Source: an optimization exercise on an open RTL-to-GDS flow (aim: small area). Production flows keep margins and buffers that such runs may drop. RTL that was checked went through simulation tests only; none was proved equivalent to the original. The series may have gaps, and a smaller design here may also do less where the tests do not look. Function not checked in runs 2 and 9: the RTL went through the layout flow alone. Power is estimated from default activity; no workload was simulated.

File: flow/config.mk
export PLATFORM = sky130hd
export DESIGN_NAME = pccpu
export DESIGN_NICKNAME = pccpu
export VERILOG_FILES = /design/flow/design.v
export SDC_FILE = /design/flow/constraint.sdc
export NUM_CORES = 4
export LEC_CHECK = 0
export CAP_MARGIN = 20
export CORE_MARGIN = 2
export CORE_UTILIZATION = 40
export SLEW_MARGIN = 20
File: flow/design.v
module pccpu(
	input clock, reset,
	input start, enable,
	input [15:0] d_datain, i_datain,
	input [3:0] select_y,
	output [7:0] i_addr,
	output [7:0] d_addr,
	output d_we,
	output reg [15:0] y,
	output [15:0] d_dataout
	);
	localparam [4:0] OP_LDIH = 5'b00001, OP_ADDI = 5'b00101, OP_SUBI = 5'b01101,
	                 OP_HALT = 5'b00110, OP_STALL1 = 5'b01001, OP_STALL2 = 5'b11001,
	                 OP_STORE = 5'b11010, OP_LOAD = 5'b11110, OP_NOP = 5'b10010,
	                 OP_CMP = 5'b11000, OP_JUMP = 5'b01011, OP_JMPR = 5'b00011,
	                 OP_BZ = 5'b11111, OP_BNZ = 5'b11011, OP_BN = 5'b00111,
	                 OP_BNN = 5'b01111, OP_BC = 5'b10011, OP_BNC = 5'b10111,
	                 OP_ADD = 5'b11100, OP_ADDC = 5'b00100, OP_SUB = 5'b01100,
	                 OP_SUBC = 5'b10100, OP_AND = 5'b01000, OP_OR = 5'b10000,
	                 OP_XOR = 5'b00000, OP_SLL = 5'b01010, OP_SLA = 5'b00010,
	                 OP_SRL = 5'b01110, OP_SRA = 5'b10110;
	reg state;
	reg [7:0] pc;
	reg [15:0] id_ir;
	reg [7:0] ex_ir, mem_ir;
	reg [2:0] wb_d;
	reg wb_we, wb_halt;
	reg [15:0] reg_A, reg_B, reg_C, reg_C1, smdr, smdr_1;
	reg zf, nf, cf, dw;
	reg [15:0] gr [0:7];
	reg [7:0] gv;
	wire run = state;
	wire [4:0] id_op = id_ir[15:11];
	wire [4:0] ex_op = ex_ir[7:3];
	wire [4:0] mem_op = mem_ir[7:3];
	wire [2:0] ex_d = ex_ir[2:0];
	wire [2:0] mem_d = mem_ir[2:0];
	always @(posedge clock or posedge reset)
		if (reset) state <= 1'b0;
		else if (!state) state <= enable & start;
		else state <= enable & ~wb_halt;
	wire id_branch = id_ir[12] & id_ir[11];
	wire id_load = (id_op == OP_LOAD);
	wire ld_haz = id_load & (({1'b0, id_ir[10:8]} == i_datain[3:0]) |
	                         ({1'b0, id_ir[10:8]} == i_datain[7:4]) |
	                         ({1'b1, id_ir[10:8]} == i_datain[11:8]));
	wire stall1 = (id_op == OP_STALL2) | ld_haz;
	reg taken;
	always @(*) begin
		if (mem_op[1:0] == 2'b11)
			case (mem_op[4:2])
				3'b111: taken = zf;
				3'b110: taken = ~zf;
				3'b001: taken = nf;
				3'b011: taken = ~nf;
				3'b100: taken = cf;
				3'b101: taken = ~cf;
				default: taken = 1'b1;
			endcase
		else
			taken = 1'b0;
	end
	always @(posedge clock or posedge reset)
		if (reset) begin
			id_ir <= 16'b1001_0000_0000_0000;
			pc <= 8'd0;
		end else if (run) begin
			if (id_branch)
				id_ir <= {OP_STALL2, 11'b0};
			else if (stall1)
				id_ir <= {OP_STALL1, 11'b0};
			else begin
				id_ir <= i_datain;
				pc <= taken ? reg_C[7:0] : pc + 8'd1;
			end
		end
	assign i_addr = pc;
	wire [2:0] ra = id_ir[11] ? id_ir[10:8] : id_ir[6:4];
	wire [2:0] rb = id_ir[2:0];
	wire [2:0] rs = id_ir[10:8];
	function [15:0] rd;
		input [2:0] a;
		input [7:0] v;
		input [127:0] f;
		integer i;
		begin
			rd = 16'd0;
			for (i = 0; i < 8; i = i + 1)
				rd = rd | ({16{(a == i) & v[i]}} & f[16*i +: 16]);
		end
	endfunction
	wire [127:0] grf = {gr[7], gr[6], gr[5], gr[4], gr[3], gr[2], gr[1], gr[0]};
	wire [15:0] gr_a = rd(ra, gv, grf);
	wire [15:0] gr_b = rd(rb, gv, grf);
	wire [15:0] gr_s = rd(rs, gv, grf);
	wire [15:0] ALUo;
	wire cout;
	wire ex_stall1 = (ex_op == OP_STALL1);
	wire ex_load = (ex_op == OP_LOAD);
	wire op_sub = (ex_op == OP_SUB) | (ex_op == OP_SUBI) | (ex_op == OP_CMP) | (ex_op == OP_SUBC);
	wire op_add = (ex_op[1:0] == 2'b11) | ex_load | (ex_op == OP_STORE) | (ex_op == OP_LDIH) |
	              (ex_op == OP_ADDI) | (ex_op == OP_ADD) | (ex_op == OP_ADDC);
	wire use_cf = (ex_op == OP_ADDC) | (ex_op == OP_SUBC);
	wire cin = op_sub ^ (use_cf & cf);
	wire [15:0] bx = reg_B ^ {16{op_sub}};
	wire [15:0] pp = reg_A ^ bx;
	wire [15:0] gg = reg_A & bx;
	wire [16:0] cc;
	assign cc[0] = cin;
	genvar gi;
	generate
		for (gi = 0; gi < 16; gi = gi + 1) begin : rca
			assign cc[gi + 1] = gg[gi] | (pp[gi] & cc[gi]);
		end
	endgenerate
	wire [15:0] sum = pp ^ cc[15:0];
	wire op_shl = (ex_op == OP_SLL) | (ex_op == OP_SLA);
	wire op_shr = (ex_op == OP_SRL) | (ex_op == OP_SRA);
	wire big = |reg_B[15:4];
	function [15:0] rev16;
		input [15:0] x;
		integer i;
		begin
			for (i = 0; i < 16; i = i + 1) rev16[i] = x[15 - i];
		end
	endfunction
	wire [15:0] sh_in = op_shl ? rev16(reg_A) : reg_A;
	wire [15:0] sh_r = sh_in >> reg_B[3:0];
	wire [15:0] sh_o = big ? 16'd0 : (op_shl ? rev16(sh_r) : sh_r);
	assign ALUo = ((op_add | op_sub) ? sum : 16'd0) |
	              (((ex_op == OP_AND) | (ex_op == OP_OR)) ? gg : 16'd0) |
	              (((ex_op == OP_XOR) | (ex_op == OP_OR)) ? pp : 16'd0) |
	              ((op_shl | op_shr) ? sh_o : 16'd0);
	wire flag_wr = ex_op[0];
	wire cf_keep = ~(op_add | op_sub);
	assign cout = cf_keep ? cf : (cc[16] ^ op_sub);
	wire a_ex = (ex_d == ra);
	wire a_mem = (mem_d == ra);
	wire a_wb = (wb_d == ra);
	wire b_ex = (ex_d == rb);
	wire b_mem = (mem_d == rb);
	wire b_wb = (wb_d == rb);
	wire mem_load = (mem_op == OP_LOAD);
	reg [15:0] a_nx, b_nx;
	always @(*) begin
		if (a_ex) a_nx = ALUo;
		else if (a_mem | a_wb) begin
			if (ex_stall1 & a_mem) a_nx = d_datain;
			else if (id_ir[11] ? ex_load : a_wb) a_nx = reg_C1;
			else a_nx = reg_C;
		end else a_nx = gr_a;
		if (id_ir[4:3] == 2'b00) begin
			if (b_ex) b_nx = ALUo;
			else if (b_mem | b_wb) begin
				if (ex_stall1) b_nx = d_datain;
				else if (b_wb) b_nx = reg_C1;
				else b_nx = reg_C;
			end else b_nx = gr_b;
		end else if (id_op == OP_LDIH)
			b_nx = {id_ir[7:0], 8'b0};
		else if (id_branch | (id_op == OP_ADDI) | (id_op == OP_SUBI))
			b_nx = {8'b0, id_ir[7:0]};
		else
			b_nx = {12'b0, id_ir[3:0]};
	end
	wire [15:0] s_nx = (mem_d == rs) ? (mem_load ? d_datain : ALUo) : gr_s;
	always @(posedge clock or posedge reset)
		if (reset) begin
			ex_ir <= 8'b1001_0000;
			reg_A <= 16'd0;
			reg_B <= 16'd0;
			smdr <= 16'd0;
		end else if (run) begin
			ex_ir <= id_ir[15:8];
			reg_A <= a_nx;
			reg_B <= b_nx;
			if (id_op == OP_STORE) smdr <= s_nx;
		end
	always @(posedge clock or posedge reset)
		if (reset) begin
			mem_ir <= 8'b1001_0000;
			reg_C <= 16'd0;
			zf <= 1'b0;
			nf <= 1'b0;
			cf <= 1'b0;
			dw <= 1'b0;
			smdr_1 <= 16'd0;
		end else if (run) begin
			mem_ir <= ex_ir;
			reg_C <= ALUo;
			if (flag_wr) begin
				zf <= (reg_C == 16'd0);
				nf <= reg_C[15];
				cf <= cout;
			end
			dw <= (ex_op == OP_STORE);
			if (ex_op == OP_STORE) smdr_1 <= smdr;
		end
	wire mem_nowr = (mem_op == OP_NOP) | (mem_op[1:0] == 2'b11) | (mem_op == OP_HALT) |
	                (mem_op == OP_STALL2) | (mem_op == OP_STALL1) | (mem_op == OP_STORE) |
	                (mem_op == OP_CMP);
	always @(posedge clock or posedge reset)
		if (reset) begin
			wb_d <= 3'd0;
			wb_we <= 1'b0;
			wb_halt <= 1'b0;
			reg_C1 <= 16'd0;
		end else if (run) begin
			wb_d <= mem_d;
			wb_we <= ~mem_nowr;
			wb_halt <= (mem_op == OP_HALT);
			reg_C1 <= mem_load ? d_datain : reg_C;
		end
	assign d_we = dw;
	assign d_dataout = smdr_1;
	assign d_addr = reg_C[7:0];
	wire wr = run & wb_we;
	always @(posedge clock or posedge reset)
		if (reset) gv <= 8'd0;
		else if (wr) gv[wb_d] <= 1'b1;
	integer k;
	always @(posedge clock)
		for (k = 0; k < 8; k = k + 1)
			if (wr && wb_d == k) gr[k] <= reg_C1;
	wire [15:0] gr_y = rd(select_y[2:0], gv & 8'hFE, grf);
	always @(*) begin
		case (select_y)
			4'b0001, 4'b0010, 4'b0011, 4'b0100,
			4'b0101, 4'b0110, 4'b0111: y = gr_y;
			4'b1000: y = reg_A;
			4'b1001: y = reg_B;
			4'b1011: y = reg_C;
			4'b1100: y = reg_C1;
			4'b1101: y = smdr;
			4'b1110: y = id_ir;
			default: y = {3'b000, dw, 2'b00, zf, nf, pc};
		endcase
	end
endmodule
File: flow/constraint.sdc
create_clock -name core_clock -period 8.0 [get_ports {clock}]
set_input_delay 1.6000 -clock core_clock [delete_from_list [all_inputs] [get_ports {clock}]]
set_output_delay 1.6000 -clock core_clock [all_outputs]
set_load 0.01 [all_outputs]
File: flow/run.sh
#!/bin/bash
# synth_recipe.tcl (not shown) runs the flow's synth.tcl, then flattens the netlist and writes it again
# the make line also repeats each setting of config.mk as NAME=value (left out here)
make -C /OpenROAD-flow-scripts/flow DESIGN_CONFIG=/design/flow/config.mk WORK_HOME=/design/flow/orfs CLKGATE_MAP_FILE= SYNTH_SCRIPT=/design/flow/synth_recipe.tcl finish
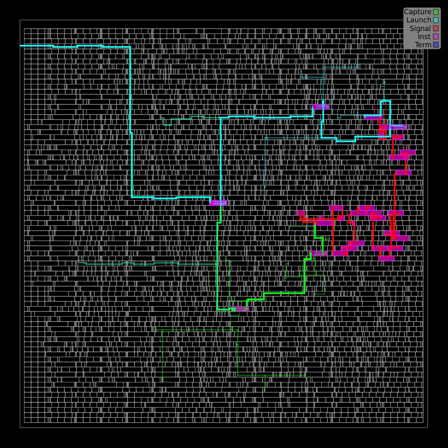
Run 1: critical path on the layout
Final Util: 47.3%
setup TNS: 0 ns
fin worst setup slack: 0.143 ns

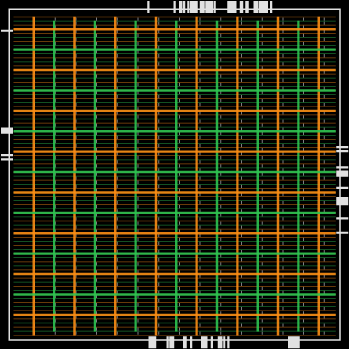
Run 1: power grid
(1.5 px per µm) Pins as bars on the die edge. Tap cells in grey.
colour	net
green	VDD
orange	VSS
met5 straps	15
met1 rails	79
tap cells	600
signal pins	89
chip height: 220 µm
die width: 220 µm
core footprint: 45600 µm²

==> flow_summary.toml, run 1 <==
[logic_synthesis]
netlist_instances = 1880
synth_top_cell_by_area = "edfxtp_1"
synth_async_sr_flop_share_pct = 54.6
synth.distinct_cells = 89
synth-edff-count = 128
synth.avg_cell_area_um2 = 9.89
ys.flop_type = "dfrtp_1"
yosysTopAreaCellShare_pct = 20.7
synth.yosys.seq_area_share_pct = 41.5
synth_area_leaders = "edfxtp_1 (21%), dfrtp_1 (20%), a22oi_1 (7.1%)"
synth_nets = 1960

[critical_path]
arrival_ns = 8.30
crit_path_max_fanout = 5
start_kind = "register"
worstPathRequired_ns = 8.44
cp-end-kind = "register"
slowest_delay_ns = 0.46
path_class = "register to register"
cp_common_cell = "fa_2"
slowest_stage = "dfrtp_2"
crit_family = "adder cells"

[clock_network]
htree_levels = 2
path_clk_slew_ns = 0.06
cts_root_buf = "clkbuf_16"
clock_latency_ns = 0.56
cts_tree = "done"
cts_buffers = 35
holdBufCountCts = 0
clockBufferDepth = 3
cts.sinks = 282

[power_and_ir_drop]
p_int_w = 0.00480
power.share.clock_pct = 16.1
peakVddDrop_mv = 0.272
swShare_pct = 50.8
share_seq_of_total_power_pct = 28.4
leakage_nw = 8.08
p_per_area_nw_per_um2 = 453
p_clk_w = 0.00157
power-top-group = "combinational logic"
seq_cell_power_w = 0.00277
pg_comb_w = 0.00543

[layout]
layout_common_cells = "a22oi_1 (175), nand2_1 (154), dfrtp_1 (145), edfxtp_1 (128), nor2_1 (104)"
antenna_cells = 0
mostFrequentLayoutCell = "a22oi_1"
multi_input_comb_area_um2 = 10300
final_cell_area_um2 = 21600
syn2layout_area_growth_pct = 16.1
final_layout_size_suffix_gt1_share_pct = 14.4
nNetsFinal = 2012
regArea_um2 = 7710

[routing]
first_iter_violations = 3591
routed_wl_mm = 87.6
drt_pass1_iterations = 10
routed-via-count = 18485
drc = 0
route.detailed.wl_per_inst_um = 34.2
drt.antenna.violating_nets = 0
vias_per_cell = 7.22

[timing]
max_freq_ghz = 0.127
drv_slew = 0
finalHoldViolations = 0
maxSlewHeadroom_pct = 16.7
period_needed_ns = 7.86
holdWs_ns = 0.504
rsz0062_at_grt = "true"
post-route-period-util_pct = 98.2

[global_routing]
grt_max_degree = 82
antenna_found_initial = 4
grt_pass1_vias = 17114
overflow = 0
grt_use_total_pct = 35.8
grt_pass1_wl_mm = 125

[floorplanning]
initial_core_util_pct = 40.8
die_area_um2 = 48200
num_rows = 78

[placement]
place_congestion = 1.02
place_area_um2 = 20400
dp_hpwl_mm = 61.2

[worst_hold_path]
min_path_type = "register to register"

[flow_run]
cap_violations = 0

[status]
status = "complete, no violations"
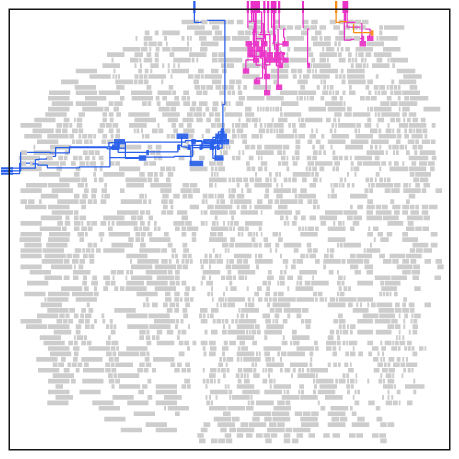
Run 1: wires at chosen ports, followed through buffers
(2 px per µm)
colour	port	direction	end cells	wire
magenta	i_datain	input	27	507 µm
orange	start	input	1	25.0 µm
blue	select_y	input	20	579 µm
number of I/O port buffers: 88
IO Pins: 89

==> run 1: layout make-up <==
type	count	area share (%)
multi-input cells	1397	47.7
flip-flops and latches	282	35.7
repair buffers	176	7.14
clock buffers	46	4.49
well taps	600	3.48
inverters	40	0.719
clock inverters	18	0.713
==> run 1: kinds of logic after synthesis <==
kind of cell	share of synthesized area [%]
muxes	7.04
DFF	41.5
and+or+nand+nor	14.3
adders and majority gates	3.34
AOI/OAI and AO/OA	27.1
xor gates and xnor gates	2.45
buffers and inverters	4.40
==> run 1: synthesized netlist by cell type, drive strengths merged (12+ instances only) <==
cell	instances
mux2	38
nor4	15
ha	24
xor2	32
o21ai	77
mux2i	53
and3	26
nor3	35
nand2b	15
edfxtp	128
a211oi	20
a221oi	38
a222oi	37
nand2	154
nor2	107
buf	38
a21oi	85
mux4	15
o221ai	18
nand3	72
a22o	51
fa	16
nand4	31
a22oi	175
dfrtp	148
clkbuf	123
a221o	21
a31oi	41
inv	39
o211ai	13
xnor2	20
o31ai	12
==> run 1: final timing paths <==
path	start	endpoint	slack (ns)	cells after the start
max in group asynchronous	reset	state	5.31	3
worst min-delay path	smdr_1[11]	smdr_1[11]	0.50	1
worst max register to register	ex_ir[5]	reg_A[15]	0.14	26
worst max-delay path	ex_ir[5]	reg_A[15]	0.14	26
min in group asynchronous	reset	smdr[13]	1.47	2
worst min register to register	smdr_1[11]	smdr_1[11]	0.50	1
==> run 1: routing by layer <==
metal  global-route usage (%)  share of wire, %
met1                     46.9                37
met5                        0             0.081
met4                     18.4               6.9
met3                     10.0                13
met2                     54.1                43
==> run 1: stage by stage <==
step,power (W),cells,utilization (%),setup TNS (ns),worst slack [ns]
floorplan,0.00558,1880,-,0,0.0181
global placement,0.00788,2492,44.8,0,0.0895
detailed placement,0.00791,2492,44.8,-0.00888,-0.00888
CTS,0.00948,2556,47.3,0,0.00884
global route,0.0101,2559,47.3,-0.282,-0.123
finish,0.00977,2559,47.3,0,0.143
==> run 1: flip-flops by register name, summed over array words and instances, names as in the netlist, 3 cells and up <==
name    cells
pc          8
reg_C      16
wb_d        3
reg_A      16
gr        128
reg_B      16
smdr_1     16
id_ir      16
smdr       16
gv          8
ex_ir       8
reg_C1     16
mem_ir      8
==> run 1: what timing repair did <==
item / CTS / global route
setup endpoints to repair: 0 / 6
resized for setup: 0 / 5
buffers inserted: 0 / 3
Run 1, routed metal, one colour a layer:
(2 px per µm) Two of the layers only.
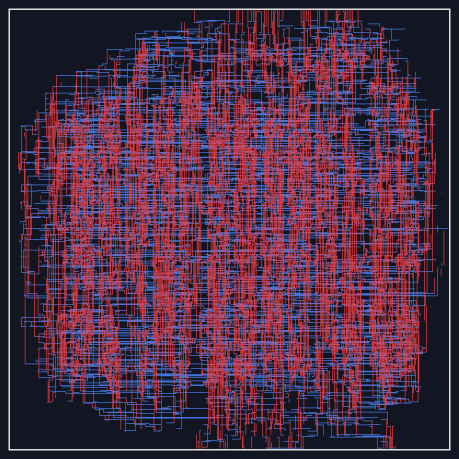

## Run 2: files that changed since run 1, shown whole
removed: flow/run.sh
==> flow/design.v <==
module pccpu(
	input clock, reset,
	input start, enable,
	input [15:0] d_datain, i_datain,
	input [3:0] select_y,
	output [7:0] i_addr,
	output [7:0] d_addr,
	output d_we,
	output [15:0] y,
	output [15:0] d_dataout
	);
	localparam [4:0] OP_LDIH = 5'b00001, OP_ADDI = 5'b00101, OP_SUBI = 5'b01101,
	                 OP_HALT = 5'b00110, OP_STALL1 = 5'b01001, OP_STALL2 = 5'b11001,
	                 OP_STORE = 5'b11010, OP_LOAD = 5'b11110, OP_NOP = 5'b10010,
	                 OP_CMP = 5'b11000, OP_JUMP = 5'b01011, OP_JMPR = 5'b00011,
	                 OP_BZ = 5'b11111, OP_BNZ = 5'b11011, OP_BN = 5'b00111,
	                 OP_BNN = 5'b01111, OP_BC = 5'b10011, OP_BNC = 5'b10111,
	                 OP_ADD = 5'b11100, OP_ADDC = 5'b00100, OP_SUB = 5'b01100,
	                 OP_SUBC = 5'b10100, OP_AND = 5'b01000, OP_OR = 5'b10000,
	                 OP_XOR = 5'b00000, OP_SLL = 5'b01010, OP_SLA = 5'b00010,
	                 OP_SRL = 5'b01110, OP_SRA = 5'b10110;
	reg state;
	reg [7:0] pc;
	reg [15:0] id_ir;
	reg [7:0] ex_ir, mem_ir;
	reg [2:0] wb_d;
	reg wb_we, wb_halt;
	reg [15:0] reg_A, reg_B, reg_C, reg_C1, smdr, smdr_1;
	reg zf, nf, cf, dw;
	reg ex_sub;
	reg [15:0] gr [0:7];
	reg [7:0] gv;
	wire run = state;
	wire [4:0] id_op = id_ir[15:11];
	wire [4:0] ex_op = ex_ir[7:3];
	wire [4:0] mem_op = mem_ir[7:3];
	wire [2:0] ex_d = ex_ir[2:0];
	wire [2:0] mem_d = mem_ir[2:0];
	always @(posedge clock or posedge reset)
		if (reset) state <= 1'b0;
		else if (!state) state <= enable & start;
		else state <= enable & ~wb_halt;
	wire id_branch = id_ir[12] & id_ir[11];
	wire id_load = (id_op == OP_LOAD);
	wire ld_haz = id_load & (({1'b0, id_ir[10:8]} == i_datain[3:0]) |
	                         ({1'b0, id_ir[10:8]} == i_datain[7:4]) |
	                         ({1'b1, id_ir[10:8]} == i_datain[11:8]));
	wire stall1 = (id_op == OP_STALL2) | ld_haz;
	reg taken;
	always @(*) begin
		if (mem_op[1:0] == 2'b11)
			case (mem_op[4:2])
				3'b111: taken = zf;
				3'b110: taken = ~zf;
				3'b001: taken = nf;
				3'b011: taken = ~nf;
				3'b100: taken = cf;
				3'b101: taken = ~cf;
				default: taken = 1'b1;
			endcase
		else
			taken = 1'b0;
	end
	always @(posedge clock or posedge reset)
		if (reset) begin
			id_ir <= 16'b1001_0000_0000_0000;
			pc <= 8'd0;
		end else if (run) begin
			if (id_branch)
				id_ir <= {OP_STALL2, 11'b0};
			else if (stall1)
				id_ir <= {OP_STALL1, 11'b0};
			else begin
				id_ir <= i_datain;
				pc <= taken ? reg_C[7:0] : pc + 8'd1;
			end
		end
	assign i_addr = pc;
	wire [2:0] ra = id_ir[11] ? id_ir[10:8] : id_ir[6:4];
	wire [2:0] rb = id_ir[2:0];
	wire [2:0] rs = id_ir[10:8];
	function [15:0] rd;
		input [2:0] a;
		input [7:0] v;
		input [127:0] f;
		integer i;
		begin
			rd = 16'd0;
			for (i = 0; i < 8; i = i + 1)
				rd = rd | ({16{(a == i) & v[i]}} & f[16*i +: 16]);
		end
	endfunction
	wire [127:0] grf = {gr[7], gr[6], gr[5], gr[4], gr[3], gr[2], gr[1], gr[0]};
	wire [15:0] gr_a = rd(ra, gv, grf);
	wire [15:0] gr_b = rd(rb, gv, grf);
	wire [15:0] gr_s = rd(rs, gv, grf);
	wire [15:0] ALUo;
	wire cout;
	wire ex_stall1 = (ex_op == OP_STALL1);
	wire ex_load = (ex_op == OP_LOAD);
	wire op_sub = ex_sub;
	wire op_add = (ex_op[1:0] == 2'b11) | ex_load | (ex_op == OP_STORE) | (ex_op == OP_LDIH) |
	              (ex_op == OP_ADDI) | (ex_op == OP_ADD) | (ex_op == OP_ADDC);
	wire use_cf = (ex_op == OP_ADDC) | (ex_op == OP_SUBC);
	wire cin = op_sub ^ (use_cf & cf);
	wire [15:0] bx = reg_B ^ {16{op_sub}};
	wire [15:0] pp = reg_A ^ bx;
	wire [15:0] gg = reg_A & bx;
	wire [10:0] cc;
	wire [16:10] c0, c1;
	assign cc[0] = cin;
	assign c0[10] = 1'b0;
	assign c1[10] = 1'b1;
	genvar gi;
	generate
		for (gi = 0; gi < 10; gi = gi + 1) begin : rca
			assign cc[gi + 1] = gg[gi] | (pp[gi] & cc[gi]);
		end
		for (gi = 10; gi < 16; gi = gi + 1) begin : csa
			assign c0[gi + 1] = gg[gi] | (pp[gi] & c0[gi]);
			assign c1[gi + 1] = gg[gi] | (pp[gi] & c1[gi]);
		end
	endgenerate
	wire [16:10] chi = cc[10] ? c1 : c0;
	wire [15:0] sum = pp ^ {chi[15:10], cc[9:0]};
	wire c16 = chi[16];
	wire op_shl = (ex_op == OP_SLL) | (ex_op == OP_SLA);
	wire op_shr = (ex_op == OP_SRL) | (ex_op == OP_SRA);
	wire big = |reg_B[15:4];
	function [15:0] rev16;
		input [15:0] x;
		integer i;
		begin
			for (i = 0; i < 16; i = i + 1) rev16[i] = x[15 - i];
		end
	endfunction
	wire [15:0] sh_in = op_shl ? rev16(reg_A) : reg_A;
	wire [15:0] sh_r = sh_in >> reg_B[3:0];
	wire sh_l = op_shl & ~big;
	wire sh_rr = op_shr & ~big;
	assign ALUo = ((op_add | op_sub) ? sum : 16'd0) |
	              (((ex_op == OP_AND) | (ex_op == OP_OR)) ? gg : 16'd0) |
	              (((ex_op == OP_XOR) | (ex_op == OP_OR)) ? pp : 16'd0) |
	              (sh_l ? rev16(sh_r) : 16'd0) |
	              (sh_rr ? sh_r : 16'd0);
	wire flag_wr = ex_op[0];
	wire cf_keep = ~(op_add | op_sub);
	assign cout = cf_keep ? cf : (c16 ^ op_sub);
	wire a_ex = (ex_d == ra);
	wire a_mem = (mem_d == ra);
	wire a_wb = (wb_d == ra);
	wire b_ex = (ex_d == rb);
	wire b_mem = (mem_d == rb);
	wire b_wb = (wb_d == rb);
	wire mem_load = (mem_op == OP_LOAD);
	wire a_fw = ~a_ex & (a_mem | a_wb);
	wire a_din = ex_stall1 & a_mem;
	wire a_c1 = id_ir[11] ? ex_load : a_wb;
	wire sa_alu = a_ex;
	wire sa_din = a_fw & a_din;
	wire sa_c1 = a_fw & ~a_din & a_c1;
	wire sa_c = a_fw & ~a_din & ~a_c1;
	wire sa_gr = ~a_ex & ~a_mem & ~a_wb;
	wire b_reg = (id_ir[4:3] == 2'b00);
	wire b_fw = ~b_ex & (b_mem | b_wb);
	wire sb_alu = b_reg & b_ex;
	wire sb_din = b_reg & b_fw & ex_stall1;
	wire sb_c1 = b_reg & b_fw & ~ex_stall1 & b_wb;
	wire sb_c = b_reg & b_fw & ~ex_stall1 & ~b_wb;
	wire sb_gr = b_reg & ~b_ex & ~b_mem & ~b_wb;
	wire id_ldih = (id_op == OP_LDIH);
	wire imm_hi = ~b_reg & id_ldih;
	wire imm_lo8 = ~b_reg & ~id_ldih & (id_branch | (id_op == OP_ADDI) | (id_op == OP_SUBI));
	wire imm_lo4 = ~b_reg & ~id_ldih;
	wire s_m = (mem_d == rs);
	wire ss_din = s_m & mem_load;
	wire ss_alu = s_m & ~mem_load;
	wire ss_gr = ~s_m;
	function [15:0] sel;
		input s;
		input [15:0] x;
		sel = {16{s}} & x;
	endfunction
	wire [15:0] a_nx = sel(sa_alu, ALUo) | sel(sa_din, d_datain) | sel(sa_c1, reg_C1) |
	                   sel(sa_c, reg_C) | rd(ra, gv & {8{sa_gr}}, grf);
	wire [15:0] b_nx = sel(sb_alu, ALUo) | sel(sb_din, d_datain) | sel(sb_c1, reg_C1) |
	                   sel(sb_c, reg_C) | rd(rb, gv & {8{sb_gr}}, grf) |
	                   {{8{imm_hi}} & id_ir[7:0], {4{imm_lo8}} & id_ir[7:4], {4{imm_lo4}} & id_ir[3:0]};
	wire [15:0] s_nx = sel(ss_din, d_datain) | sel(ss_alu, ALUo) | rd(rs, gv & {8{ss_gr}}, grf);
	always @(posedge clock or posedge reset)
		if (reset) begin
			ex_ir <= 8'b1001_0000;
			ex_sub <= 1'b0;
			reg_A <= 16'd0;
			reg_B <= 16'd0;
			smdr <= 16'd0;
		end else if (run) begin
			ex_ir <= id_ir[15:8];
			ex_sub <= (id_op == OP_SUB) | (id_op == OP_SUBI) | (id_op == OP_CMP) | (id_op == OP_SUBC);
			reg_A <= a_nx;
			reg_B <= b_nx;
			if (id_op == OP_STORE) smdr <= s_nx;
		end
	always @(posedge clock or posedge reset)
		if (reset) begin
			mem_ir <= 8'b1001_0000;
			reg_C <= 16'd0;
			zf <= 1'b0;
			nf <= 1'b0;
			cf <= 1'b0;
			dw <= 1'b0;
			smdr_1 <= 16'd0;
		end else if (run) begin
			mem_ir <= ex_ir;
			reg_C <= ALUo;
			if (flag_wr) begin
				zf <= (reg_C == 16'd0);
				nf <= reg_C[15];
				cf <= cout;
			end
			dw <= (ex_op == OP_STORE);
			if (ex_op == OP_STORE) smdr_1 <= smdr;
		end
	wire mem_nowr = (mem_op == OP_NOP) | (mem_op[1:0] == 2'b11) | (mem_op == OP_HALT) |
	                (mem_op == OP_STALL2) | (mem_op == OP_STALL1) | (mem_op == OP_STORE) |
	                (mem_op == OP_CMP);
	always @(posedge clock or posedge reset)
		if (reset) begin
			wb_d <= 3'd0;
			wb_we <= 1'b0;
			wb_halt <= 1'b0;
			reg_C1 <= 16'd0;
		end else if (run) begin
			wb_d <= mem_d;
			wb_we <= ~mem_nowr;
			wb_halt <= (mem_op == OP_HALT);
			reg_C1 <= mem_load ? d_datain : reg_C;
		end
	assign d_we = dw;
	assign d_dataout = smdr_1;
	assign d_addr = reg_C[7:0];
	wire wr = run & wb_we;
	always @(posedge clock or posedge reset)
		if (reset) gv <= 8'd0;
		else if (wr) gv[wb_d] <= 1'b1;
	integer k;
	always @(posedge clock)
		for (k = 0; k < 8; k = k + 1)
			if (wr && wb_d == k) gr[k] <= reg_C1;
	wire [15:0] sy = 16'd1 << select_y;
	wire sy_misc = sy[0] | sy[10] | sy[15];
	assign y = rd(select_y[2:0], gv & {sy[7:1], 1'b0}, grf) |
	           sel(sy[8], reg_A) | sel(sy[9], reg_B) | sel(sy[11], reg_C) |
	           sel(sy[12], reg_C1) | sel(sy[13], smdr) | sel(sy[14], id_ir) |
	           sel(sy_misc, {3'b000, dw, 2'b00, zf, nf, pc});
endmodule
==> flow/flow/run.sh <==
#!/bin/bash
# Own layout flow: the standard layout (standard.sh) with two changes.
#  1. Synthesis is the standard flow's own script (synth_recipe.tcl, which sources ORFS's synth.tcl),
#     except that ABC maps the logic with flow/abc_area.script, an area-oriented script,
#     in place of ORFS's delay-oriented one. Registers are untouched: ABC runs without -dff,
#     after dfflibmap, so register names and cells are those of the standard synthesis.
#  2. Port buffers are sky130_fd_sc_hd__buf_1 (every port still gets its own buffer).
# Each tool's full output goes to a log file of its own in this folder.
set -euo pipefail
W=$PWD

sed "s#log_cmd abc {\*}\$abc_args#log_cmd abc -script $W/flow/abc_area.script {*}[lrange \$abc_args 2 end]#" \
  "$FLOW_HOME/scripts/synth.tcl" > "$W/own_synth_main.tcl"
grep -q "flow/abc_area.script" "$W/own_synth_main.tcl"
sed "s#\$::env(SCRIPTS_DIR)/synth.tcl#$W/own_synth_main.tcl#" synth_recipe.tcl > "$W/own_synth.tcl"
grep -q "own_synth_main.tcl" "$W/own_synth.tcl"
sed "s#SYNTH_SCRIPT=[^ ]*#SYNTH_SCRIPT=$W/own_synth.tcl#" standard.sh > "$W/own_standard.sh"
grep -q "own_synth.tcl" "$W/own_standard.sh"

bash "$W/own_standard.sh" synth > "$W/synth.log" 2>&1
bash standard.sh "BUFFER_PORTS_ARGS=-buffer_cell sky130_fd_sc_hd__buf_1" finish > "$W/layout.log" 2>&1
test -s out/final.def
==> flow/flow/abc_area.script <==
&get -n
&st
&dch
&nf -R 1000 -p
&put
==> flow/standard.sh <==
#!/bin/bash
# synth_recipe.tcl (not shown) runs the flow's synth.tcl, then flattens the netlist and writes it again
# the make line also repeats each setting of config.mk as NAME=value (left out here)
make -C /OpenROAD-flow-scripts/flow DESIGN_CONFIG=/design/flow/config.mk WORK_HOME=/design/flow/orfs CLKGATE_MAP_FILE= SYNTH_SCRIPT=/design/flow/synth_recipe.tcl "${@:-finish}"
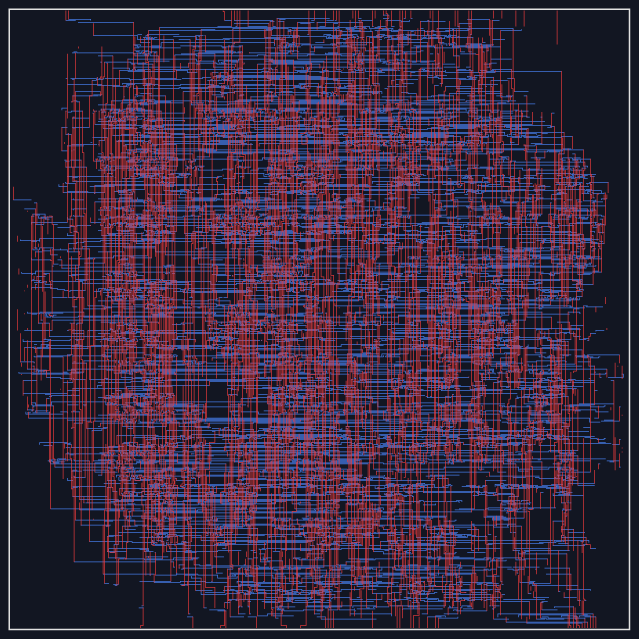
Run 2: routed metal, one colour a layer
(3 px per µm) Two of the layers only.
colour	layer	wire length
red	M2	32.1 mm
blue	M1	29.7 mm
Avg WL per Cell: 32.7 µm
gr usage total: 36.1%
final WL: 77.4 mm

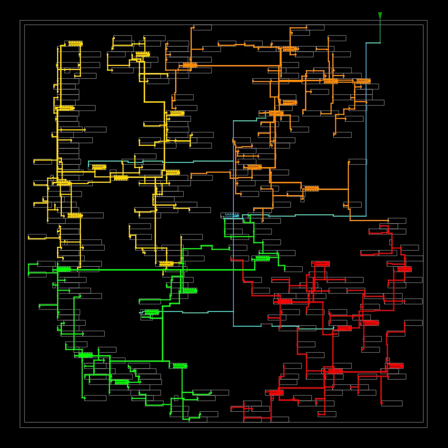
Run 2: the clock tree on the layout
CTS Buf Count: 34
FF+latch count: 283
H-tree levels: 2

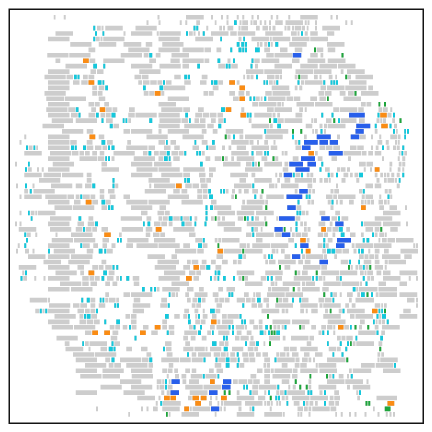
Run 2: logic cells by family
(2 px per µm)
colour	family	cells	most used
orange	non-inverting ao/oa cells	42	a22o_1
cyan	nand cells	350	nand2_1
green	inv cells	62	clkinv_1
blue	fa/ha/maj cells	35	ha_1
most common cell after layout, fill and taps aside: nand2_1
Finished Layout Cells: 2368

==> run 2 against run 1 <==
  * Sequential share of layout area increased by 4.5 points
  * Largest power group unchanged
  * Area after synthesis decreased by 12%
  * Synthesized cell count decreased by 13%
  * Count of clock-buffer cells in the layout decreased by 3
  * First-iteration DRC count increased by 7.7%
  * Sequential power decreased by 4%
==> flow_summary.toml, run 2 <==
[logic_synthesis]
synth_top_family_by_area = "compound AO/OA/AOI/OAI gates"
synth.distinct_cells = 57
synth-edff-count = 128
synth_top_cell_by_area = "edfxtp_1"
synthMuxAreaShare_pct = 3.10
yosys.area_share.simple_pct = 16.0
synth_area_leaders = "edfxtp_1 (23%), dfrtp_1 (23%), a222oi_1 (8.2%)"
synth_xor_area_share_pct = 2.89
syn-cell-area_um2 = 16400
synth.yosys.seq_area_share_pct = 47.2
synth_async_sr_flop_share_pct = 54.8
synth.avg_cell_area_um2 = 10.0
ys.flop_type = "dfrtp_1"
synth_fa_ha_area_share_pct = 3.18
netlist_instances = 1630
yosysMostFrequentCell = "nand2_1"
synth_commonest_cells = "nand2_1 (261), dfrtp_1 (149), a222oi_1 (134)"
synth_compound_area_share_pct = 25.8

[timing]
holdWs_ns = 0.487
post-route-period-util_pct = 94.4
drv_slew = 0
period_needed_ns = 7.55
maxSlewHeadroom_pct = 9.49
finalHoldViolations = 0
fin_tns_setup_ns = 0
rsz0062_at_grt = "false"

[layout]
layout_common_cells = "nand2_1 (261), dfrtp_1 (148), a222oi_1 (134), edfxtp_1 (128), o21ai_0 (125)"
largest_reg_flops = 128
final_layout_size_suffix_gt1_share_pct = 9.20
fill_cells = 3795
top_register = "gr"
final_cell_area_um2 = 19200
multi_input_comb_area_um2 = 8610
antenna_cells = 0
postLayoutCoreUtil_pct = 47.3

[power_and_ir_drop]
finalPower_w = 0.00798
peakVddDrop_mv = 0.184
leakage_nw = 6.95

[clock_network]
path_clk_slew_ns = 0.06
cts_root_buf = "clkbuf_16"
cts_tree = "done"
holdBufCountCts = 0
cts_resized = 0
cts_setup_buffers = 0
clockBufferDepth = 3
clock_latency_ns = 0.57
cts.sinks = 283

[critical_path]
path_class = "register to register"
crit_path_max_fanout = 3
worstPathRequired_ns = 8.37
cp-end-kind = "register"
start_kind = "register"

[flow_run]
cap_violations = 0

[routing]
routed-via-count = 16768
vias_per_cell = 7.08
drc = 0
drt.antenna.violating_nets = 0
first_iter_violations = 3867

[status]
status = "complete, no violations"

[placement]
place_area_um2 = 18100
io_buffers = 88
place_congestion = 0.966

[global_routing]
grt_pass1_wl_mm = 110
grt_max_degree = 149
grt_pass1_vias = 15538

[floorplanning]
die_h_um = 206
initial_core_util_pct = 40.3
die_area_um2 = 42500
num_rows = 74
ios = 89

[worst_hold_path]
min_path_type = "register to register"
run 2: cell count changes after synthesis, moves of 33 or more:
cell	before	now
mux2_2	37	0
nand2_1	154	261
clkbuf_1	123	0
mux2i_1	51	18
a22oi_1	175	84
o21ai_0	75	127
a222oi_1	37	134
inv_1	38	0
clkinv_1	1	62
run 2: path summary, 6_finish.rpt:
check / slack, ns / to / start
max: 0.45 / reg_A[15] / ex_ir[5]
min reg2reg: 0.49 / smdr_1[15] / smdr_1[15]
max reg2reg: 0.45 / reg_A[15] / ex_ir[5]
min: 0.49 / smdr_1[15] / smdr_1[15]
min in group asynchronous: 1.23 / state / reset
max in group asynchronous: 5.24 / reg_C1[2] / reset
run 2: through the flow:
step                cells  worst slack (ns)
detailed placement   2306             0.157
floorplan            1630             0.346
finish               2368             0.445
global route         2368            0.0512
CTS                  2368             0.143
global placement     2306             0.258
run 2: cell type report:
type	instances	area share, %
clock inverter	19	1.16
multi-input combinational	1277	44.8
timing repair buffer	152	4.29
inverter	62	1.24
clock buffer	43	4.76
tap	532	3.47
sequential	283	40.3
run 2: critical path, cell delays in order (launching register included):
cell	delay, ns
dfrtp_1	0.35
clkinv_1	0.08
nor2_1	0.15
nand3_1	0.16
xnor2_1	0.18
fa_1	0.43
fa_2	0.39
fa_1	0.43
fa_1	0.43
fa_1	0.43
fa_1	0.43
fa_1	0.43
fa_1	0.45
fa_2	0.39
fa_2	0.40
nor2_1	0.10
a21oi_1	0.07
a21oi_2	0.19
nor2b_1	0.08
o21a_1	0.19
o21ai_1	0.15
nand2b_1	0.10
fa_1	0.45
a222oi_1	0.34
a21boi_2	0.20
o21ai_0	0.13
nand2_1	0.14
o221ai_1	0.12
run 2: cells by family after synthesis:
family,count (synthesis)
and+or+nand+nor,573
adders and majority gates,35
DFF,283
xor gates and xnor gates,54
buffers and inverters,70
AOI/OAI and AO/OA,569
muxes,46
run 2: power by group:
part	leakage, nW	switching (W)	internal (W)
Sequential	3.00	0.000712	0.00195
Clock	0.553	0.000651	0.000948
Combinational	3.39	0.00244	0.00128
run 2: routing by layer:
layer / GRT usage (%) / vias up / share of wire (%)
met3: 13.0 / 361 / 14
met2: 51.2 / 1361 / 41
met5: 0 / - / 0.017
met4: 19.4 / 2 / 6.2
li1: - / 6956 / -
met1: 47.9 / 8088 / 38
Run 2, critical path on the layout:
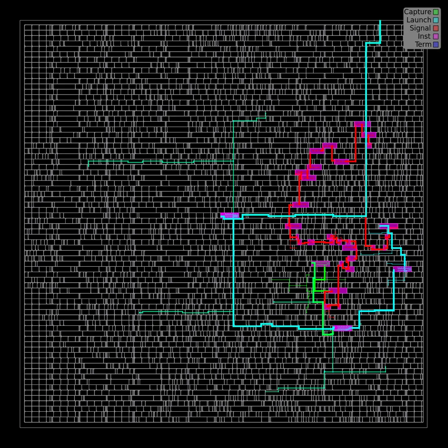

==> inputs of run 3 (changes only) <==
--- a/flow/design.v
+++ b/flow/design.v
@@ -30,2 +30,3 @@
 	reg ex_sub;
+	reg abv, sv;
 	reg [15:0] gr [0:7];
@@ -63,2 +64,7 @@
 	end
+	reg [7:0] pc_inc;
+	integer pi;
+	always @(*)
+		for (pi = 0; pi < 8; pi = pi + 1)
+			pc_inc[pi] = pc[pi] ^ (&(pc | ~((8'd1 << pi) - 8'd1)));
 	always @(posedge clock or posedge reset)
@@ -74,3 +80,3 @@
 				id_ir <= i_datain;
-				pc <= taken ? reg_C[7:0] : pc + 8'd1;
+				pc <= taken ? reg_C[7:0] : pc_inc;
 			end
@@ -189,12 +195,4 @@
 	wire [15:0] s_nx = sel(ss_din, d_datain) | sel(ss_alu, ALUo) | rd(rs, gv & {8{ss_gr}}, grf);
-	always @(posedge clock or posedge reset)
-		if (reset) begin
-			ex_ir <= 8'b1001_0000;
-			ex_sub <= 1'b0;
-			reg_A <= 16'd0;
-			reg_B <= 16'd0;
-			smdr <= 16'd0;
-		end else if (run) begin
-			ex_ir <= id_ir[15:8];
-			ex_sub <= (id_op == OP_SUB) | (id_op == OP_SUBI) | (id_op == OP_CMP) | (id_op == OP_SUBC);
+	always @(posedge clock)
+		if (run) begin
 			reg_A <= a_nx;
@@ -202,2 +200,14 @@
 			if (id_op == OP_STORE) smdr <= s_nx;
+		end
+	always @(posedge clock or posedge reset)
+		if (reset) begin
+			ex_ir <= 8'b1001_0000;
+			ex_sub <= 1'b0;
+			abv <= 1'b0;
+			sv <= 1'b0;
+		end else if (run) begin
+			ex_ir <= id_ir[15:8];
+			ex_sub <= (id_op == OP_SUB) | (id_op == OP_SUBI) | (id_op == OP_CMP) | (id_op == OP_SUBC);
+			abv <= 1'b1;
+			if (id_op == OP_STORE) sv <= 1'b1;
 		end
@@ -231,3 +241,2 @@
 			wb_halt <= 1'b0;
-			reg_C1 <= 16'd0;
 		end else if (run) begin
@@ -236,4 +245,5 @@
 			wb_halt <= (mem_op == OP_HALT);
-			reg_C1 <= mem_load ? d_datain : reg_C;
-		end
+		end
+	always @(posedge clock)
+		if (run) reg_C1 <= mem_load ? d_datain : reg_C;
 	assign d_we = dw;
@@ -252,4 +262,4 @@
 	assign y = rd(select_y[2:0], gv & {sy[7:1], 1'b0}, grf) |
-	           sel(sy[8], reg_A) | sel(sy[9], reg_B) | sel(sy[11], reg_C) |
-	           sel(sy[12], reg_C1) | sel(sy[13], smdr) | sel(sy[14], id_ir) |
+	           sel(sy[8] & abv, reg_A) | sel(sy[9] & abv, reg_B) | sel(sy[11], reg_C) |
+	           sel(sy[12] & abv, reg_C1) | sel(sy[13] & sv, smdr) | sel(sy[14], id_ir) |
 	           sel(sy_misc, {3'b000, dw, 2'b00, zf, nf, pc});
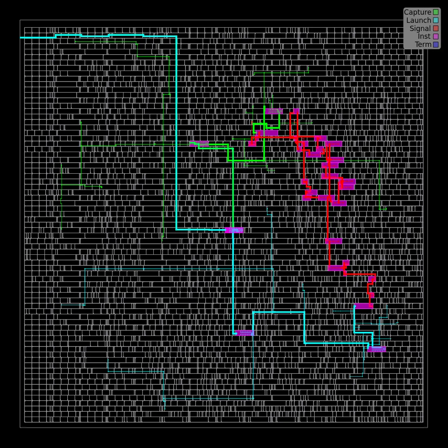
Run 3: critical path on the layout
Final Util: 47.2%
Finished Layout Cells: 2171
Tmin final: 7.56 ns

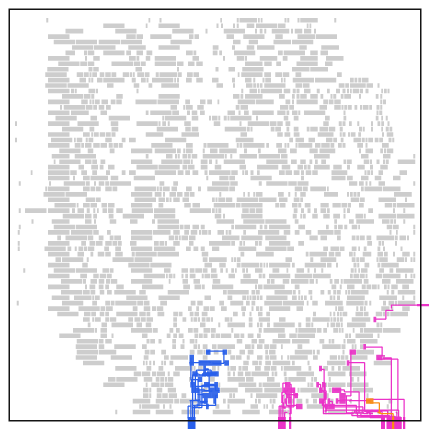
Run 3: wires at chosen ports, followed through buffers
(2 px per µm)

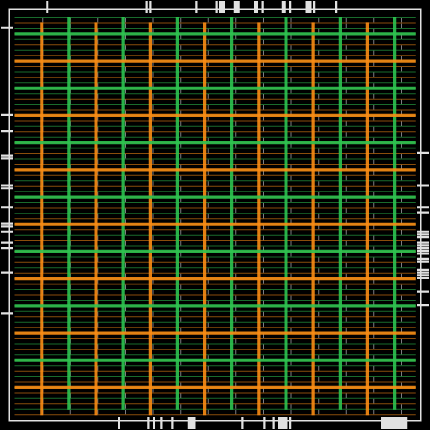
Run 3: power grid
(2 px per µm) Pins as bars on the die edge. Tap cells in grey.
colour	net
orange	VSS
green	VDD
met4 straps	14
signal pins	89
tap cells	525
rows	73
Peak VDD IR: 0.177 mV
core footprint: 39800 µm²
chip height: 205 µm
die width: 205 µm

==> run 3 against run 2 <==
  * Core utilization is essentially flat
  * Maximum frequency is essentially flat
  * Synthesized cell count is 11% lower
  * Die area is 1.1% lower
  * Critical endpoint is now reg_A[15]
  * Highest routed layer unchanged
==> flow_summary.toml, run 3 <==
[placement]
place_area_um2 = 17700
dp_hpwl_mm = 49.4
io_buffers = 88
place_congestion = 0.990

[floorplanning]
initial_core_util_pct = 40.6
num_rows = 73

[logic_synthesis]
synth.yosys.seq_area_share_pct = 50.1
synth_nets = 1523
synth_fa_ha_area_share_pct = 3.45
synth_area_leaders = "edfxtp_1 (36%), dfrtp_1 (13%), a222oi_1 (9.7%)"
synth.avg_cell_area_um2 = 11.2
ys.flop_type = "edfxtp_1"
yosys.area_share.simple_pct = 14.3
synth_xor_area_share_pct = 2.82
synth_compound_area_share_pct = 22.9
synthMuxAreaShare_pct = 5.40
netlist_instances = 1445
synth.distinct_cells = 56

[routing]
vias_per_cell = 7.22
drt_pass1_iterations = 14
drc = 0
first_iter_violations = 3880
routed-via-count = 15678
route.detailed.wl_per_inst_um = 33.8
drt.antenna.violating_nets = 0

[worst_hold_path]
worstHoldPathCells = 1
holdPathEnd = "sv"

[layout]
syn2layout_area_growth_pct = 16.3
final_layout_size_suffix_gt1_share_pct = 9.86
largest_reg_flops = 128
nNetsFinal = 1697
final_cell_area_um2 = 18800

[timing]
maxSlewHeadroom_pct = 15.3
post-route-period-util_pct = 94.5
max_freq_ghz = 0.132
drv_slew = 0

[status]
status = "complete, no violations"

[critical_path]
cp_common_cell = "fa_2"
r2r_slack_ns = 0.44
cp-end-kind = "register"
r2r_end = "reg_A[15]"
slowest_stage = "fa_1"
crit_family = "adder cells"

[clock_network]
path_clk_slew_ns = 0.07
clockBufferDepth = 3

[global_routing]
grt_pass1_vias = 15002
grt_max_degree = 76
antenna_found_initial = 4
## run 3: cell types whose count changed after synthesis, moves of 17 or more
cell	delta
nand2_1	-76
edfxtp_1	+64
dfrtp_1	-62
nor2_1	-35
clkinv_1	-33
o21ai_0	-32
a31oi_1	-31
mux2_1	+29
a222oi_1	+22
and3_1	+17
o221ai_1	-17
## run 3: where the power goes
| part | total [W] | internal, W | switching [W] |
|---|---|---|---|
| logic | 0.00423 | 0.00155 | 0.00268 |
| clock network | 0.00153 | 0.000880 | 0.000648 |
| registers | 0.00276 | 0.00208 | 0.000682 |
## run 3: per-stage QoR
stage / cells / hold slack (ns)
after CTS: 2167 / 0.483
final: 2171 / 0.479
after global placement: 2110 / 0.457
after floorplan: 1445 / 0.435
after detailed placement: 2110 / 0.459
after global routing: 2170 / 0.516
## run 3: timing repair
action	CTS	global route
setup buffers	0	1
pin swaps	0	5
endpoints found under the setup margin	3	4
gates resized for setup	3	15
## run 3: worst max-delay path by stage
stage | from | end | slack, ns | cells after the start
global route | ex_ir[6] | reg_A[15] | 0.03 | 27
floorplan | ex_sub | reg_A[15] | 0.19 | 24
global placement | ex_ir[6] | reg_A[15] | -0.02 | 27
finish | ex_ir[6] | reg_A[15] | 0.44 | 27
CTS | ex_ir[6] | reg_A[15] | 0.005 | 27
detailed placement | ex_ir[6] | reg_A[15] | -0.11 | 27
## run 3: cell families (layout without fill, tap and decap cells)
| kind of cell | Yosys count | count (layout) |
|---|---|---|
| xor+xnor | 52 | 52 |
| flops | 285 | 285 |
| compound gates | 479 | 479 |
| simple gates | 475 | 475 |
| fa+ha+maj | 38 | 38 |
| buf+inv | 37 | 235 |
| mux | 79 | 79 |
| other cells | 0 | 3 |
## run 3: layout make-up
cell class	instances	area, µm²	share of cell area [%]
sequential	285	8100	43.1
multi-input combinational	1123	8060	42.9
clock buffer	40	881	4.68
timing repair buffer	149	788	4.19
tap	525	657	3.49
clock inverter	17	198	1.05
inverter	29	111	0.592
antenna	3	7.51	0.0399
## run 3: routing by layer
layer  up-vias  GRT usage (%)  part of all wire, %
met5         -          0.833                 0.22
met2      1317           50.9                   42
li1       6407              -                    -
met3       362           13.0                   14
met1      7586           43.9                   37
met4         6           17.5                  6.5
Run 3, logic cells by family:
(2 px per µm)
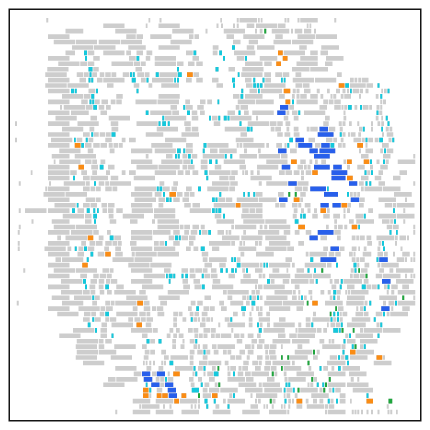

==> inputs of run 4 (changes only) <==
--- a/flow/flow/run.sh
+++ b/flow/flow/run.sh
@@ -1,3 +1,3 @@
 #!/bin/bash
-# Own layout flow: the standard layout (standard.sh) with two changes.
+# Own layout flow: the standard layout (standard.sh) with these changes.
 #  1. Synthesis is the standard flow's own script (synth_recipe.tcl, which sources ORFS's synth.tcl),
@@ -7,2 +7,3 @@
 #  2. Port buffers are sky130_fd_sc_hd__buf_1 (every port still gets its own buffer).
+#  3. Clock tree: larger sink clusters, driven by clkbuf_16, without dummy loads.
 # Each tool's full output goes to a log file of its own in this folder.
@@ -10,2 +11,3 @@
 W=$PWD
+CLUSTER="${CLUSTER:-20 -sink_clustering_max_diameter 80}"
 
@@ -20,3 +22,5 @@
 bash "$W/own_standard.sh" synth > "$W/synth.log" 2>&1
-bash standard.sh "BUFFER_PORTS_ARGS=-buffer_cell sky130_fd_sc_hd__buf_1" finish > "$W/layout.log" 2>&1
+bash standard.sh "BUFFER_PORTS_ARGS=-buffer_cell sky130_fd_sc_hd__buf_1" \
+  "CTS_ARGS=-sink_clustering_enable -repair_clock_nets -sink_clustering_size $CLUSTER -buf_list sky130_fd_sc_hd__clkbuf_16 -dont_use_dummy_load" \
+  finish > "$W/layout.log" 2>&1
 test -s out/final.def
==> flow/flow/abc_area.script (replaced) <==
&get -n
&st
&dc2
&dch -f
&nf -R 1000 -p -C 32 -F 8 -A 4
&put
--- a/flow/config.mk
+++ b/flow/config.mk
@@ -9,3 +9,3 @@
 export CORE_MARGIN = 2
-export CORE_UTILIZATION = 40
+export CORE_UTILIZATION = 45
 export SLEW_MARGIN = 20
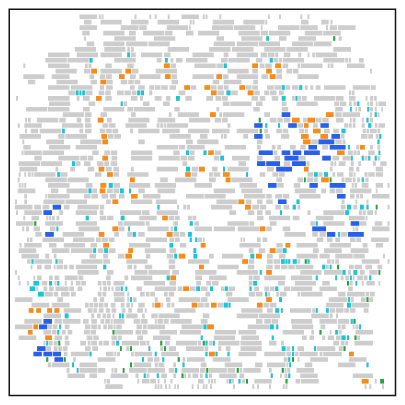
Run 4: logic cells by family
(2 px per µm)
colour	family	cells	most used
orange	non-inverting ao/oa cells	82	a22o_1
green	inv cells	36	clkinv_1
blue	fa/ha/maj cells	38	ha_1
cyan	nand cells	167	nand2_1
most common cell after layout, fill and taps aside: edfxtp_1
Finished Layout Cells: 1977
multi-input combinational area share: 43.9%

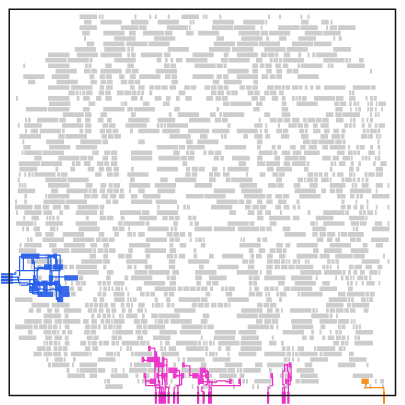
Run 4: wires at chosen ports, followed through buffers
(2 px per µm)

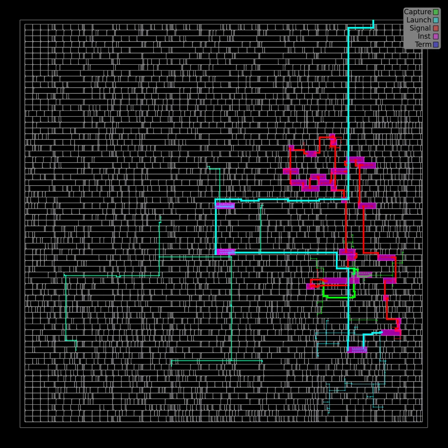
Run 4: critical path on the layout
Tmin final: 7.67 ns
Final Util: 51.1%

==> run 4 against run 3 <==
  * Register-to-register slack lost 0.11 ns
  * Count of clock-buffer cells in the layout shrank 21
  * Cell count shrank 8.9%
  * Global-route usage grew 6.3 points
  * Clock power shrank about 40%
  * Power shrank 8.8%
  * Sequential cell count is the same
  * Non-clock buffer count is the same
  * First-iteration DRC count grew 13%
  * Synthesized cell count shrank 6.2%
==> flow_summary.toml, run 4 <==
[status]
status = "complete, no violations"

[layout]
nNetsFinal = 1596
largest_reg_flops = 128
antenna_cells = 0
syn2layout_area_growth_pct = 12.6
layout_common_cells = "edfxtp_1 (192), a222oi_1 (154), nand2_1 (91), buf_1 (88), dfrtp_1 (86)"
final_layout_size_suffix_gt1_share_pct = 8.51
fill_cells = 3182
final_cell_area_um2 = 18000
top_register = "gr"

[logic_synthesis]
synth_nets = 1434
synth-edff-count = 192
yosysTopAreaCellShare_pct = 36.1
netlist_instances = 1356
synth.yosys.seq_area_share_pct = 50.7
synth.distinct_cells = 56
synth_commonest_cells = "edfxtp_1 (192), a222oi_1 (154), nand2_1 (91)"
yosysMostFrequentCell = "edfxtp_1"
synth_area_leaders = "edfxtp_1 (36%), dfrtp_1 (14%), a222oi_1 (9.6%)"
synth_async_sr_flop_share_pct = 32.6

[flow_run]
cap_violations = 0

[timing]
fin_tns_setup_ns = 0
post-route-period-util_pct = 95.9
rsz0062_at_grt = "false"
drv_slew = 0
finalHoldViolations = 0
max_freq_ghz = 0.130
maxSlewHeadroom_pct = 7.94

[placement]
place_area_um2 = 17500
place_congestion = 1.02
io_buffers = 88
dp.cells = 1957
dp_hpwl_mm = 48.0

[clock_network]
path_clk_slew_ns = 0.08
htree_levels = 1
cts_root_buf = "clkbuf_16"
cts_buffers = 19
clockBufferDepth = 3
clock_latency_ns = 0.55
cts_tree = "done"
cts.sinks = 285
cts_setup_buffers = 0
holdBufCountCts = 0

[floorplanning]
initial_core_util_pct = 45.4
die_x_um = 192
ios = 89
die_area_um2 = 37000
die_h_um = 192
num_rows = 69

[worst_hold_path]
min_path_type = "register to register"

[routing]
routed_wl_mm = 76.0
drt_pass1_iterations = 12
first_iter_violations = 4383
drt.antenna.violating_nets = 0
routed-via-count = 15920
drc = 0

[critical_path]
crit_buf_inv = 1
crit_family = "adder cells"
slowest_stage = "fa_1"
slowest_delay_ns = 0.46
arrival_ns = 7.94
cp_common_cell = "fa_2"
start_kind = "register"
worstPathRequired_ns = 8.27
cp-end-kind = "register"
path_class = "register to register"

[power_and_ir_drop]
power.share.clock_pct = 11.8
p_int_w = 0.00397
share_seq_of_total_power_pct = 35.7
peakVddDrop_mv = 0.201
finalPower_w = 0.00778
leakage_nw = 6.34
p_per_area_nw_per_um2 = 432
swShare_pct = 49.0

[global_routing]
grt_pass1_vias = 14884
overflow = 0
grt_pass1_wl_mm = 107
grt_max_degree = 54
grt_use_total_pct = 40.7
antenna_found_initial = 2
[run 4: cell types whose count changed after synthesis, sizes merged, moves of 16 or more]
cell    change
a221oi     +18
and4       -16
a22oi      -29
o21ai      -23
a22o       +34
nand2      -94
[run 4: final cells by class]
type                    count  area (µm²)  area share (%)
flip-flops and latches    285        8100            45.0
multi-input cells        1027        7900            43.9
repair buffers            149         796            4.42
well taps                 461         577            3.21
clock buffers              19         475            2.64
inverters                  36         138           0.765
[run 4: cell families (layout without fill, tap and decap cells)]
group / after synthesis / count (layout) / synth area share, %
mux: 70 / 70 / 4.84
simple gates: 350 / 350 / 11.1
buf+inv: 44 / 204 / 1.22
flops: 285 / 285 / 50.7
fa+ha+maj: 38 / 38 / 3.49
xor+xnor: 50 / 50 / 2.74
compound gates: 519 / 519 / 25.9
[run 4: routing by layer]
layer / vias up / GRT usage (%) / routed length, µm
met3: 457 / 17.6 / 13100
li1: 6195 / - / -
met1: 7590 / 54.0 / 27700
met2: 1674 / 56.3 / 29700
met4: 4 / 20.4 / 5510
met5: - / 0.549 / 27
[run 4: stage by stage]
step	util (%)	hold slack (ns)	setup WS (ns)
2_1_floorplan	-	0.441	0.238
3_3_place_gp	49.6	0.464	0.111
3_5_place_dp	49.6	0.467	0.0146
4_1_cts	50.9	0.490	0.0399
5_1_grt	51.1	0.510	0.0271
6_report	51.1	0.489	0.330
[run 4: timing repair]
| item | CTS | global route |
|---|---|---|
| endpoints found under the setup margin | 3 | 4 |
| pin swaps | 0 | 2 |
| resized for setup | 1 | 9 |
[run 4: path summary, 6_finish.rpt]
| check | endpoint | slack [ns] | cells after the start | start |
|---|---|---|---|---|
| max | smdr[15] | 0.33 | 25 | ex_ir[5] |
| min | smdr_1[14] | 0.49 | 1 | smdr_1[14] |
| max reg2reg | smdr[15] | 0.33 | 25 | ex_ir[5] |
| min reg2reg | smdr_1[14] | 0.49 | 1 | smdr_1[14] |
| max in group asynchronous | reg_C[2] | 5.66 | 3 | reset |
| min in group asynchronous | state | 1.15 | 2 | reset |
[run 4: power groups by stage]
stage / Sequential (W) / Combinational [W] / Clock, W
2_1_floorplan: 0.00251 / 0.00234 / 0
3_3_place_gp: 0.00274 / 0.00376 / 0
3_5_place_dp: 0.00275 / 0.00382 / 0
4_1_cts: 0.00272 / 0.00383 / 0.000932
5_1_grt: 0.00278 / 0.00430 / 0.000976
6_report: 0.00277 / 0.00408 / 0.000921
Run 4, routed metal, one colour a layer:
(3 px per µm) Two of the layers only.
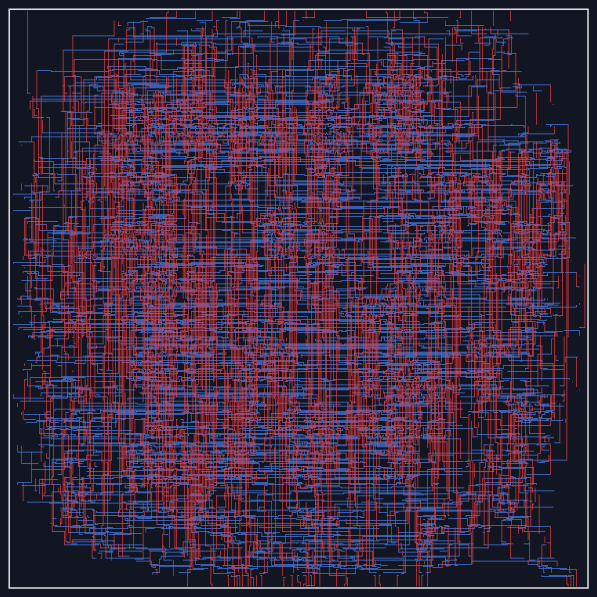

==> inputs of run 5 (changes only) <==
--- a/flow/config.mk
+++ b/flow/config.mk
@@ -7,5 +7,5 @@
 export LEC_CHECK = 0
-export CAP_MARGIN = 20
+export CAP_MARGIN = 0
 export CORE_MARGIN = 2
 export CORE_UTILIZATION = 45
-export SLEW_MARGIN = 20
+export SLEW_MARGIN = 0
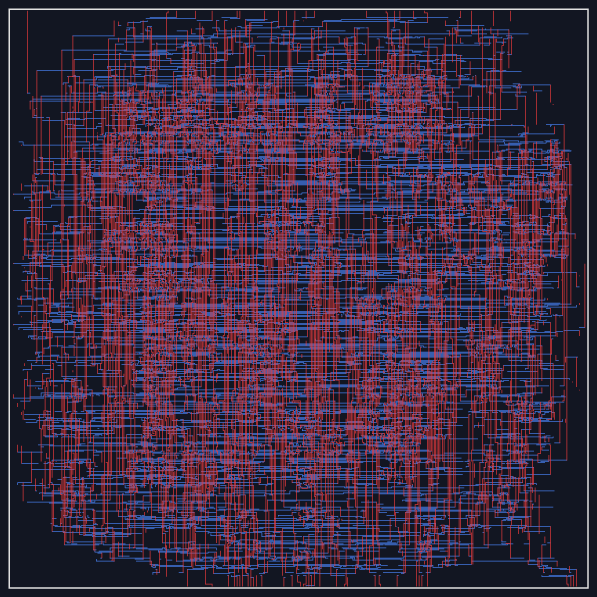
Run 5: routed metal, one colour a layer
(3 px per µm) Two of the layers only.
colour	layer	wire length
red	M2	29.8 mm
blue	M1	27.9 mm
routed via count: 15858
gr usage total: 40.7%

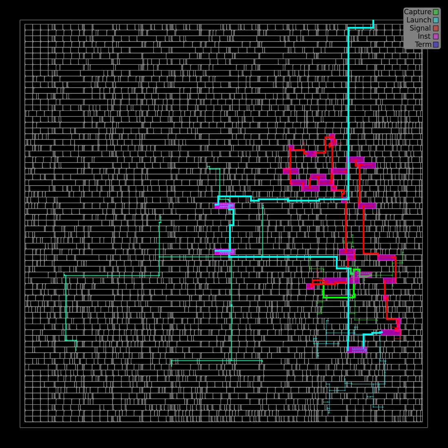
Run 5: critical path on the layout
Tmin final: 7.63 ns
fin worst setup slack: 0.371 ns
Final Util: 51.0%

==> run 5 against run 4 <==
  * Still clean
  * Sequential power barely moved
  * First-iteration DRC count shrank 2.8%
  * Clock skew about the same
  * Synthesized cell count did not move
  * Critical path type unchanged
==> flow_summary.toml, run 5 <==
[status]
status = "complete, no violations"

[timing]
max_freq_ghz = 0.131
rsz0062_at_grt = "false"
finalHoldViolations = 0

[layout]
final_layout_size_suffix_gt1_share_pct = 8.18
top_register = "gr"
nNetsFinal = 1595
fin_cells = 1977
largest_reg_flops = 128

[floorplanning]
die_x_um = 192
die_area_um2 = 37000
core_area_um2 = 35200

[critical_path]
setup.worst_path.start = "ex_ir[5]"
r2r-start = "ex_ir[5]"
cp-end-kind = "register"
path_class = "register to register"
worstPathRequired_ns = 8.28

[logic_synthesis]
synth-edff-count = 192
synth.avg_cell_area_um2 = 11.8
synth_nets = 1434
yosysTopAreaCellShare_pct = 36.1
synth_commonest_cells = "edfxtp_1 (192), a222oi_1 (154), nand2_1 (91)"
netlist_instances = 1356
syn-cell-area_um2 = 16000
synth.yosys.seq_area_share_pct = 50.7
synth_top_cell_by_area = "edfxtp_1"

[power_and_ir_drop]
leakage_nw = 6.33
peakVddDrop_mv = 0.201
finalPower_w = 0.00778

[worst_hold_path]
min-delay-start = "abv"

[global_routing]
use_met1_pct = 54.0
met2_usage_pct = 56.3
grt_pass1_vias = 14884
use_met3_pct = 17.6
grt_max_degree = 54

[clock_network]
clockBufferDepth = 3
clock_latency_ns = 0.55
cts_setup_buffers = 0
path_clk_slew_ns = 0.08

[routing]
drt.antenna.violating_nets = 0
vias_per_cell = 8.02
routed.top_layer = "met5"
drt_pass1_iterations = 15

[placement]
dp.cells = 1957
dp_hpwl_mm = 48.0
place_congestion = 1.02
io_buffers = 88
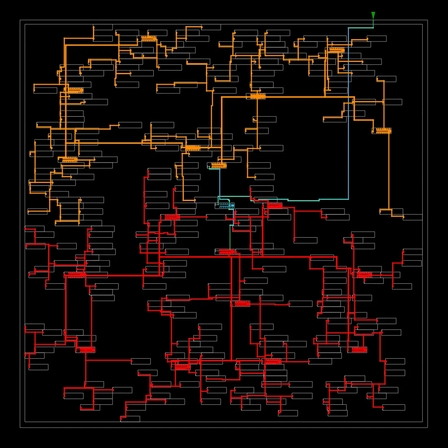
Run 5: the clock tree on the layout
clk sinks: 285
FF+latch count: 285
H-tree levels: 1
root buf cell: clkbuf_16
CTS Buf Count: 19

==> run 5: cell counts after synthesis <==
No cell type changed its count.
==> run 5: path summary, 6_finish.rpt <==
check,slack (ns),end,depth (start not counted)
min in group asynchronous,1.14,state,2
worst max register to register,0.37,smdr[15],25
worst max-delay path,0.37,smdr[15],25
worst min-delay path,0.49,abv,1
worst min register to register,0.49,abv,1
max in group asynchronous,5.66,reg_C[2],3
==> run 5: worst max-delay path: stages (launching register included) <==
cell	delay, ns
dfrtp_1	0.36
clkinv_1	0.09
nor2_2	0.14
nand4_1	0.14
xnor2_2	0.18
fa_2	0.39
fa_2	0.39
fa_2	0.38
fa_2	0.37
fa_2	0.37
fa_1	0.42
fa_1	0.43
fa_2	0.37
fa_1	0.42
fa_1	0.42
or2_0	0.25
a31oi_2	0.24
nor2b_1	0.09
o21a_1	0.21
o21a_1	0.18
or2_0	0.24
fa_1	0.46
a222oi_1	0.40
o221ai_2	0.21
nand2_1	0.11
nand4_1	0.09
==> run 5: through the flow <==
step	hold slack, ns	area, µm²
floorplan	0.441	16000
global placement	0.464	17500
detailed placement	0.467	17500
CTS	0.490	17900
global route	0.510	18000
finish	0.486	18000
==> run 5: cell families after synthesis <==
kind of cell	count (synthesis)	share of synthesized area, %
XOR/XNOR	50	2.74
buffers and inverters	44	1.22
AO/OA/AOI/OAI	519	25.9
flip-flops	285	50.7
AND/OR/NAND/NOR	350	11.1
adder cells (fa/ha/maj)	38	3.49
multiplexers	70	4.84
==> run 5: power breakdown <==
| part | leakage (nW) | internal, W | switching, W |
|---|---|---|---|
| combinational | 3.21 | 0.00148 | 0.00261 |
| sequential | 2.89 | 0.00206 | 0.000708 |
| clock | 0.234 | 0.000423 | 0.000500 |
| total | 6.33 | 0.00396 | 0.00381 |
==> run 5: area by class of cell <==
type | count | area, µm²
Antenna cell | 1 | 2.50
Clock buffer | 19 | 475
Fill cell | 3181 | 17300
Inverter | 36 | 138
Multi-Input combinational cell | 1027 | 7890
Sequential cell | 285 | 8100
Tap cell | 461 | 577
Timing Repair Buffer | 148 | 781
==> run 5: timing repair <==
| item | 4_1_cts | 5_1_grt |
|---|---|---|
| pin swaps | 0 | 2 |
| endpoints found under the setup margin | 3 | 4 |
| gates cloned | 0 | 0 |
| resized for setup | 1 | 9 |
| endpoints found under the hold margin | 0 | 0 |
Run 5, logic cells by family:
(2 px per µm)
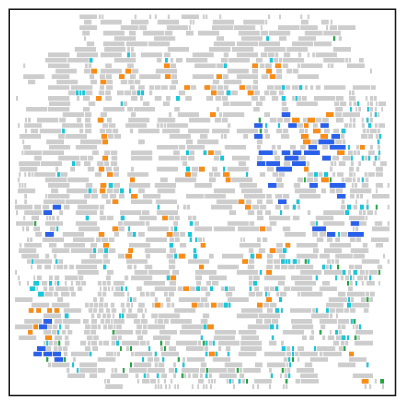

==> inputs of run 6 (changes only) <==
--- a/flow/flow/run.sh
+++ b/flow/flow/run.sh
@@ -6,2 +6,4 @@
 #     after dfflibmap, so register names and cells are those of the standard synthesis.
+#     ORFS's adder step (extract_fa, which maps full and half adders to fa/ha cells that
+#     ABC cannot optimise through) is skipped: ABC maps the adders with the rest.
 #  2. Port buffers are sky130_fd_sc_hd__buf_1 (every port still gets its own buffer).
@@ -21,3 +23,3 @@
 
-bash "$W/own_standard.sh" synth > "$W/synth.log" 2>&1
+bash "$W/own_standard.sh" ADDER_MAP_FILE= synth > "$W/synth.log" 2>&1
 bash standard.sh "BUFFER_PORTS_ARGS=-buffer_cell sky130_fd_sc_hd__buf_1" \
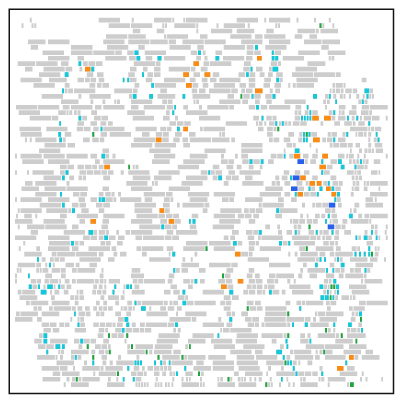
Run 6: logic cells by family
(2 px per µm)
multi-input combinational area share: 43.3%
Finished Layout Cells: 2027

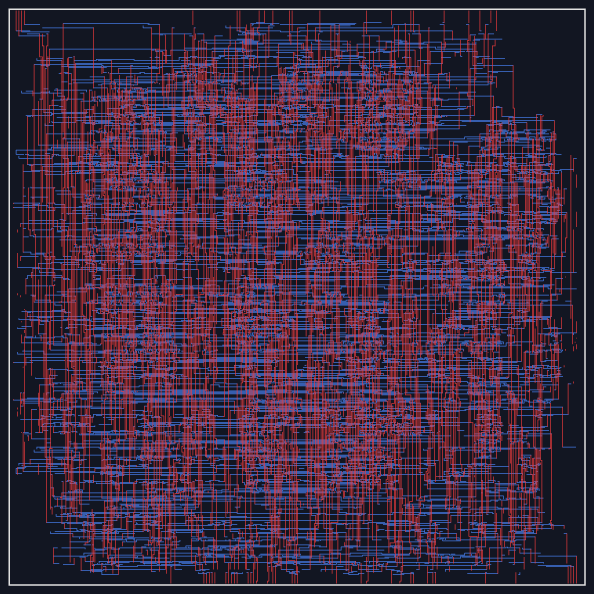
Run 6: routed metal, one colour a layer
(3 px per µm) Two of the layers only.
colour	layer	wire length
red	M2	31.0 mm
blue	M1	27.5 mm
Avg WL per Cell: 37.7 µm
routed via count: 15948
final WL: 76.3 mm

==> run 6 against run 5 <==
  * Now fails the layout checks on capacitance limit, slew limit
  * Clock skew is 0.012 ns higher
  * Register-to-register slack better by 1.3 ns
  * Setup slack better by 1.3 ns
  * Routed wire length is 0.17% higher
  * Non-clock buffer count is 8 lower
  * Global-route usage is 0.73 points higher
  * Critical endpoint is now smdr[14]
==> flow_summary.toml, run 6 <==
[timing]
fin_tns_setup_ns = 0
drv_slew = 26
fin_ws_ns = 1.68
rsz0062_at_grt = "false"
max_freq_ghz = 0.158
finalHoldViolations = 0
maxSlewHeadroom_pct = -3.41
post-route-period-util_pct = 79.0
period_needed_ns = 6.32

[layout]
nNetsFinal = 1614
antenna_cells = 0
final_layout_size_suffix_gt1_share_pct = 6.93
mostFrequentLayoutCell = "edfxtp_1"
syn2layout_area_growth_pct = 12.4
largest_reg_flops = 128
top_register = "gr"
layout_common_cells = "edfxtp_1 (192), a222oi_1 (174), nand2_1 (116), a21oi_1 (98), buf_1 (88)"

[logic_synthesis]
synth_compound_area_share_pct = 25.5
netlist_instances = 1419
synth_xor_area_share_pct = 3.71
synth_fa_ha_area_share_pct = 0.317
synth_top_family_by_area = "compound AO/OA/AOI/OAI gates"
syn-cell-area_um2 = 15800
synth.yosys.seq_area_share_pct = 51.3
synth.distinct_cells = 56
synth_async_sr_flop_share_pct = 32.6
synth_nets = 1459
yosysMostFrequentCell = "edfxtp_1"
ys.flop_type = "edfxtp_1"
synth-edff-count = 192
synth_area_leaders = "edfxtp_1 (36%), dfrtp_1 (14%), a222oi_1 (11%)"
synth.avg_cell_area_um2 = 11.1
synthMuxAreaShare_pct = 4.68
yosys.area_share.simple_pct = 13.2

[worst_hold_path]
min-delay-start = "sv"
worstHoldPathCells = 1
min_path_type = "register to register"

[critical_path]
worstPathRequired_ns = 8.29
crit_buf_inv = 1
path_cells = "clkinv_1 > xnor2_1 > o21ai_0 > maj3_1 > maj3_1 > nand2_1 > a21o_1 > a21o_1 > a21o_1 > nand2_1 > maj3_1 > maj3_1 > maj3_1 > nor2_1 > a21oi_1 > xor2_1 > a2111oi_1 > o21a_1 > nand3_1"
cp-end-kind = "register"
crit_family = "adder cells"
r2r-start = "ex_sub"
start_kind = "register"
r2r_end = "smdr[14]"
rr_worst_depth = 19
slowest_delay_ns = 0.99
cp_common_cell = "maj3_1"
r2r_slack_ns = 1.68
crit_path_max_fanout = 19
path_class = "register to register"
arrival_ns = 6.61

[clock_network]
cts_root_buf = "clkbuf_16"
holdBufCountCts = 0
clock_latency_ns = 0.55
cts_setup_buffers = 0
htree_levels = 1
path_clk_slew_ns = 0.08
cts_resized = 0
clockBufferDepth = 3
cts.sinks = 285

[routing]
first_iter_violations = 3906
drc = 0
vias_per_cell = 7.87
drt_pass1_iterations = 14

[global_routing]
overflow = 0
grt_pass1_wl_mm = 108
grt_pass1_vias = 15076

[placement]
place_congestion = 1.02
dp_hpwl_mm = 47.4
preCtsSetupSlack_ns = 1.42
io_buffers = 88

[power_and_ir_drop]
p_int_w = 0.00388
peakVddDrop_mv = 0.225
power.share.clock_pct = 12.8
finalPower_w = 0.00768
total_switching_power_w = 0.00380
p_per_area_nw_per_um2 = 432
share_seq_of_total_power_pct = 36.9
combinationalPowerShare_pct = 50.3
swShare_pct = 49.5

[floorplanning]
core_area_um2 = 34500
die_area_um2 = 36600
die_h_um = 191

[status]
status = "failed layout checks"
violations = "capacitance limit, slew limit"

[flow_run]
cap_violations = 4
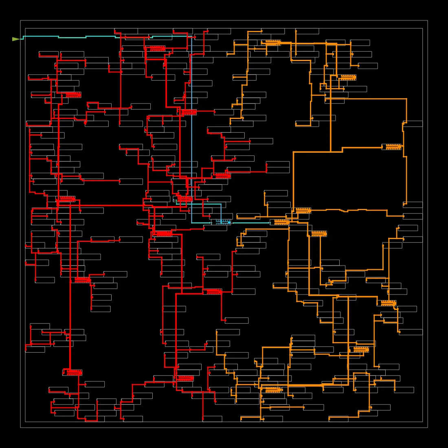
Run 6: the clock tree on the layout
CTS Buf Count: 21

==> run 6: per-layer routing <==
layer / up-vias / global-route usage [%] / wire, µm
met5: - / 0.962 / 24
met4: 2 / 20.8 / 5600
li1: 6349 / - / -
met2: 1543 / 58.8 / 31000
met3: 447 / 16.1 / 12200
met1: 7607 / 54.8 / 27500
==> run 6: cell families after synthesis <==
kind of cell	count (synthesis)
adders and majority gates	5
DFF	285
buffers and inverters	47
xor gates and xnor gates	67
muxes	68
AOI/OAI and AO/OA	526
and+or+nand+nor	421
==> run 6: worst max path at each step <==
stage          endpoint      from
2_1_floorplan  smdr[14]  reg_B[0]
3_3_place_gp   smdr[14]    ex_sub
3_5_place_dp   smdr[14]    ex_sub
4_1_cts        smdr[14]    ex_sub
5_1_grt        smdr[14]    ex_sub
6_report       smdr[14]    ex_sub
==> run 6: stage by stage <==
stage	hold slack (ns)	cells	instance area, µm²	utilization, %
after CTS	0.492	2027	17800	51.4
after floorplan	0.441	1419	15800	-
after global routing	0.505	2027	17800	51.4
final	0.489	2027	17800	51.4
after detailed placement	0.465	2006	17200	49.9
after global placement	0.465	2006	17200	49.9
==> run 6: final cells by class <==
type                            count  area [µm²]
Fill cell                        3141       16800
Sequential cell                   285        8100
Multi-Input combinational cell   1087        7690
Timing Repair Buffer              140         721
Tap cell                          455         569
Clock buffer                       21         526
Inverter                           39         149
==> run 6: power groups by stage <==
stage / logic (W) / registers, W / clock network, W
global route: 0.00408 / 0.00284 / 0.00104
CTS: 0.00367 / 0.00277 / 0.000997
finish: 0.00386 / 0.00283 / 0.000983
detailed placement: 0.00365 / 0.00280 / 0
global placement: 0.00361 / 0.00280 / 0
floorplan: 0.00230 / 0.00252 / 0
Run 6, critical path on the layout:
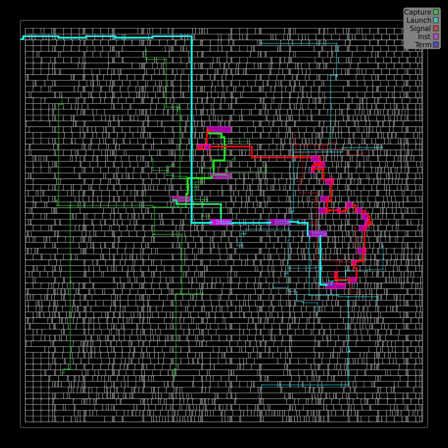

==> inputs of run 7 (changes only) <==
--- a/flow/config.mk
+++ b/flow/config.mk
@@ -7,5 +7,5 @@
 export LEC_CHECK = 0
-export CAP_MARGIN = 0
+export CAP_MARGIN = 20
 export CORE_MARGIN = 2
 export CORE_UTILIZATION = 45
-export SLEW_MARGIN = 0
+export SLEW_MARGIN = 20
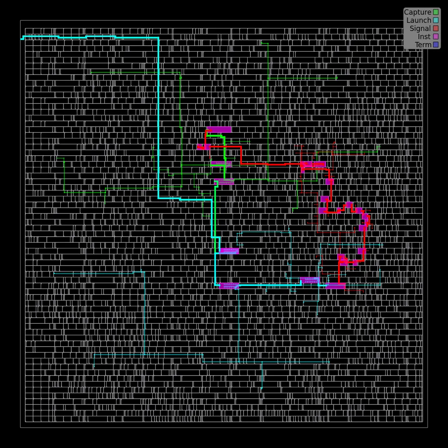
Run 7: critical path on the layout
Tmin final: 6.09 ns
fin worst setup slack: 1.91 ns
Finished Layout Cells: 2031
Final Util: 51.5%

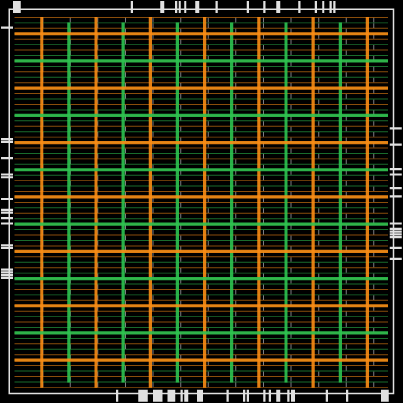
Run 7: power grid
(2 px per µm) Pins as bars on the die edge. Tap cells in grey.
core footprint: 34500 µm²
die width: 191 µm
chip height: 191 µm

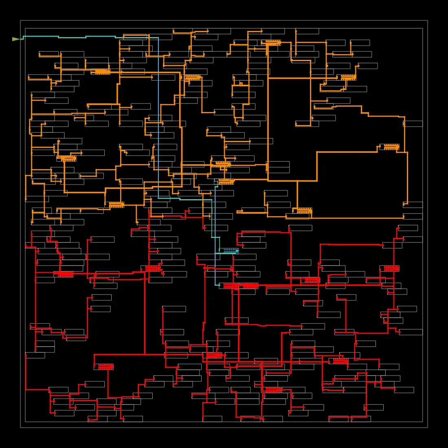
Run 7: the clock tree on the layout

==> run 7 against run 6 <==
  * Now clean on timing, DRC and antenna
  * Via count rose by 1.1%
  * Cell count grew 0.20%
  * Global-route usage is 0.081 points higher
  * Sequential share of layout area decreased by 0.087 points
  * Largest cell class unchanged
  * Largest power group unchanged
==> flow_summary.toml, run 7 <==
[layout]
mostFrequentLayoutCell = "edfxtp_1"
syn2layout_area_growth_pct = 12.6
multi_input_comb_area_um2 = 7710
layout_common_cells = "edfxtp_1 (192), a222oi_1 (174), nand2_1 (116), a21oi_1 (98), buf_1 (88)"
nNetsFinal = 1615
regArea_um2 = 8100
top_register = "gr"
final_cell_area_um2 = 17800
largest_reg_flops = 128
fill_cells = 3189
final_layout_size_suffix_gt1_share_pct = 7.50

[logic_synthesis]
ys.flop_type = "edfxtp_1"
netlist_instances = 1419
synth_commonest_cells = "edfxtp_1 (192), a222oi_1 (174), nand2_1 (116)"
synth_area_leaders = "edfxtp_1 (36%), dfrtp_1 (14%), a222oi_1 (11%)"
synth_warnings = 2
synth_nets = 1459
synth_async_sr_flop_share_pct = 32.6
synth_top_cell_by_area = "edfxtp_1"
synth.yosys.seq_area_share_pct = 51.3
yosysMostFrequentCell = "edfxtp_1"
synth.avg_cell_area_um2 = 11.1
yosysTopAreaCellShare_pct = 36.5

[critical_path]
cp-end-kind = "register"
slowest_delay_ns = 0.99
r2r-start = "ex_sub"
arrival_ns = 6.38
crit_buf_inv = 0
crit_path_max_fanout = 19
crit_family = "adder cells"
worstPathRequired_ns = 8.29
start_kind = "register"
path_cells = "xor2_1 > xnor2_1 > o21ai_0 > maj3_1 > maj3_1 > nand2_1 > a21o_1 > a21o_1 > a21o_1 > nand2_1 > maj3_1 > maj3_1 > maj3_1 > nor2_1 > a21oi_1 > xor2_1 > a2111oi_2 > o21a_1 > nand3_1"
slowest_stage = "dfrtp_1"
setup.worst_path.start = "ex_sub"

[clock_network]
clockBufferDepth = 3
holdBufCountCts = 0
path_clk_slew_ns = 0.08
cts.sinks = 285
cts_tree = "done"
cts_root_buf = "clkbuf_16"
htree_levels = 1
cts_buffers = 21
cts_setup_buffers = 0
clock_latency_ns = 0.56

[global_routing]
grt_max_degree = 60
antenna_found_initial = 4
overflow = 0
grt_pass1_wl_mm = 108
grt_use_total_pct = 41.5

[timing]
fin_tns_setup_ns = 0
max_freq_ghz = 0.164
maxSlewHeadroom_pct = 5.46
skew_ns = 0.0517
post-route-period-util_pct = 76.1
drv_slew = 0

[worst_hold_path]
min-delay-start = "wb_halt"
min_path_type = "register to register"

[power_and_ir_drop]
total_switching_power_w = 0.00384
share_seq_of_total_power_pct = 36.7
power.share.clock_pct = 13.1
p_per_area_nw_per_um2 = 434
leakage_nw = 5.99
swShare_pct = 49.6
peakVddDrop_mv = 0.211
combinationalPowerShare_pct = 50.2

[placement]
dp_hpwl_mm = 47.4
io_buffers = 88
place_congestion = 1.02
place_area_um2 = 17200

[routing]
first_iter_violations = 4445
routed_wl_mm = 76.6
route.detailed.wl_per_inst_um = 37.7
drc = 0
routed-via-count = 16126
drt_pass1_iterations = 17
vias_per_cell = 7.94

[floorplanning]
initial_core_util_pct = 45.8
num_rows = 68
ios = 89
die_area_um2 = 36600

[status]
status = "complete, no violations"

[flow_run]
cap_violations = 0
## run 7: cell types whose count changed in the layout (fill, tap and decap cells not counted), sizes merged
| cell | before | now |
|---|---|---|
| buf | 140 | 141 |
| diode | 0 | 3 |
## run 7: metal layers
layer  GRT usage (%)  share of wire, %  up-vias
li1                -                 -     6357
met1            55.0                36     7692
met2            58.4                40     1595
met3            16.3                16      482
met4            21.8               7.6        0
met5               0                 0        -
## run 7: worst paths after layout
kind | cells past startpoint | to | slack (ns)
min in group asynchronous | 2 | smdr_1[2] | 1.12
min reg2reg | 1 | wb_halt | 0.48
max | 19 | smdr[14] | 1.91
min | 1 | wb_halt | 0.48
max in group asynchronous | 3 | reg_C[12] | 5.65
max reg2reg | 19 | smdr[14] | 1.91
## run 7: final cells by class
class | instances | share of cell area, %
flip-flops and latches | 285 | 45.5
inverters | 39 | 0.837
multi-input cells | 1087 | 43.3
well taps | 455 | 3.20
diodes | 3 | 0.0422
clock buffers | 21 | 2.95
repair buffers | 141 | 4.09
## run 7: kinds of logic after synthesis
| family | share of synthesized area (%) |
|---|---|
| buffers and inverters | 1.31 |
| AND/OR/NAND/NOR | 13.2 |
| flip-flops | 51.3 |
| XOR/XNOR | 3.71 |
| AO/OA/AOI/OAI | 25.5 |
| multiplexers | 4.68 |
| adder cells (fa/ha/maj) | 0.317 |
## run 7: power by group through the flow
stage	registers [W]	clock network, W	logic, W
after floorplan	0.00252	0	0.00230
after global placement	0.00280	0	0.00361
after detailed placement	0.00280	0	0.00366
after CTS	0.00277	0.000999	0.00367
after global routing	0.00284	0.00105	0.00410
final	0.00284	0.00101	0.00388
## run 7: stage by stage
stage / total power [W] / cells / utilization [%] / setup WS (ns) / hold slack (ns)
after global placement: 0.00641 / 2006 / 49.9 / 1.64 / 0.465
after floorplan: 0.00482 / 1419 / - / 2.41 / 0.441
final: 0.00773 / 2031 / 51.5 / 1.91 / 0.485
after global routing: 0.00799 / 2028 / 51.5 / 1.43 / 0.505
after detailed placement: 0.00646 / 2006 / 49.9 / 1.37 / 0.464
after CTS: 0.00744 / 2027 / 51.4 / 1.41 / 0.488
Run 7, routed metal, one colour a layer:
(3 px per µm) Two of the layers only.
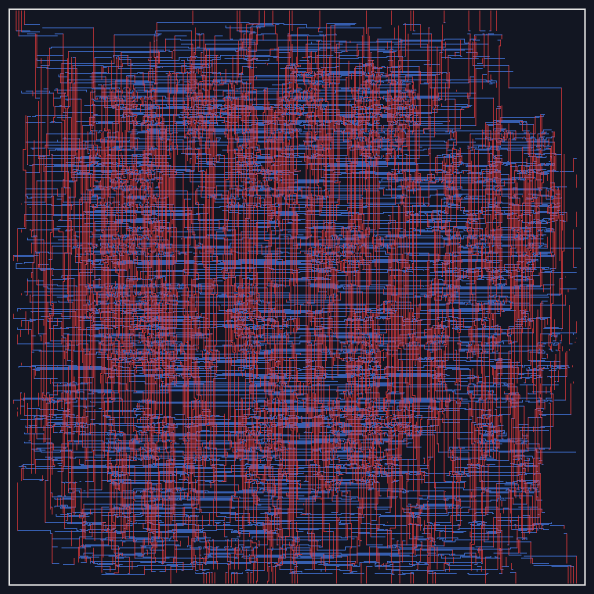

==> inputs of run 8 (changes only) <==
--- a/flow/config.mk
+++ b/flow/config.mk
@@ -9,3 +9,3 @@
 export CORE_MARGIN = 2
-export CORE_UTILIZATION = 45
+export CORE_UTILIZATION = 40
 export SLEW_MARGIN = 20
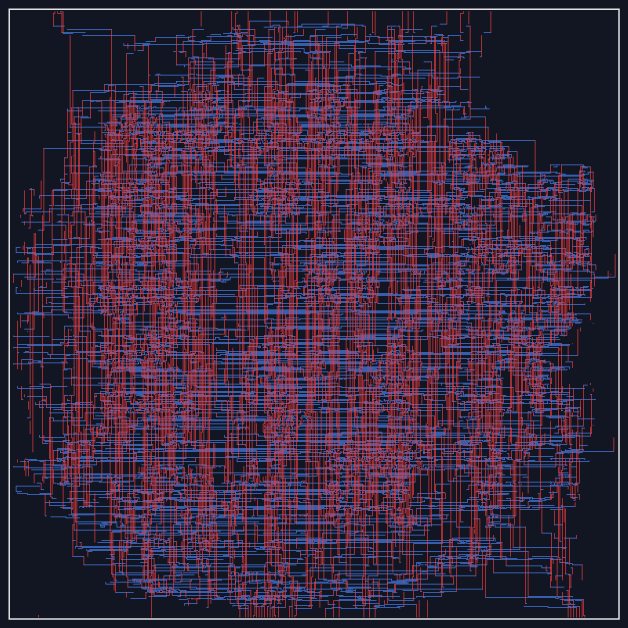
Run 8: routed metal, one colour a layer
(3 px per µm) Two of the layers only.
routed via count: 15983
final WL: 76.7 mm
Avg WL per Cell: 36.6 µm
gr usage total: 36.5%

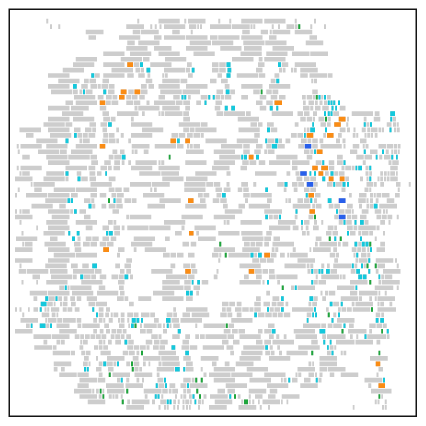
Run 8: logic cells by family
(2 px per µm)
multi-input combinational area share: 43.1%
Finished Layout Cells: 2095

==> run 8 against run 7 <==
  * Global-route usage fell by 5.0 points
  * Final area rose by 0.85%
  * Critical path depth is 1 higher
  * Via count down 0.89%
  * Combinational power barely moved
  * Largest cell class unchanged
  * Count of clock-buffer cells in the layout up 1
  * Register-to-register slack got worse by 0.12 ns
  * Die area up 12%
  * Sequential cell count unchanged
  * Setup slack lost 0.12 ns
  * Synthesized cell count stayed put
==> flow_summary.toml, run 8 <==
[status]
status = "complete, no violations"

[logic_synthesis]
synth_area_leaders = "edfxtp_1 (36%), dfrtp_1 (14%), a222oi_1 (11%)"
syn-cell-area_um2 = 15800
synth_async_sr_flop_share_pct = 32.6
yosysTopAreaCellShare_pct = 36.5
yosysMostFrequentCell = "edfxtp_1"
synth_compound_area_share_pct = 25.5
synth_seq_cells = 285
synth_top_cell_by_area = "edfxtp_1"
netlist_instances = 1419
synth.avg_cell_area_um2 = 11.1
synth_top_family_by_area = "compound AO/OA/AOI/OAI gates"
synth.distinct_cells = 56
yosys.area_share.simple_pct = 13.2
synth_fa_ha_area_share_pct = 0.317
synth_warnings = 2
synthMuxAreaShare_pct = 4.68
synth_nets = 1459
synth_commonest_cells = "edfxtp_1 (192), a222oi_1 (174), nand2_1 (116)"
synth-edff-count = 192
synth_xor_area_share_pct = 3.71
ys.flop_type = "edfxtp_1"
synth.yosys.seq_area_share_pct = 51.3

[routing]
first_iter_violations = 3976
drt.antenna.violating_nets = 0
drt_pass1_iterations = 22
vias_per_cell = 7.63
drc = 0

[layout]
antenna_cells = 0
final_cell_area_um2 = 17900
top_register = "gr"
syn2layout_area_growth_pct = 13.6
fill_cells = 3599
nNetsFinal = 1619
postLayoutCoreUtil_pct = 46.2
layout_common_cells = "edfxtp_1 (192), a222oi_1 (174), nand2_1 (116), a21oi_1 (98), buf_1 (88)"
largest_reg_flops = 128
final_layout_size_suffix_gt1_share_pct = 7.55
mostFrequentLayoutCell = "edfxtp_1"

[power_and_ir_drop]
p_per_area_nw_per_um2 = 432
leakage_nw = 6.02

[worst_hold_path]
min_path_type = "register to register"
worstHoldPathCells = 1
min-delay-start = "abv"

[critical_path]
arrival_ns = 6.50
path_class = "register to register"
setup.worst_path.start = "ex_sub"
start_kind = "register"
rr_worst_depth = 20
crit_path_max_fanout = 19
cp-end-kind = "register"
r2r-start = "ex_sub"
worstPathRequired_ns = 8.30

[floorplanning]
die_area_um2 = 41100
ios = 89
initial_core_util_pct = 40.7
num_rows = 72

[timing]
period_needed_ns = 6.20
post-route-period-util_pct = 77.5
worstMarginPinSlew_ns = 1.31
finalHoldViolations = 0
fin_tns_setup_ns = 0
skew_ns = 0.0489
final-setup-viol-count = 0
maxSlewHeadroom_pct = 12.8
fin_ws_ns = 1.80
rsz0062_at_grt = "false"
drv_slew = 0
max_freq_ghz = 0.161

[clock_network]
cts.sinks = 285
cts_setup_buffers = 0
clock_latency_ns = 0.58
holdBufCountCts = 0
cts_tree = "done"
path_clk_slew_ns = 0.09
htree_levels = 1
cts_buffers = 22
clockBufferDepth = 3
cts_resized = 0
cts_root_buf = "clkbuf_16"

[placement]
preCtsSetupSlack_ns = 1.94
place_congestion = 1.00
place_area_um2 = 17300
dp_hpwl_mm = 48.3
io_buffers = 88

[global_routing]
overflow = 0
grt_max_degree = 78
antenna_found_initial = 2
grt_pass1_vias = 15070
grt_pass1_wl_mm = 109

[flow_run]
cap_violations = 0
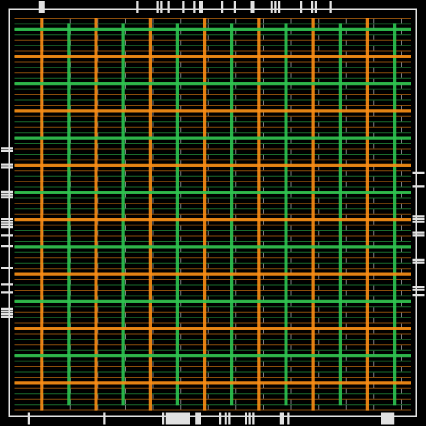
Run 8: power grid
(2 px per µm) Pins as bars on the die edge. Tap cells in grey.
colour	net
orange	VSS
green	VDD
signal pins	89
rows	72
Peak VDD IR: 0.214 mV
die width: 203 µm
chip height: 203 µm
core footprint: 38800 µm²

==> run 8: area by class of cell <==
| cell class | count | area, µm² | share of cell area (%) |
|---|---|---|---|
| inverters | 39 | 149 | 0.830 |
| flip-flops and latches | 285 | 8100 | 45.2 |
| well taps | 518 | 648 | 3.61 |
| multi-input cells | 1087 | 7730 | 43.1 |
| clock buffers | 22 | 551 | 3.07 |
| repair buffers | 144 | 766 | 4.27 |
==> run 8: worst paths after layout <==
kind	end	slack [ns]
worst max register to register	smdr[14]	1.80
max in group asynchronous	reg_C[12]	5.61
min in group asynchronous	smdr_1[1]	1.04
worst min-delay path	abv	0.49
worst max-delay path	smdr[14]	1.80
worst min register to register	abv	0.49
==> run 8: kinds of logic after synthesis <==
family / count (synthesis)
AO/OA/AOI/OAI: 526
AND/OR/NAND/NOR: 421
flip-flops: 285
multiplexers: 68
XOR/XNOR: 67
buffers and inverters: 47
adder cells (fa/ha/maj): 5
==> run 8: worst max-delay path, cell delays in order (launching register included) <==
cell,delay [ns]
dfrtp_1,1.00
xor2_1,0.23
xnor2_1,0.34
o21ai_0,0.24
maj3_1,0.43
maj3_1,0.38
nand2_1,0.11
a21o_1,0.16
a21o_1,0.15
a21o_1,0.14
nand2_1,0.09
maj3_1,0.40
maj3_1,0.41
maj3_1,0.51
nor2_1,0.15
a21oi_1,0.06
xor2_1,0.16
a2111oi_0,0.52
buf_4,0.24
o21a_1,0.13
nand3_1,0.08
==> run 8: stage by stage <==
step	hold slack (ns)	total power, W	instances
CTS	0.490	0.00750	2093
finish	0.489	0.00775	2095
global route	0.508	0.00802	2095
global placement	0.466	0.00645	2071
detailed placement	0.466	0.00649	2071
floorplan	0.441	0.00482	1419
==> run 8: layer usage <==
metal | up-vias | wire length (µm) | global-route usage, %
met2 | 1508 | 31300 | 52.0
met3 | 393 | 11900 | 13.0
met5 | - | 13 | 0
met1 | 7721 | 28300 | 48.7
li1 | 6359 | - | -
met4 | 2 | 5220 | 19.2
==> run 8: power by group <==
part,internal [W],switching [W]
clock,0.000485,0.000532
sequential,0.00207,0.000784
combinational,0.00137,0.00251
total,0.00393,0.00383
Run 8, wires at chosen ports, followed through buffers:
(2 px per µm)
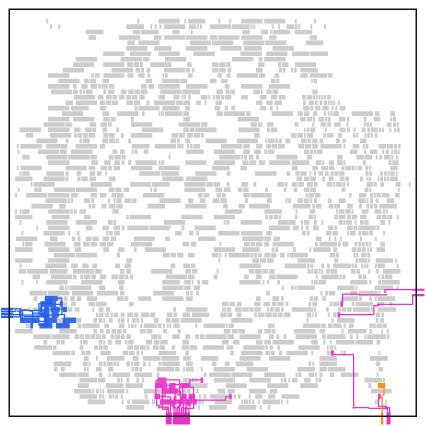

--- run 9 (changed files replaced; the others as in run 8) ---
removed: flow/flow/run.sh
removed: flow/flow/abc_area.script
removed: flow/standard.sh
==> flow/design.v <==
module pccpu(
	input clock, reset,
	input start, enable,
	input [15:0]d_datain, i_datain,
	input [3:0] select_y,
	output [7:0] i_addr,
	output [7:0]d_addr,
	output d_we,
	output reg[15:0]  y,
	output [15:0]d_dataout
	);
	reg[7:0] pc; 
	reg[15:0] id_ir; 
	reg[15:0] gr[0:7]; 
	reg[7:0] ex_ir, wb_ir, mem_ir;
	reg[15:0]  smdr, reg_C, smdr_1, reg_C1;
	reg[15:0] reg_B, reg_A;
	reg zf, nf, cf;
	reg dw;
	reg cout;
	reg [15:0] ALUo;
	reg state;
	reg next_state;
always @(posedge clock or posedge reset)
	begin
		if (reset)
			state <= 1'b0;
		else
			state <= next_state;
	end
always @(*)
	begin
		case (state)
			1'b0 : 
				if ((enable == 1'b1) 
				&& (start == 1'b1))
					next_state <= 1'b1;
				else	
					next_state <= 1'b0;
			1'b1 :
				if ((enable == 1'b0) 
				|| (wb_ir[7:3] == 5'b00110))
					next_state <= 1'b0;
				else
					next_state <= 1'b1;
			default : next_state <= 1'b0;
		endcase
	end
always @(posedge clock or posedge reset)
	begin
		if (reset)
			begin
				id_ir <= 16'b1001_0000_0000_0000;
				pc <= 8'b0000_0000;
			end
		else if (state == 1'b1)
			begin
				if(id_ir[12:11] == 2'b11) 
				begin
					id_ir <= {5'b11001,11'b000_0000_0000};
					pc <= pc;
				end
				else if((id_ir[15:11] == 5'b11001) 
					||(id_ir[15:11]==5'b11110&&{i_datain[3:0]}=={1'b0,id_ir[10:8]}) 
					||(id_ir[15:11]==5'b11110&&{i_datain[7:4]}=={1'b0,id_ir[10:8]})
					||(id_ir[15:11]==5'b11110&&{i_datain[11:8]}=={1'b1,id_ir[10:8]})
					) 
				begin
					id_ir <= {5'b01001,11'b000_0000_0000};
					pc <= pc;
				end
				else 
				begin
					id_ir <= i_datain;
					if(((mem_ir[7:3] == 5'b11111)&& (zf == 1'b1)) 
					|| ((mem_ir[7:3] == 5'b00111)&& (nf == 1'b1))
					|| ((mem_ir[7:3] == 5'b10011)&& (cf == 1'b1))
					|| ((mem_ir[7:3] == 5'b11011)&& (zf == 1'b0)) 
					|| ((mem_ir[7:3] == 5'b01111)&& (nf == 1'b0))
					|| ((mem_ir[7:3] == 5'b10111)&& (cf == 1'b0)) 
					|| (mem_ir[7:3] == 5'b01011)
					|| (mem_ir[7:3] == 5'b00011))
					begin 	
						pc <= reg_C[7:0];
					end
					else
					begin 
					pc <= pc + 1'b1;
					end
				end
			end
	end
assign i_addr = pc; 
	always @(posedge clock or posedge reset)
	begin
		if (reset)
			begin
				ex_ir <= 8'b1001_0000;
				reg_A <= 16'b0000_0000_0000_0000;
				reg_B <= 16'b0000_0000_0000_0000;
				smdr <= 16'b0000_0000_0000_0000;
			end
		else if (state == 1'b1)
			begin				
				ex_ir <= id_ir[15:8];
				if(id_ir[11]==1'b1) 
					begin
					if(ex_ir[2:0]==id_ir[10:8])
							begin
								reg_A <= ALUo;  
							end
					else if(mem_ir[2:0]==id_ir[10:8]||wb_ir[2:0]==id_ir[10:8] )
							begin
							if(ex_ir[7:3] == 5'b01001&&mem_ir[2:0]==id_ir[10:8])
								begin		
									reg_A <= d_datain;  
								end
							else if(ex_ir[7:3] == 5'b11110)
								begin
									reg_A <= reg_C1;
								end
							else
								begin
									reg_A <= reg_C; 
								end
							end
					else	
						reg_A <= gr[id_ir[10:8]];
					end
				else 
					begin
					if(ex_ir[2:0]==id_ir[6:4]) 
							begin
								reg_A <= ALUo;
							end 
					else if(mem_ir[2:0]==id_ir[6:4]||wb_ir[2:0]==id_ir[6:4])
							begin
							if(ex_ir[7:3] == 5'b01001&&mem_ir[2:0]==id_ir[6:4])
								begin
									reg_A <= d_datain; 
								end
							else if(wb_ir[2:0]==id_ir[6:4])
								begin
									reg_A <= reg_C1;	
								end
							else
								begin
									reg_A <= reg_C;     
								end
							end
					else
						reg_A <= gr[id_ir[6:4]];
					end
				if(id_ir[4:3]==2'b00) 
					begin
					if(ex_ir[2:0]==id_ir[2:0]) 
						begin
							reg_B <= ALUo; 
						end
					else if(mem_ir[2:0]==id_ir[2:0]||wb_ir[2:0]==id_ir[2:0])
						begin
							if(ex_ir[7:3] == 5'b01001)
								begin
									reg_B <= d_datain; 
								end
							else if(wb_ir[2:0]==id_ir[2:0])
								begin
									reg_B <= reg_C1;
								end
							else
								begin
									reg_B <= reg_C; 
								end
						end
					else
							reg_B <= gr[id_ir[2:0]];
					end
				else  
					begin
					if(id_ir[15:11]==	5'b00001)
						reg_B <= {id_ir[7:0], 8'b0000_0000};
					else if(id_ir[12:11]==2'b11
							||id_ir[15:11]==5'b00101
							||id_ir[15:11]==5'b01101)
						reg_B <= {8'b0000_0000, id_ir[7:0]};
					else
						reg_B <= {12'b0000_0000_0000, id_ir[3:0]};
				   end
				if(id_ir[15:11]==5'b11010)
					begin
					if(mem_ir[2:0]==id_ir[10:8]) 
							begin 
							if(mem_ir[7:3] == 5'b11110)
								smdr <= d_datain;
							else
								smdr <= ALUo;
							end
					else
							smdr <= gr[id_ir[10:8]];
					end
				else
					smdr <= smdr;
			end
	end		
always @(*)
	begin
		if(reset)
			begin
				ALUo <= 0;
				cout <= 0;
			end
		else
			begin
				if(ex_ir[4:3] == 2'b11||ex_ir[7:3]==5'b11110
				||ex_ir[7:3]==5'b11010||ex_ir[7:3]==5'b00001||
				ex_ir[7:3]==5'b00101||ex_ir[7:3]==5'b11100
				)begin
					{cout, ALUo} <= reg_A + reg_B;
					end
				else if(ex_ir[7:3] ==5'b01100||ex_ir[7:3] ==5'b01101||ex_ir[7:3] == 5'b11000)
					begin 
						{cout, ALUo}<= reg_A - reg_B;
					end
				else if(ex_ir[7:3]==5'b10100)
					begin {cout, ALUo}<= (reg_A - reg_B) - cf ; end
				else if(ex_ir[7:3]==5'b00100)
					begin {cout, ALUo} <= (reg_A + reg_B) + cf; end
				else if(ex_ir[7:3]==5'b01000)
					begin {cout, ALUo}<= reg_A & reg_B;         end
				else if(ex_ir[7:3]==5'b10000)
					begin {cout, ALUo}<= reg_A | reg_B;         end
				else if(ex_ir[7:3]==5'b00000)
					begin {cout, ALUo}<= reg_A ^ reg_B;         end
				else if(ex_ir[7:3]==5'b01010)
					begin {cout, ALUo}<= reg_A << reg_B;        end
				else if(ex_ir[7:3]==5'b00010)
					begin {cout, ALUo}<= reg_A <<< reg_B;       end
				else if(ex_ir[7:3]==5'b10110)
					begin ALUo <= reg_A >>> reg_B; cout<=cf;    end
				else if(ex_ir[7:3]==5'b01110)
					begin ALUo<= reg_A >> reg_B;  cout<=cf;     end
				else
					begin {cout, ALUo} <= {cf,16'b0};           end
			end		
	end
always @(posedge clock or posedge reset)
	begin
		if (reset)
			begin
				mem_ir <= 8'b1001_0000;
				reg_C <= 16'b0000_0000_0000_0000;
				zf <= 0;
				cf <= 0;
				nf <= 0;
				dw <= 1'b0;
				smdr_1 <= 16'b0000_0000_0000_0000;
			end	
		else if (state == 1'b1)
			begin
				mem_ir <= ex_ir;
				reg_C <= ALUo;
				if ((ex_ir[3] == 1'b1) 
				|| (ex_ir[7:3] == 5'b00101)
				|| (ex_ir[7:3] == 5'b00001)
				|| (ex_ir[7:3] == 5'b01101))
					begin				
						if (reg_C == 16'b0000_0000_0000_0000)
							zf <= 1'b1;
						else
							zf <= 1'b0;
						nf <= reg_C[15];
						cf <= cout;
					end
				else
					begin
						zf <= zf;
						nf <= nf;
						cf <= cf;
					end
				if (ex_ir[7:3] == 5'b11010)
					begin
						dw <= 1'b1;
						smdr_1 <= smdr;
					end
				else
					begin
					dw <= 1'b0;
					smdr_1 <= smdr_1;
					end
			end
	end
always @(posedge clock or posedge reset)
	begin
		if (reset)
			begin
				wb_ir <= 8'b1001_0000;
				reg_C1 <= 16'b0000_0000_0000_0000;
			end	
		else if (state == 1'b1)
			begin
				wb_ir <= mem_ir;				
				if (mem_ir[7:3] == 5'b11110)
					reg_C1 <= d_datain;
				else
					reg_C1 <= reg_C;
			end
		else
			begin
				wb_ir <= wb_ir;
				reg_C1 <= reg_C1;
			end
	end	
assign d_we = dw;
assign d_dataout = smdr_1;
assign d_addr = reg_C[7:0];
always @(posedge clock or posedge reset)
	begin
		if (reset)
			begin
				gr[0] <= 16'b0000_0000_0000_0000;
				gr[1] <= 16'b0000_0000_0000_0000;
				gr[2] <= 16'b0000_0000_0000_0000;
				gr[3] <= 16'b0000_0000_0000_0000;
				gr[4] <= 16'b0000_0000_0000_0000;
				gr[5] <= 16'b0000_0000_0000_0000;
				gr[6] <= 16'b0000_0000_0000_0000;
				gr[7] <= 16'b0000_0000_0000_0000;
			end	
		else if (state == 1'b1)
			begin
				if ((wb_ir[7:3] == 5'b10010)
				||(wb_ir[4:3] == 2'b11)
				||(wb_ir[7:3] == 5'b00110)
				||(wb_ir[7:3] == 5'b11001)
				||(wb_ir[7:3] ==5'b01001)
				||(wb_ir[7:3] ==5'b11010)
				||(wb_ir[7:3] ==5'b11000))
					gr[wb_ir[2:0]] <= gr[wb_ir[2:0]];					
				else
					gr[wb_ir[2:0]] <= reg_C1;
			end
		else
			gr[wb_ir[2:0]] <= gr[wb_ir[2:0]];
	end
always @(*)
   begin
     case (select_y)
       4'b0001 : y = gr[1];
       4'b0010 : y = gr[2];
       4'b0011 : y = gr[3];
       4'b0100 : y = gr[4];
       4'b0101 : y = gr[5];
       4'b0110 : y = gr[6];
       4'b0111 : y = gr[7];
       4'b1000 : y = reg_A;
       4'b1001 : y = reg_B;
       4'b1011 : y = reg_C;
       4'b1100 : y = reg_C1;
       4'b1101 : y = smdr;
       4'b1110 : y = id_ir;
       default : y = {3'b000, dw, 2'b00, zf, nf, pc};
     endcase
   end
endmodule
==> flow/run.sh <==
#!/bin/bash
# synth_recipe.tcl (not shown) runs the flow's synth.tcl, then flattens the netlist and writes it again
# the make line also repeats each setting of config.mk as NAME=value (left out here)
make -C /OpenROAD-flow-scripts/flow DESIGN_CONFIG=/design/flow/config.mk WORK_HOME=/design/flow/orfs CLKGATE_MAP_FILE= SYNTH_SCRIPT=/design/flow/synth_recipe.tcl finish
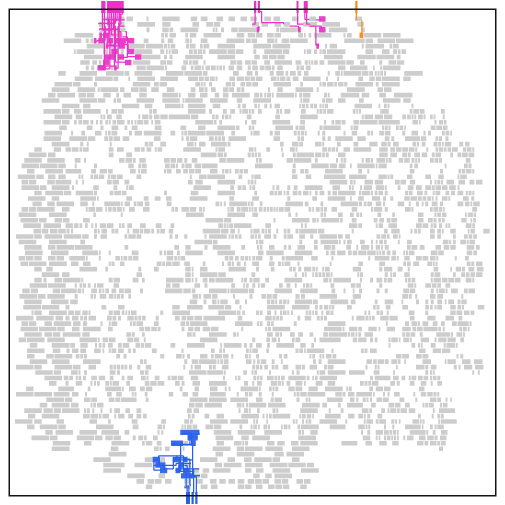
Run 9: wires at chosen ports, followed through buffers
(2 px per µm)
colour	port	direction	end cells	wire
blue	select_y	input	17	247 µm
magenta	i_datain	input	27	435 µm
orange	start	input	1	12.5 µm

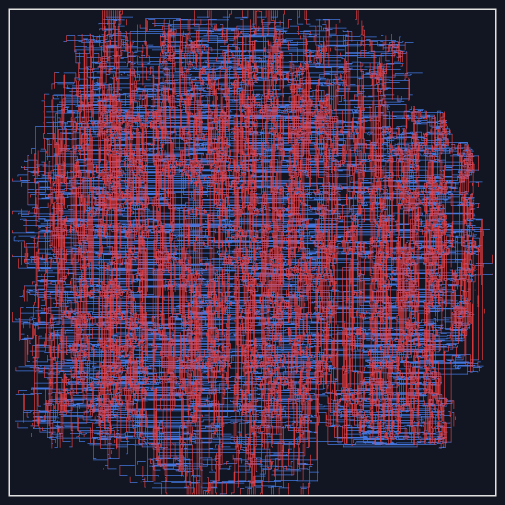
Run 9: routed metal, one colour a layer
(2 px per µm) Two of the layers only.
colour	layer	wire length
red	M2	45.2 mm
blue	M1	42.4 mm
routed via count: 23399
gr usage total: 35.5%
Avg WL per Cell: 31.7 µm
final WL: 108 mm

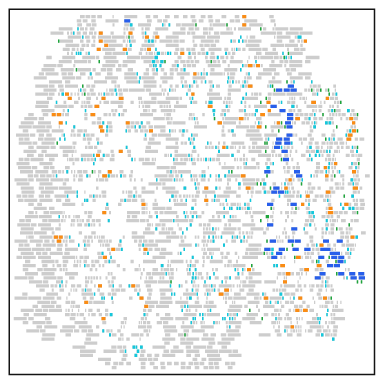
Run 9: logic cells by family
(1.5 px per µm)
most common cell after layout, fill and taps aside: dfrtp_1
Finished Layout Cells: 3406
multi-input combinational area share: 57.7%

==> run 9 against run 8 <==
  * Power grew 61%
  * Core utilization down 0.99 points
  * Still clean on timing, DRC and antenna
  * Clock skew shrank 0.026 ns
  * Largest power group unchanged
  * Critical path type is now input pin to output port
  * Critical endpoint is now y[5]
==> flow_summary.toml, run 9 <==
[status]
status = "complete, no violations"

[global_routing]
overflow = 0
grt_pass1_vias = 22070
grt_max_degree = 84
grt_pass1_wl_mm = 157
use_met3_pct = 8.43
met2_usage_pct = 52.2
use_met1_pct = 47.1
antenna_found_initial = 4
top_usage_layer = "met2"

[critical_path]
worstPathRequired_ns = 6.40
cp_common_cell = "clkdlybuf4s50_1"
crit_path_max_fanout = 11
slowest_stage = "o32ai_2"
start_kind = "input pin"
crit_buf_inv = 2
path_class = "input pin to output port"
crit_family = "buffers and inverters"
path_cells = "clkdlybuf4s50_1 > xor2_1 > o32ai_2 > a21oi_1 > nand3_1 > clkdlybuf4s50_1"
arrival_ns = 4.41

[power_and_ir_drop]
power.share.clock_pct = 12.7
peakVddDrop_mv = 0.225
swShare_pct = 53.7
leakage_nw = 10.2
combinationalPowerShare_pct = 59.8
p_int_w = 0.00579
p_per_area_nw_per_um2 = 491
total_switching_power_w = 0.00672
share_seq_of_total_power_pct = 27.5

[timing]
finalHoldViolations = 0
period_needed_ns = 6.01
rsz0062_at_grt = "false"
final-setup-viol-count = 0
maxSlewHeadroom_pct = 17.3
max_freq_ghz = 0.166
fin_tns_setup_ns = 0
worstMarginPinSlew_ns = 1.24
holdWs_ns = 0.503

[layout]
top_register = "gr"
final_layout_size_suffix_gt1_share_pct = 15.5
largest_reg_flops = 128
layout_common_cells = "dfrtp_1 (263), nand2_1 (238), nor2_1 (215), mux2_2 (194), a21oi_1 (190)"
syn2layout_area_growth_pct = 11.9

[placement]
dp.cells = 3345
dp_hpwl_mm = 77.8
io_buffers = 88

[clock_network]
cts_root_buf = "clkbuf_16"
clock_latency_ns = 0.61
path_clk_slew_ns = 0.06
cts.sinks = 277
cts_setup_buffers = 0
holdBufCountCts = 0
clockBufferDepth = 3
htree_levels = 1

[logic_synthesis]
synth-edff-count = 0
synth_seq_cells = 277
yosysTopAreaCellShare_pct = 29.6
synth_warnings = 2
synth_nets = 2754
synth_area_leaders = "dfrtp_1 (30%), mux2_2 (9.6%), mux2i_1 (4.4%)"
ys.flop_type = "dfrtp_1"
synth_top_cell_by_area = "dfrtp_1"
synth_xor_area_share_pct = 3.16
yosys.area_share.simple_pct = 15.5
synth_top_family_by_area = "compound AO/OA/AOI/OAI gates"
yosysMostFrequentCell = "dfrtp_1"
synth_compound_area_share_pct = 25.1
synth_async_sr_flop_share_pct = 100
synth_fa_ha_area_share_pct = 3.09
synth.distinct_cells = 89
synth_commonest_cells = "dfrtp_1 (269), nand2_1 (238), nor2_1 (218)"
netlist_instances = 2659

[routing]
met3WireLength_mm = 12.0
met2_length_mm = 45.2
drt.antenna.violating_nets = 0
routed.top_layer = "met5"
vias_per_cell = 6.87
wl_met1_mm = 42.4
first_iter_violations = 3446

[floorplanning]
initial_core_util_pct = 40.4
die_x_um = 242
num_rows = 87
core_area_um2 = 56300

[flow_run]
cap_violations = 0

[worst_hold_path]
min_path_type = "register to register"
run 9: cell count changes in the layout (fill, tap and decap cells not counted), moves of 46 or more:
cell / change
buf_1: -88
a222oi_1: -158
dfrtp_1: +177
mux2i_1: +80
ha_1: +53
mux2_2: +194
o21ai_0: +104
edfxtp_1: -192
a21oi_1: +92
mux2_1: -46
inv_1: +64
nor2_1: +129
clkdlybuf4s50_1: +88
nand2_1: +122
run 9: worst register-to-register path: cells and delay by family (launching register included):
kind | cells | cell delay [ns]
AOI/OAI and AO/OA | 4 | 1.92
xor gates and xnor gates | 1 | 0.16
adders and majority gates | 1 | 0.60
buffers and inverters | 2 | 0.85
DFF | 1 | 0.32
and+or+nand+nor | 6 | 1.35
run 9: path summary, 6_finish.rpt:
kind / start / slack, ns / to / cells after the start
max in group asynchronous: reset / 4.46 / id_ir[10] / 5
setup / recovery: select_y[1] / 1.99 / y[5] / 6
hold / removal: smdr_1[4] / 0.50 / smdr_1[4] / 1
min in group asynchronous: reset / 1.95 / reg_C[3] / 4
setup reg to reg: reg_B[2] / 2.67 / reg_B[13] / 14
hold reg to reg: smdr_1[4] / 0.50 / smdr_1[4] / 1
run 9: power groups by stage:
stage                     Combinational [W]  Sequential, W  Clock (W)
after CTS                           0.00720        0.00332    0.00161
after global routing                0.00794        0.00344    0.00166
after global placement              0.00709        0.00334          0
after detailed placement            0.00717        0.00334          0
after floorplan                     0.00512        0.00255          0
final                               0.00748        0.00344    0.00159
run 9: final cells by class:
| class | instances | area [µm²] | area share, % |
|---|---|---|---|
| Multi-Input combinational cell | 2075 | 14700 | 57.7 |
| Sequential cell | 277 | 6950 | 27.3 |
| Timing Repair Buffer | 164 | 1460 | 5.75 |
| Tap cell | 756 | 946 | 3.72 |
| Clock buffer | 39 | 866 | 3.40 |
| Inverter | 74 | 282 | 1.11 |
| Clock inverter | 17 | 253 | 0.993 |
| Antenna cell | 4 | 10.0 | 0.0393 |
run 9: through the flow:
| stage | worst slack, ns | util (%) | area, µm² | total power, W |
|---|---|---|---|---|
| 2_1_floorplan | 1.16 | - | 22800 | 0.00767 |
| 6_report | 1.99 | 45.2 | 25500 | 0.0125 |
| 3_3_place_gp | 1.78 | 43.2 | 24300 | 0.0104 |
| 4_1_cts | 1.96 | 45.2 | 25400 | 0.0121 |
| 5_1_grt | 1.86 | 45.2 | 25400 | 0.0130 |
| 3_5_place_dp | 1.96 | 43.2 | 24300 | 0.0105 |

==> notes/layouts.md <==
Pictures saved along the way, in no particular order.

The clock tree on the layout.
(a)
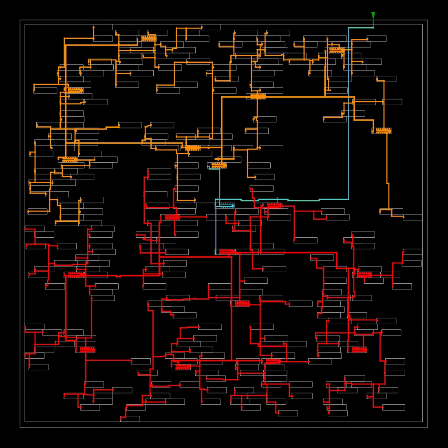
(b)
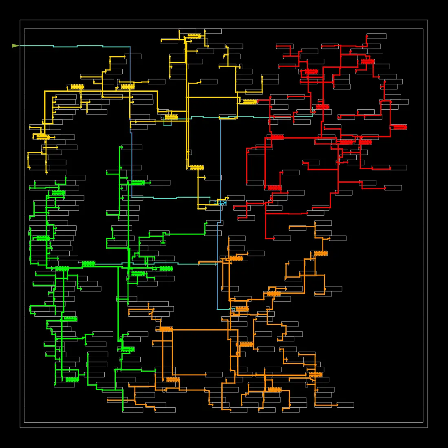
(c)
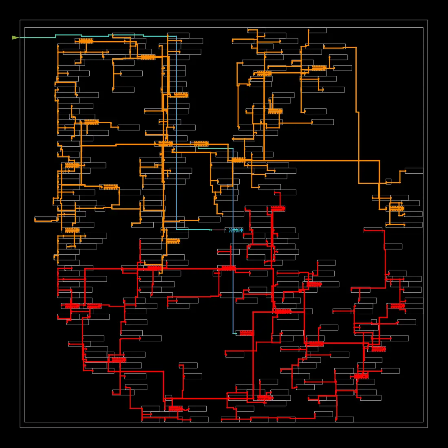
(d)
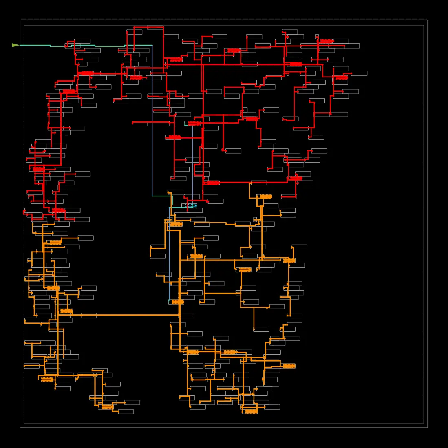
(b) comes from run 1.
(c) comes from run 3.
(d) comes from run 9.
(a) comes from run 4.


==> layout pictures side by side <==
Wires at chosen ports, followed through buffers.
(2 px per µm)
panel A
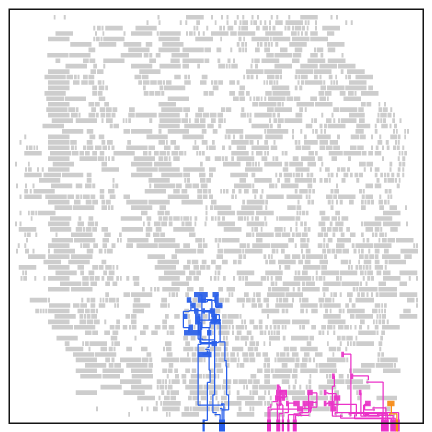
panel B
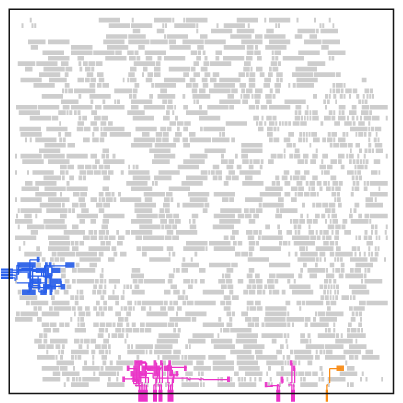
- largest die: panel A
- most cells: panel A
run 2 -> panel A
run 6 -> panel B

re-timing with driven ports:
The flow's constraints put no driver on any port. The routed layouts listed below were extracted and timed again, unchanged, in two steps. Step 1 (the two cells are an assumption about what drives the block):
set clk [get_ports {clock}]
set_driving_cell -lib_cell sky130_fd_sc_hd__clkbuf_16 $clk
set_driving_cell -lib_cell sky130_fd_sc_hd__buf_2 [delete_from_list [all_inputs] $clk]
Step 2 also shifts input and output timing later by t, the mid clock arrival at the registers, as if the neighbouring blocks saw the same clock. Three values: ideal, step 1, step 2; two values: the first two.
run	t, ns	setup slack, ns	slew at the worst register clock pin (ns)	worst slew at a driven data input, ns	cell pins on the clock port's net
run 1	0.604	0.143 / 0.143 / 0.143	0.06 / 0.06	0.04	1
run 2	0.610	0.445 / 0.445 / 0.445	0.06 / 0.06	0.06	1
run 3	0.645	0.441 / 0.441 / 0.441	0.07 / 0.07	0.06	1
run 4	0.569	0.330 / 0.330 / 0.330	0.09 / 0.09	0.05	1
run 5	0.568	0.371 / 0.371 / 0.371	0.09 / 0.09	0.05	1
run 6	0.570	1.677 / 1.677 / 1.677	0.09 / 0.09	0.03	1
run 7	0.592	1.915 / 1.915 / 1.915	0.09 / 0.09	0.04	1
run 8	0.605	1.799 / 1.799 / 1.799	0.09 / 0.09	0.04	1
run 9	0.647	1.986 / 1.959 / 1.959	0.07 / 0.07	0.04	1
The setup slack of run 9, which loses most, moves by -0.027 ns with the drivers and by -0.027 ns with both steps.
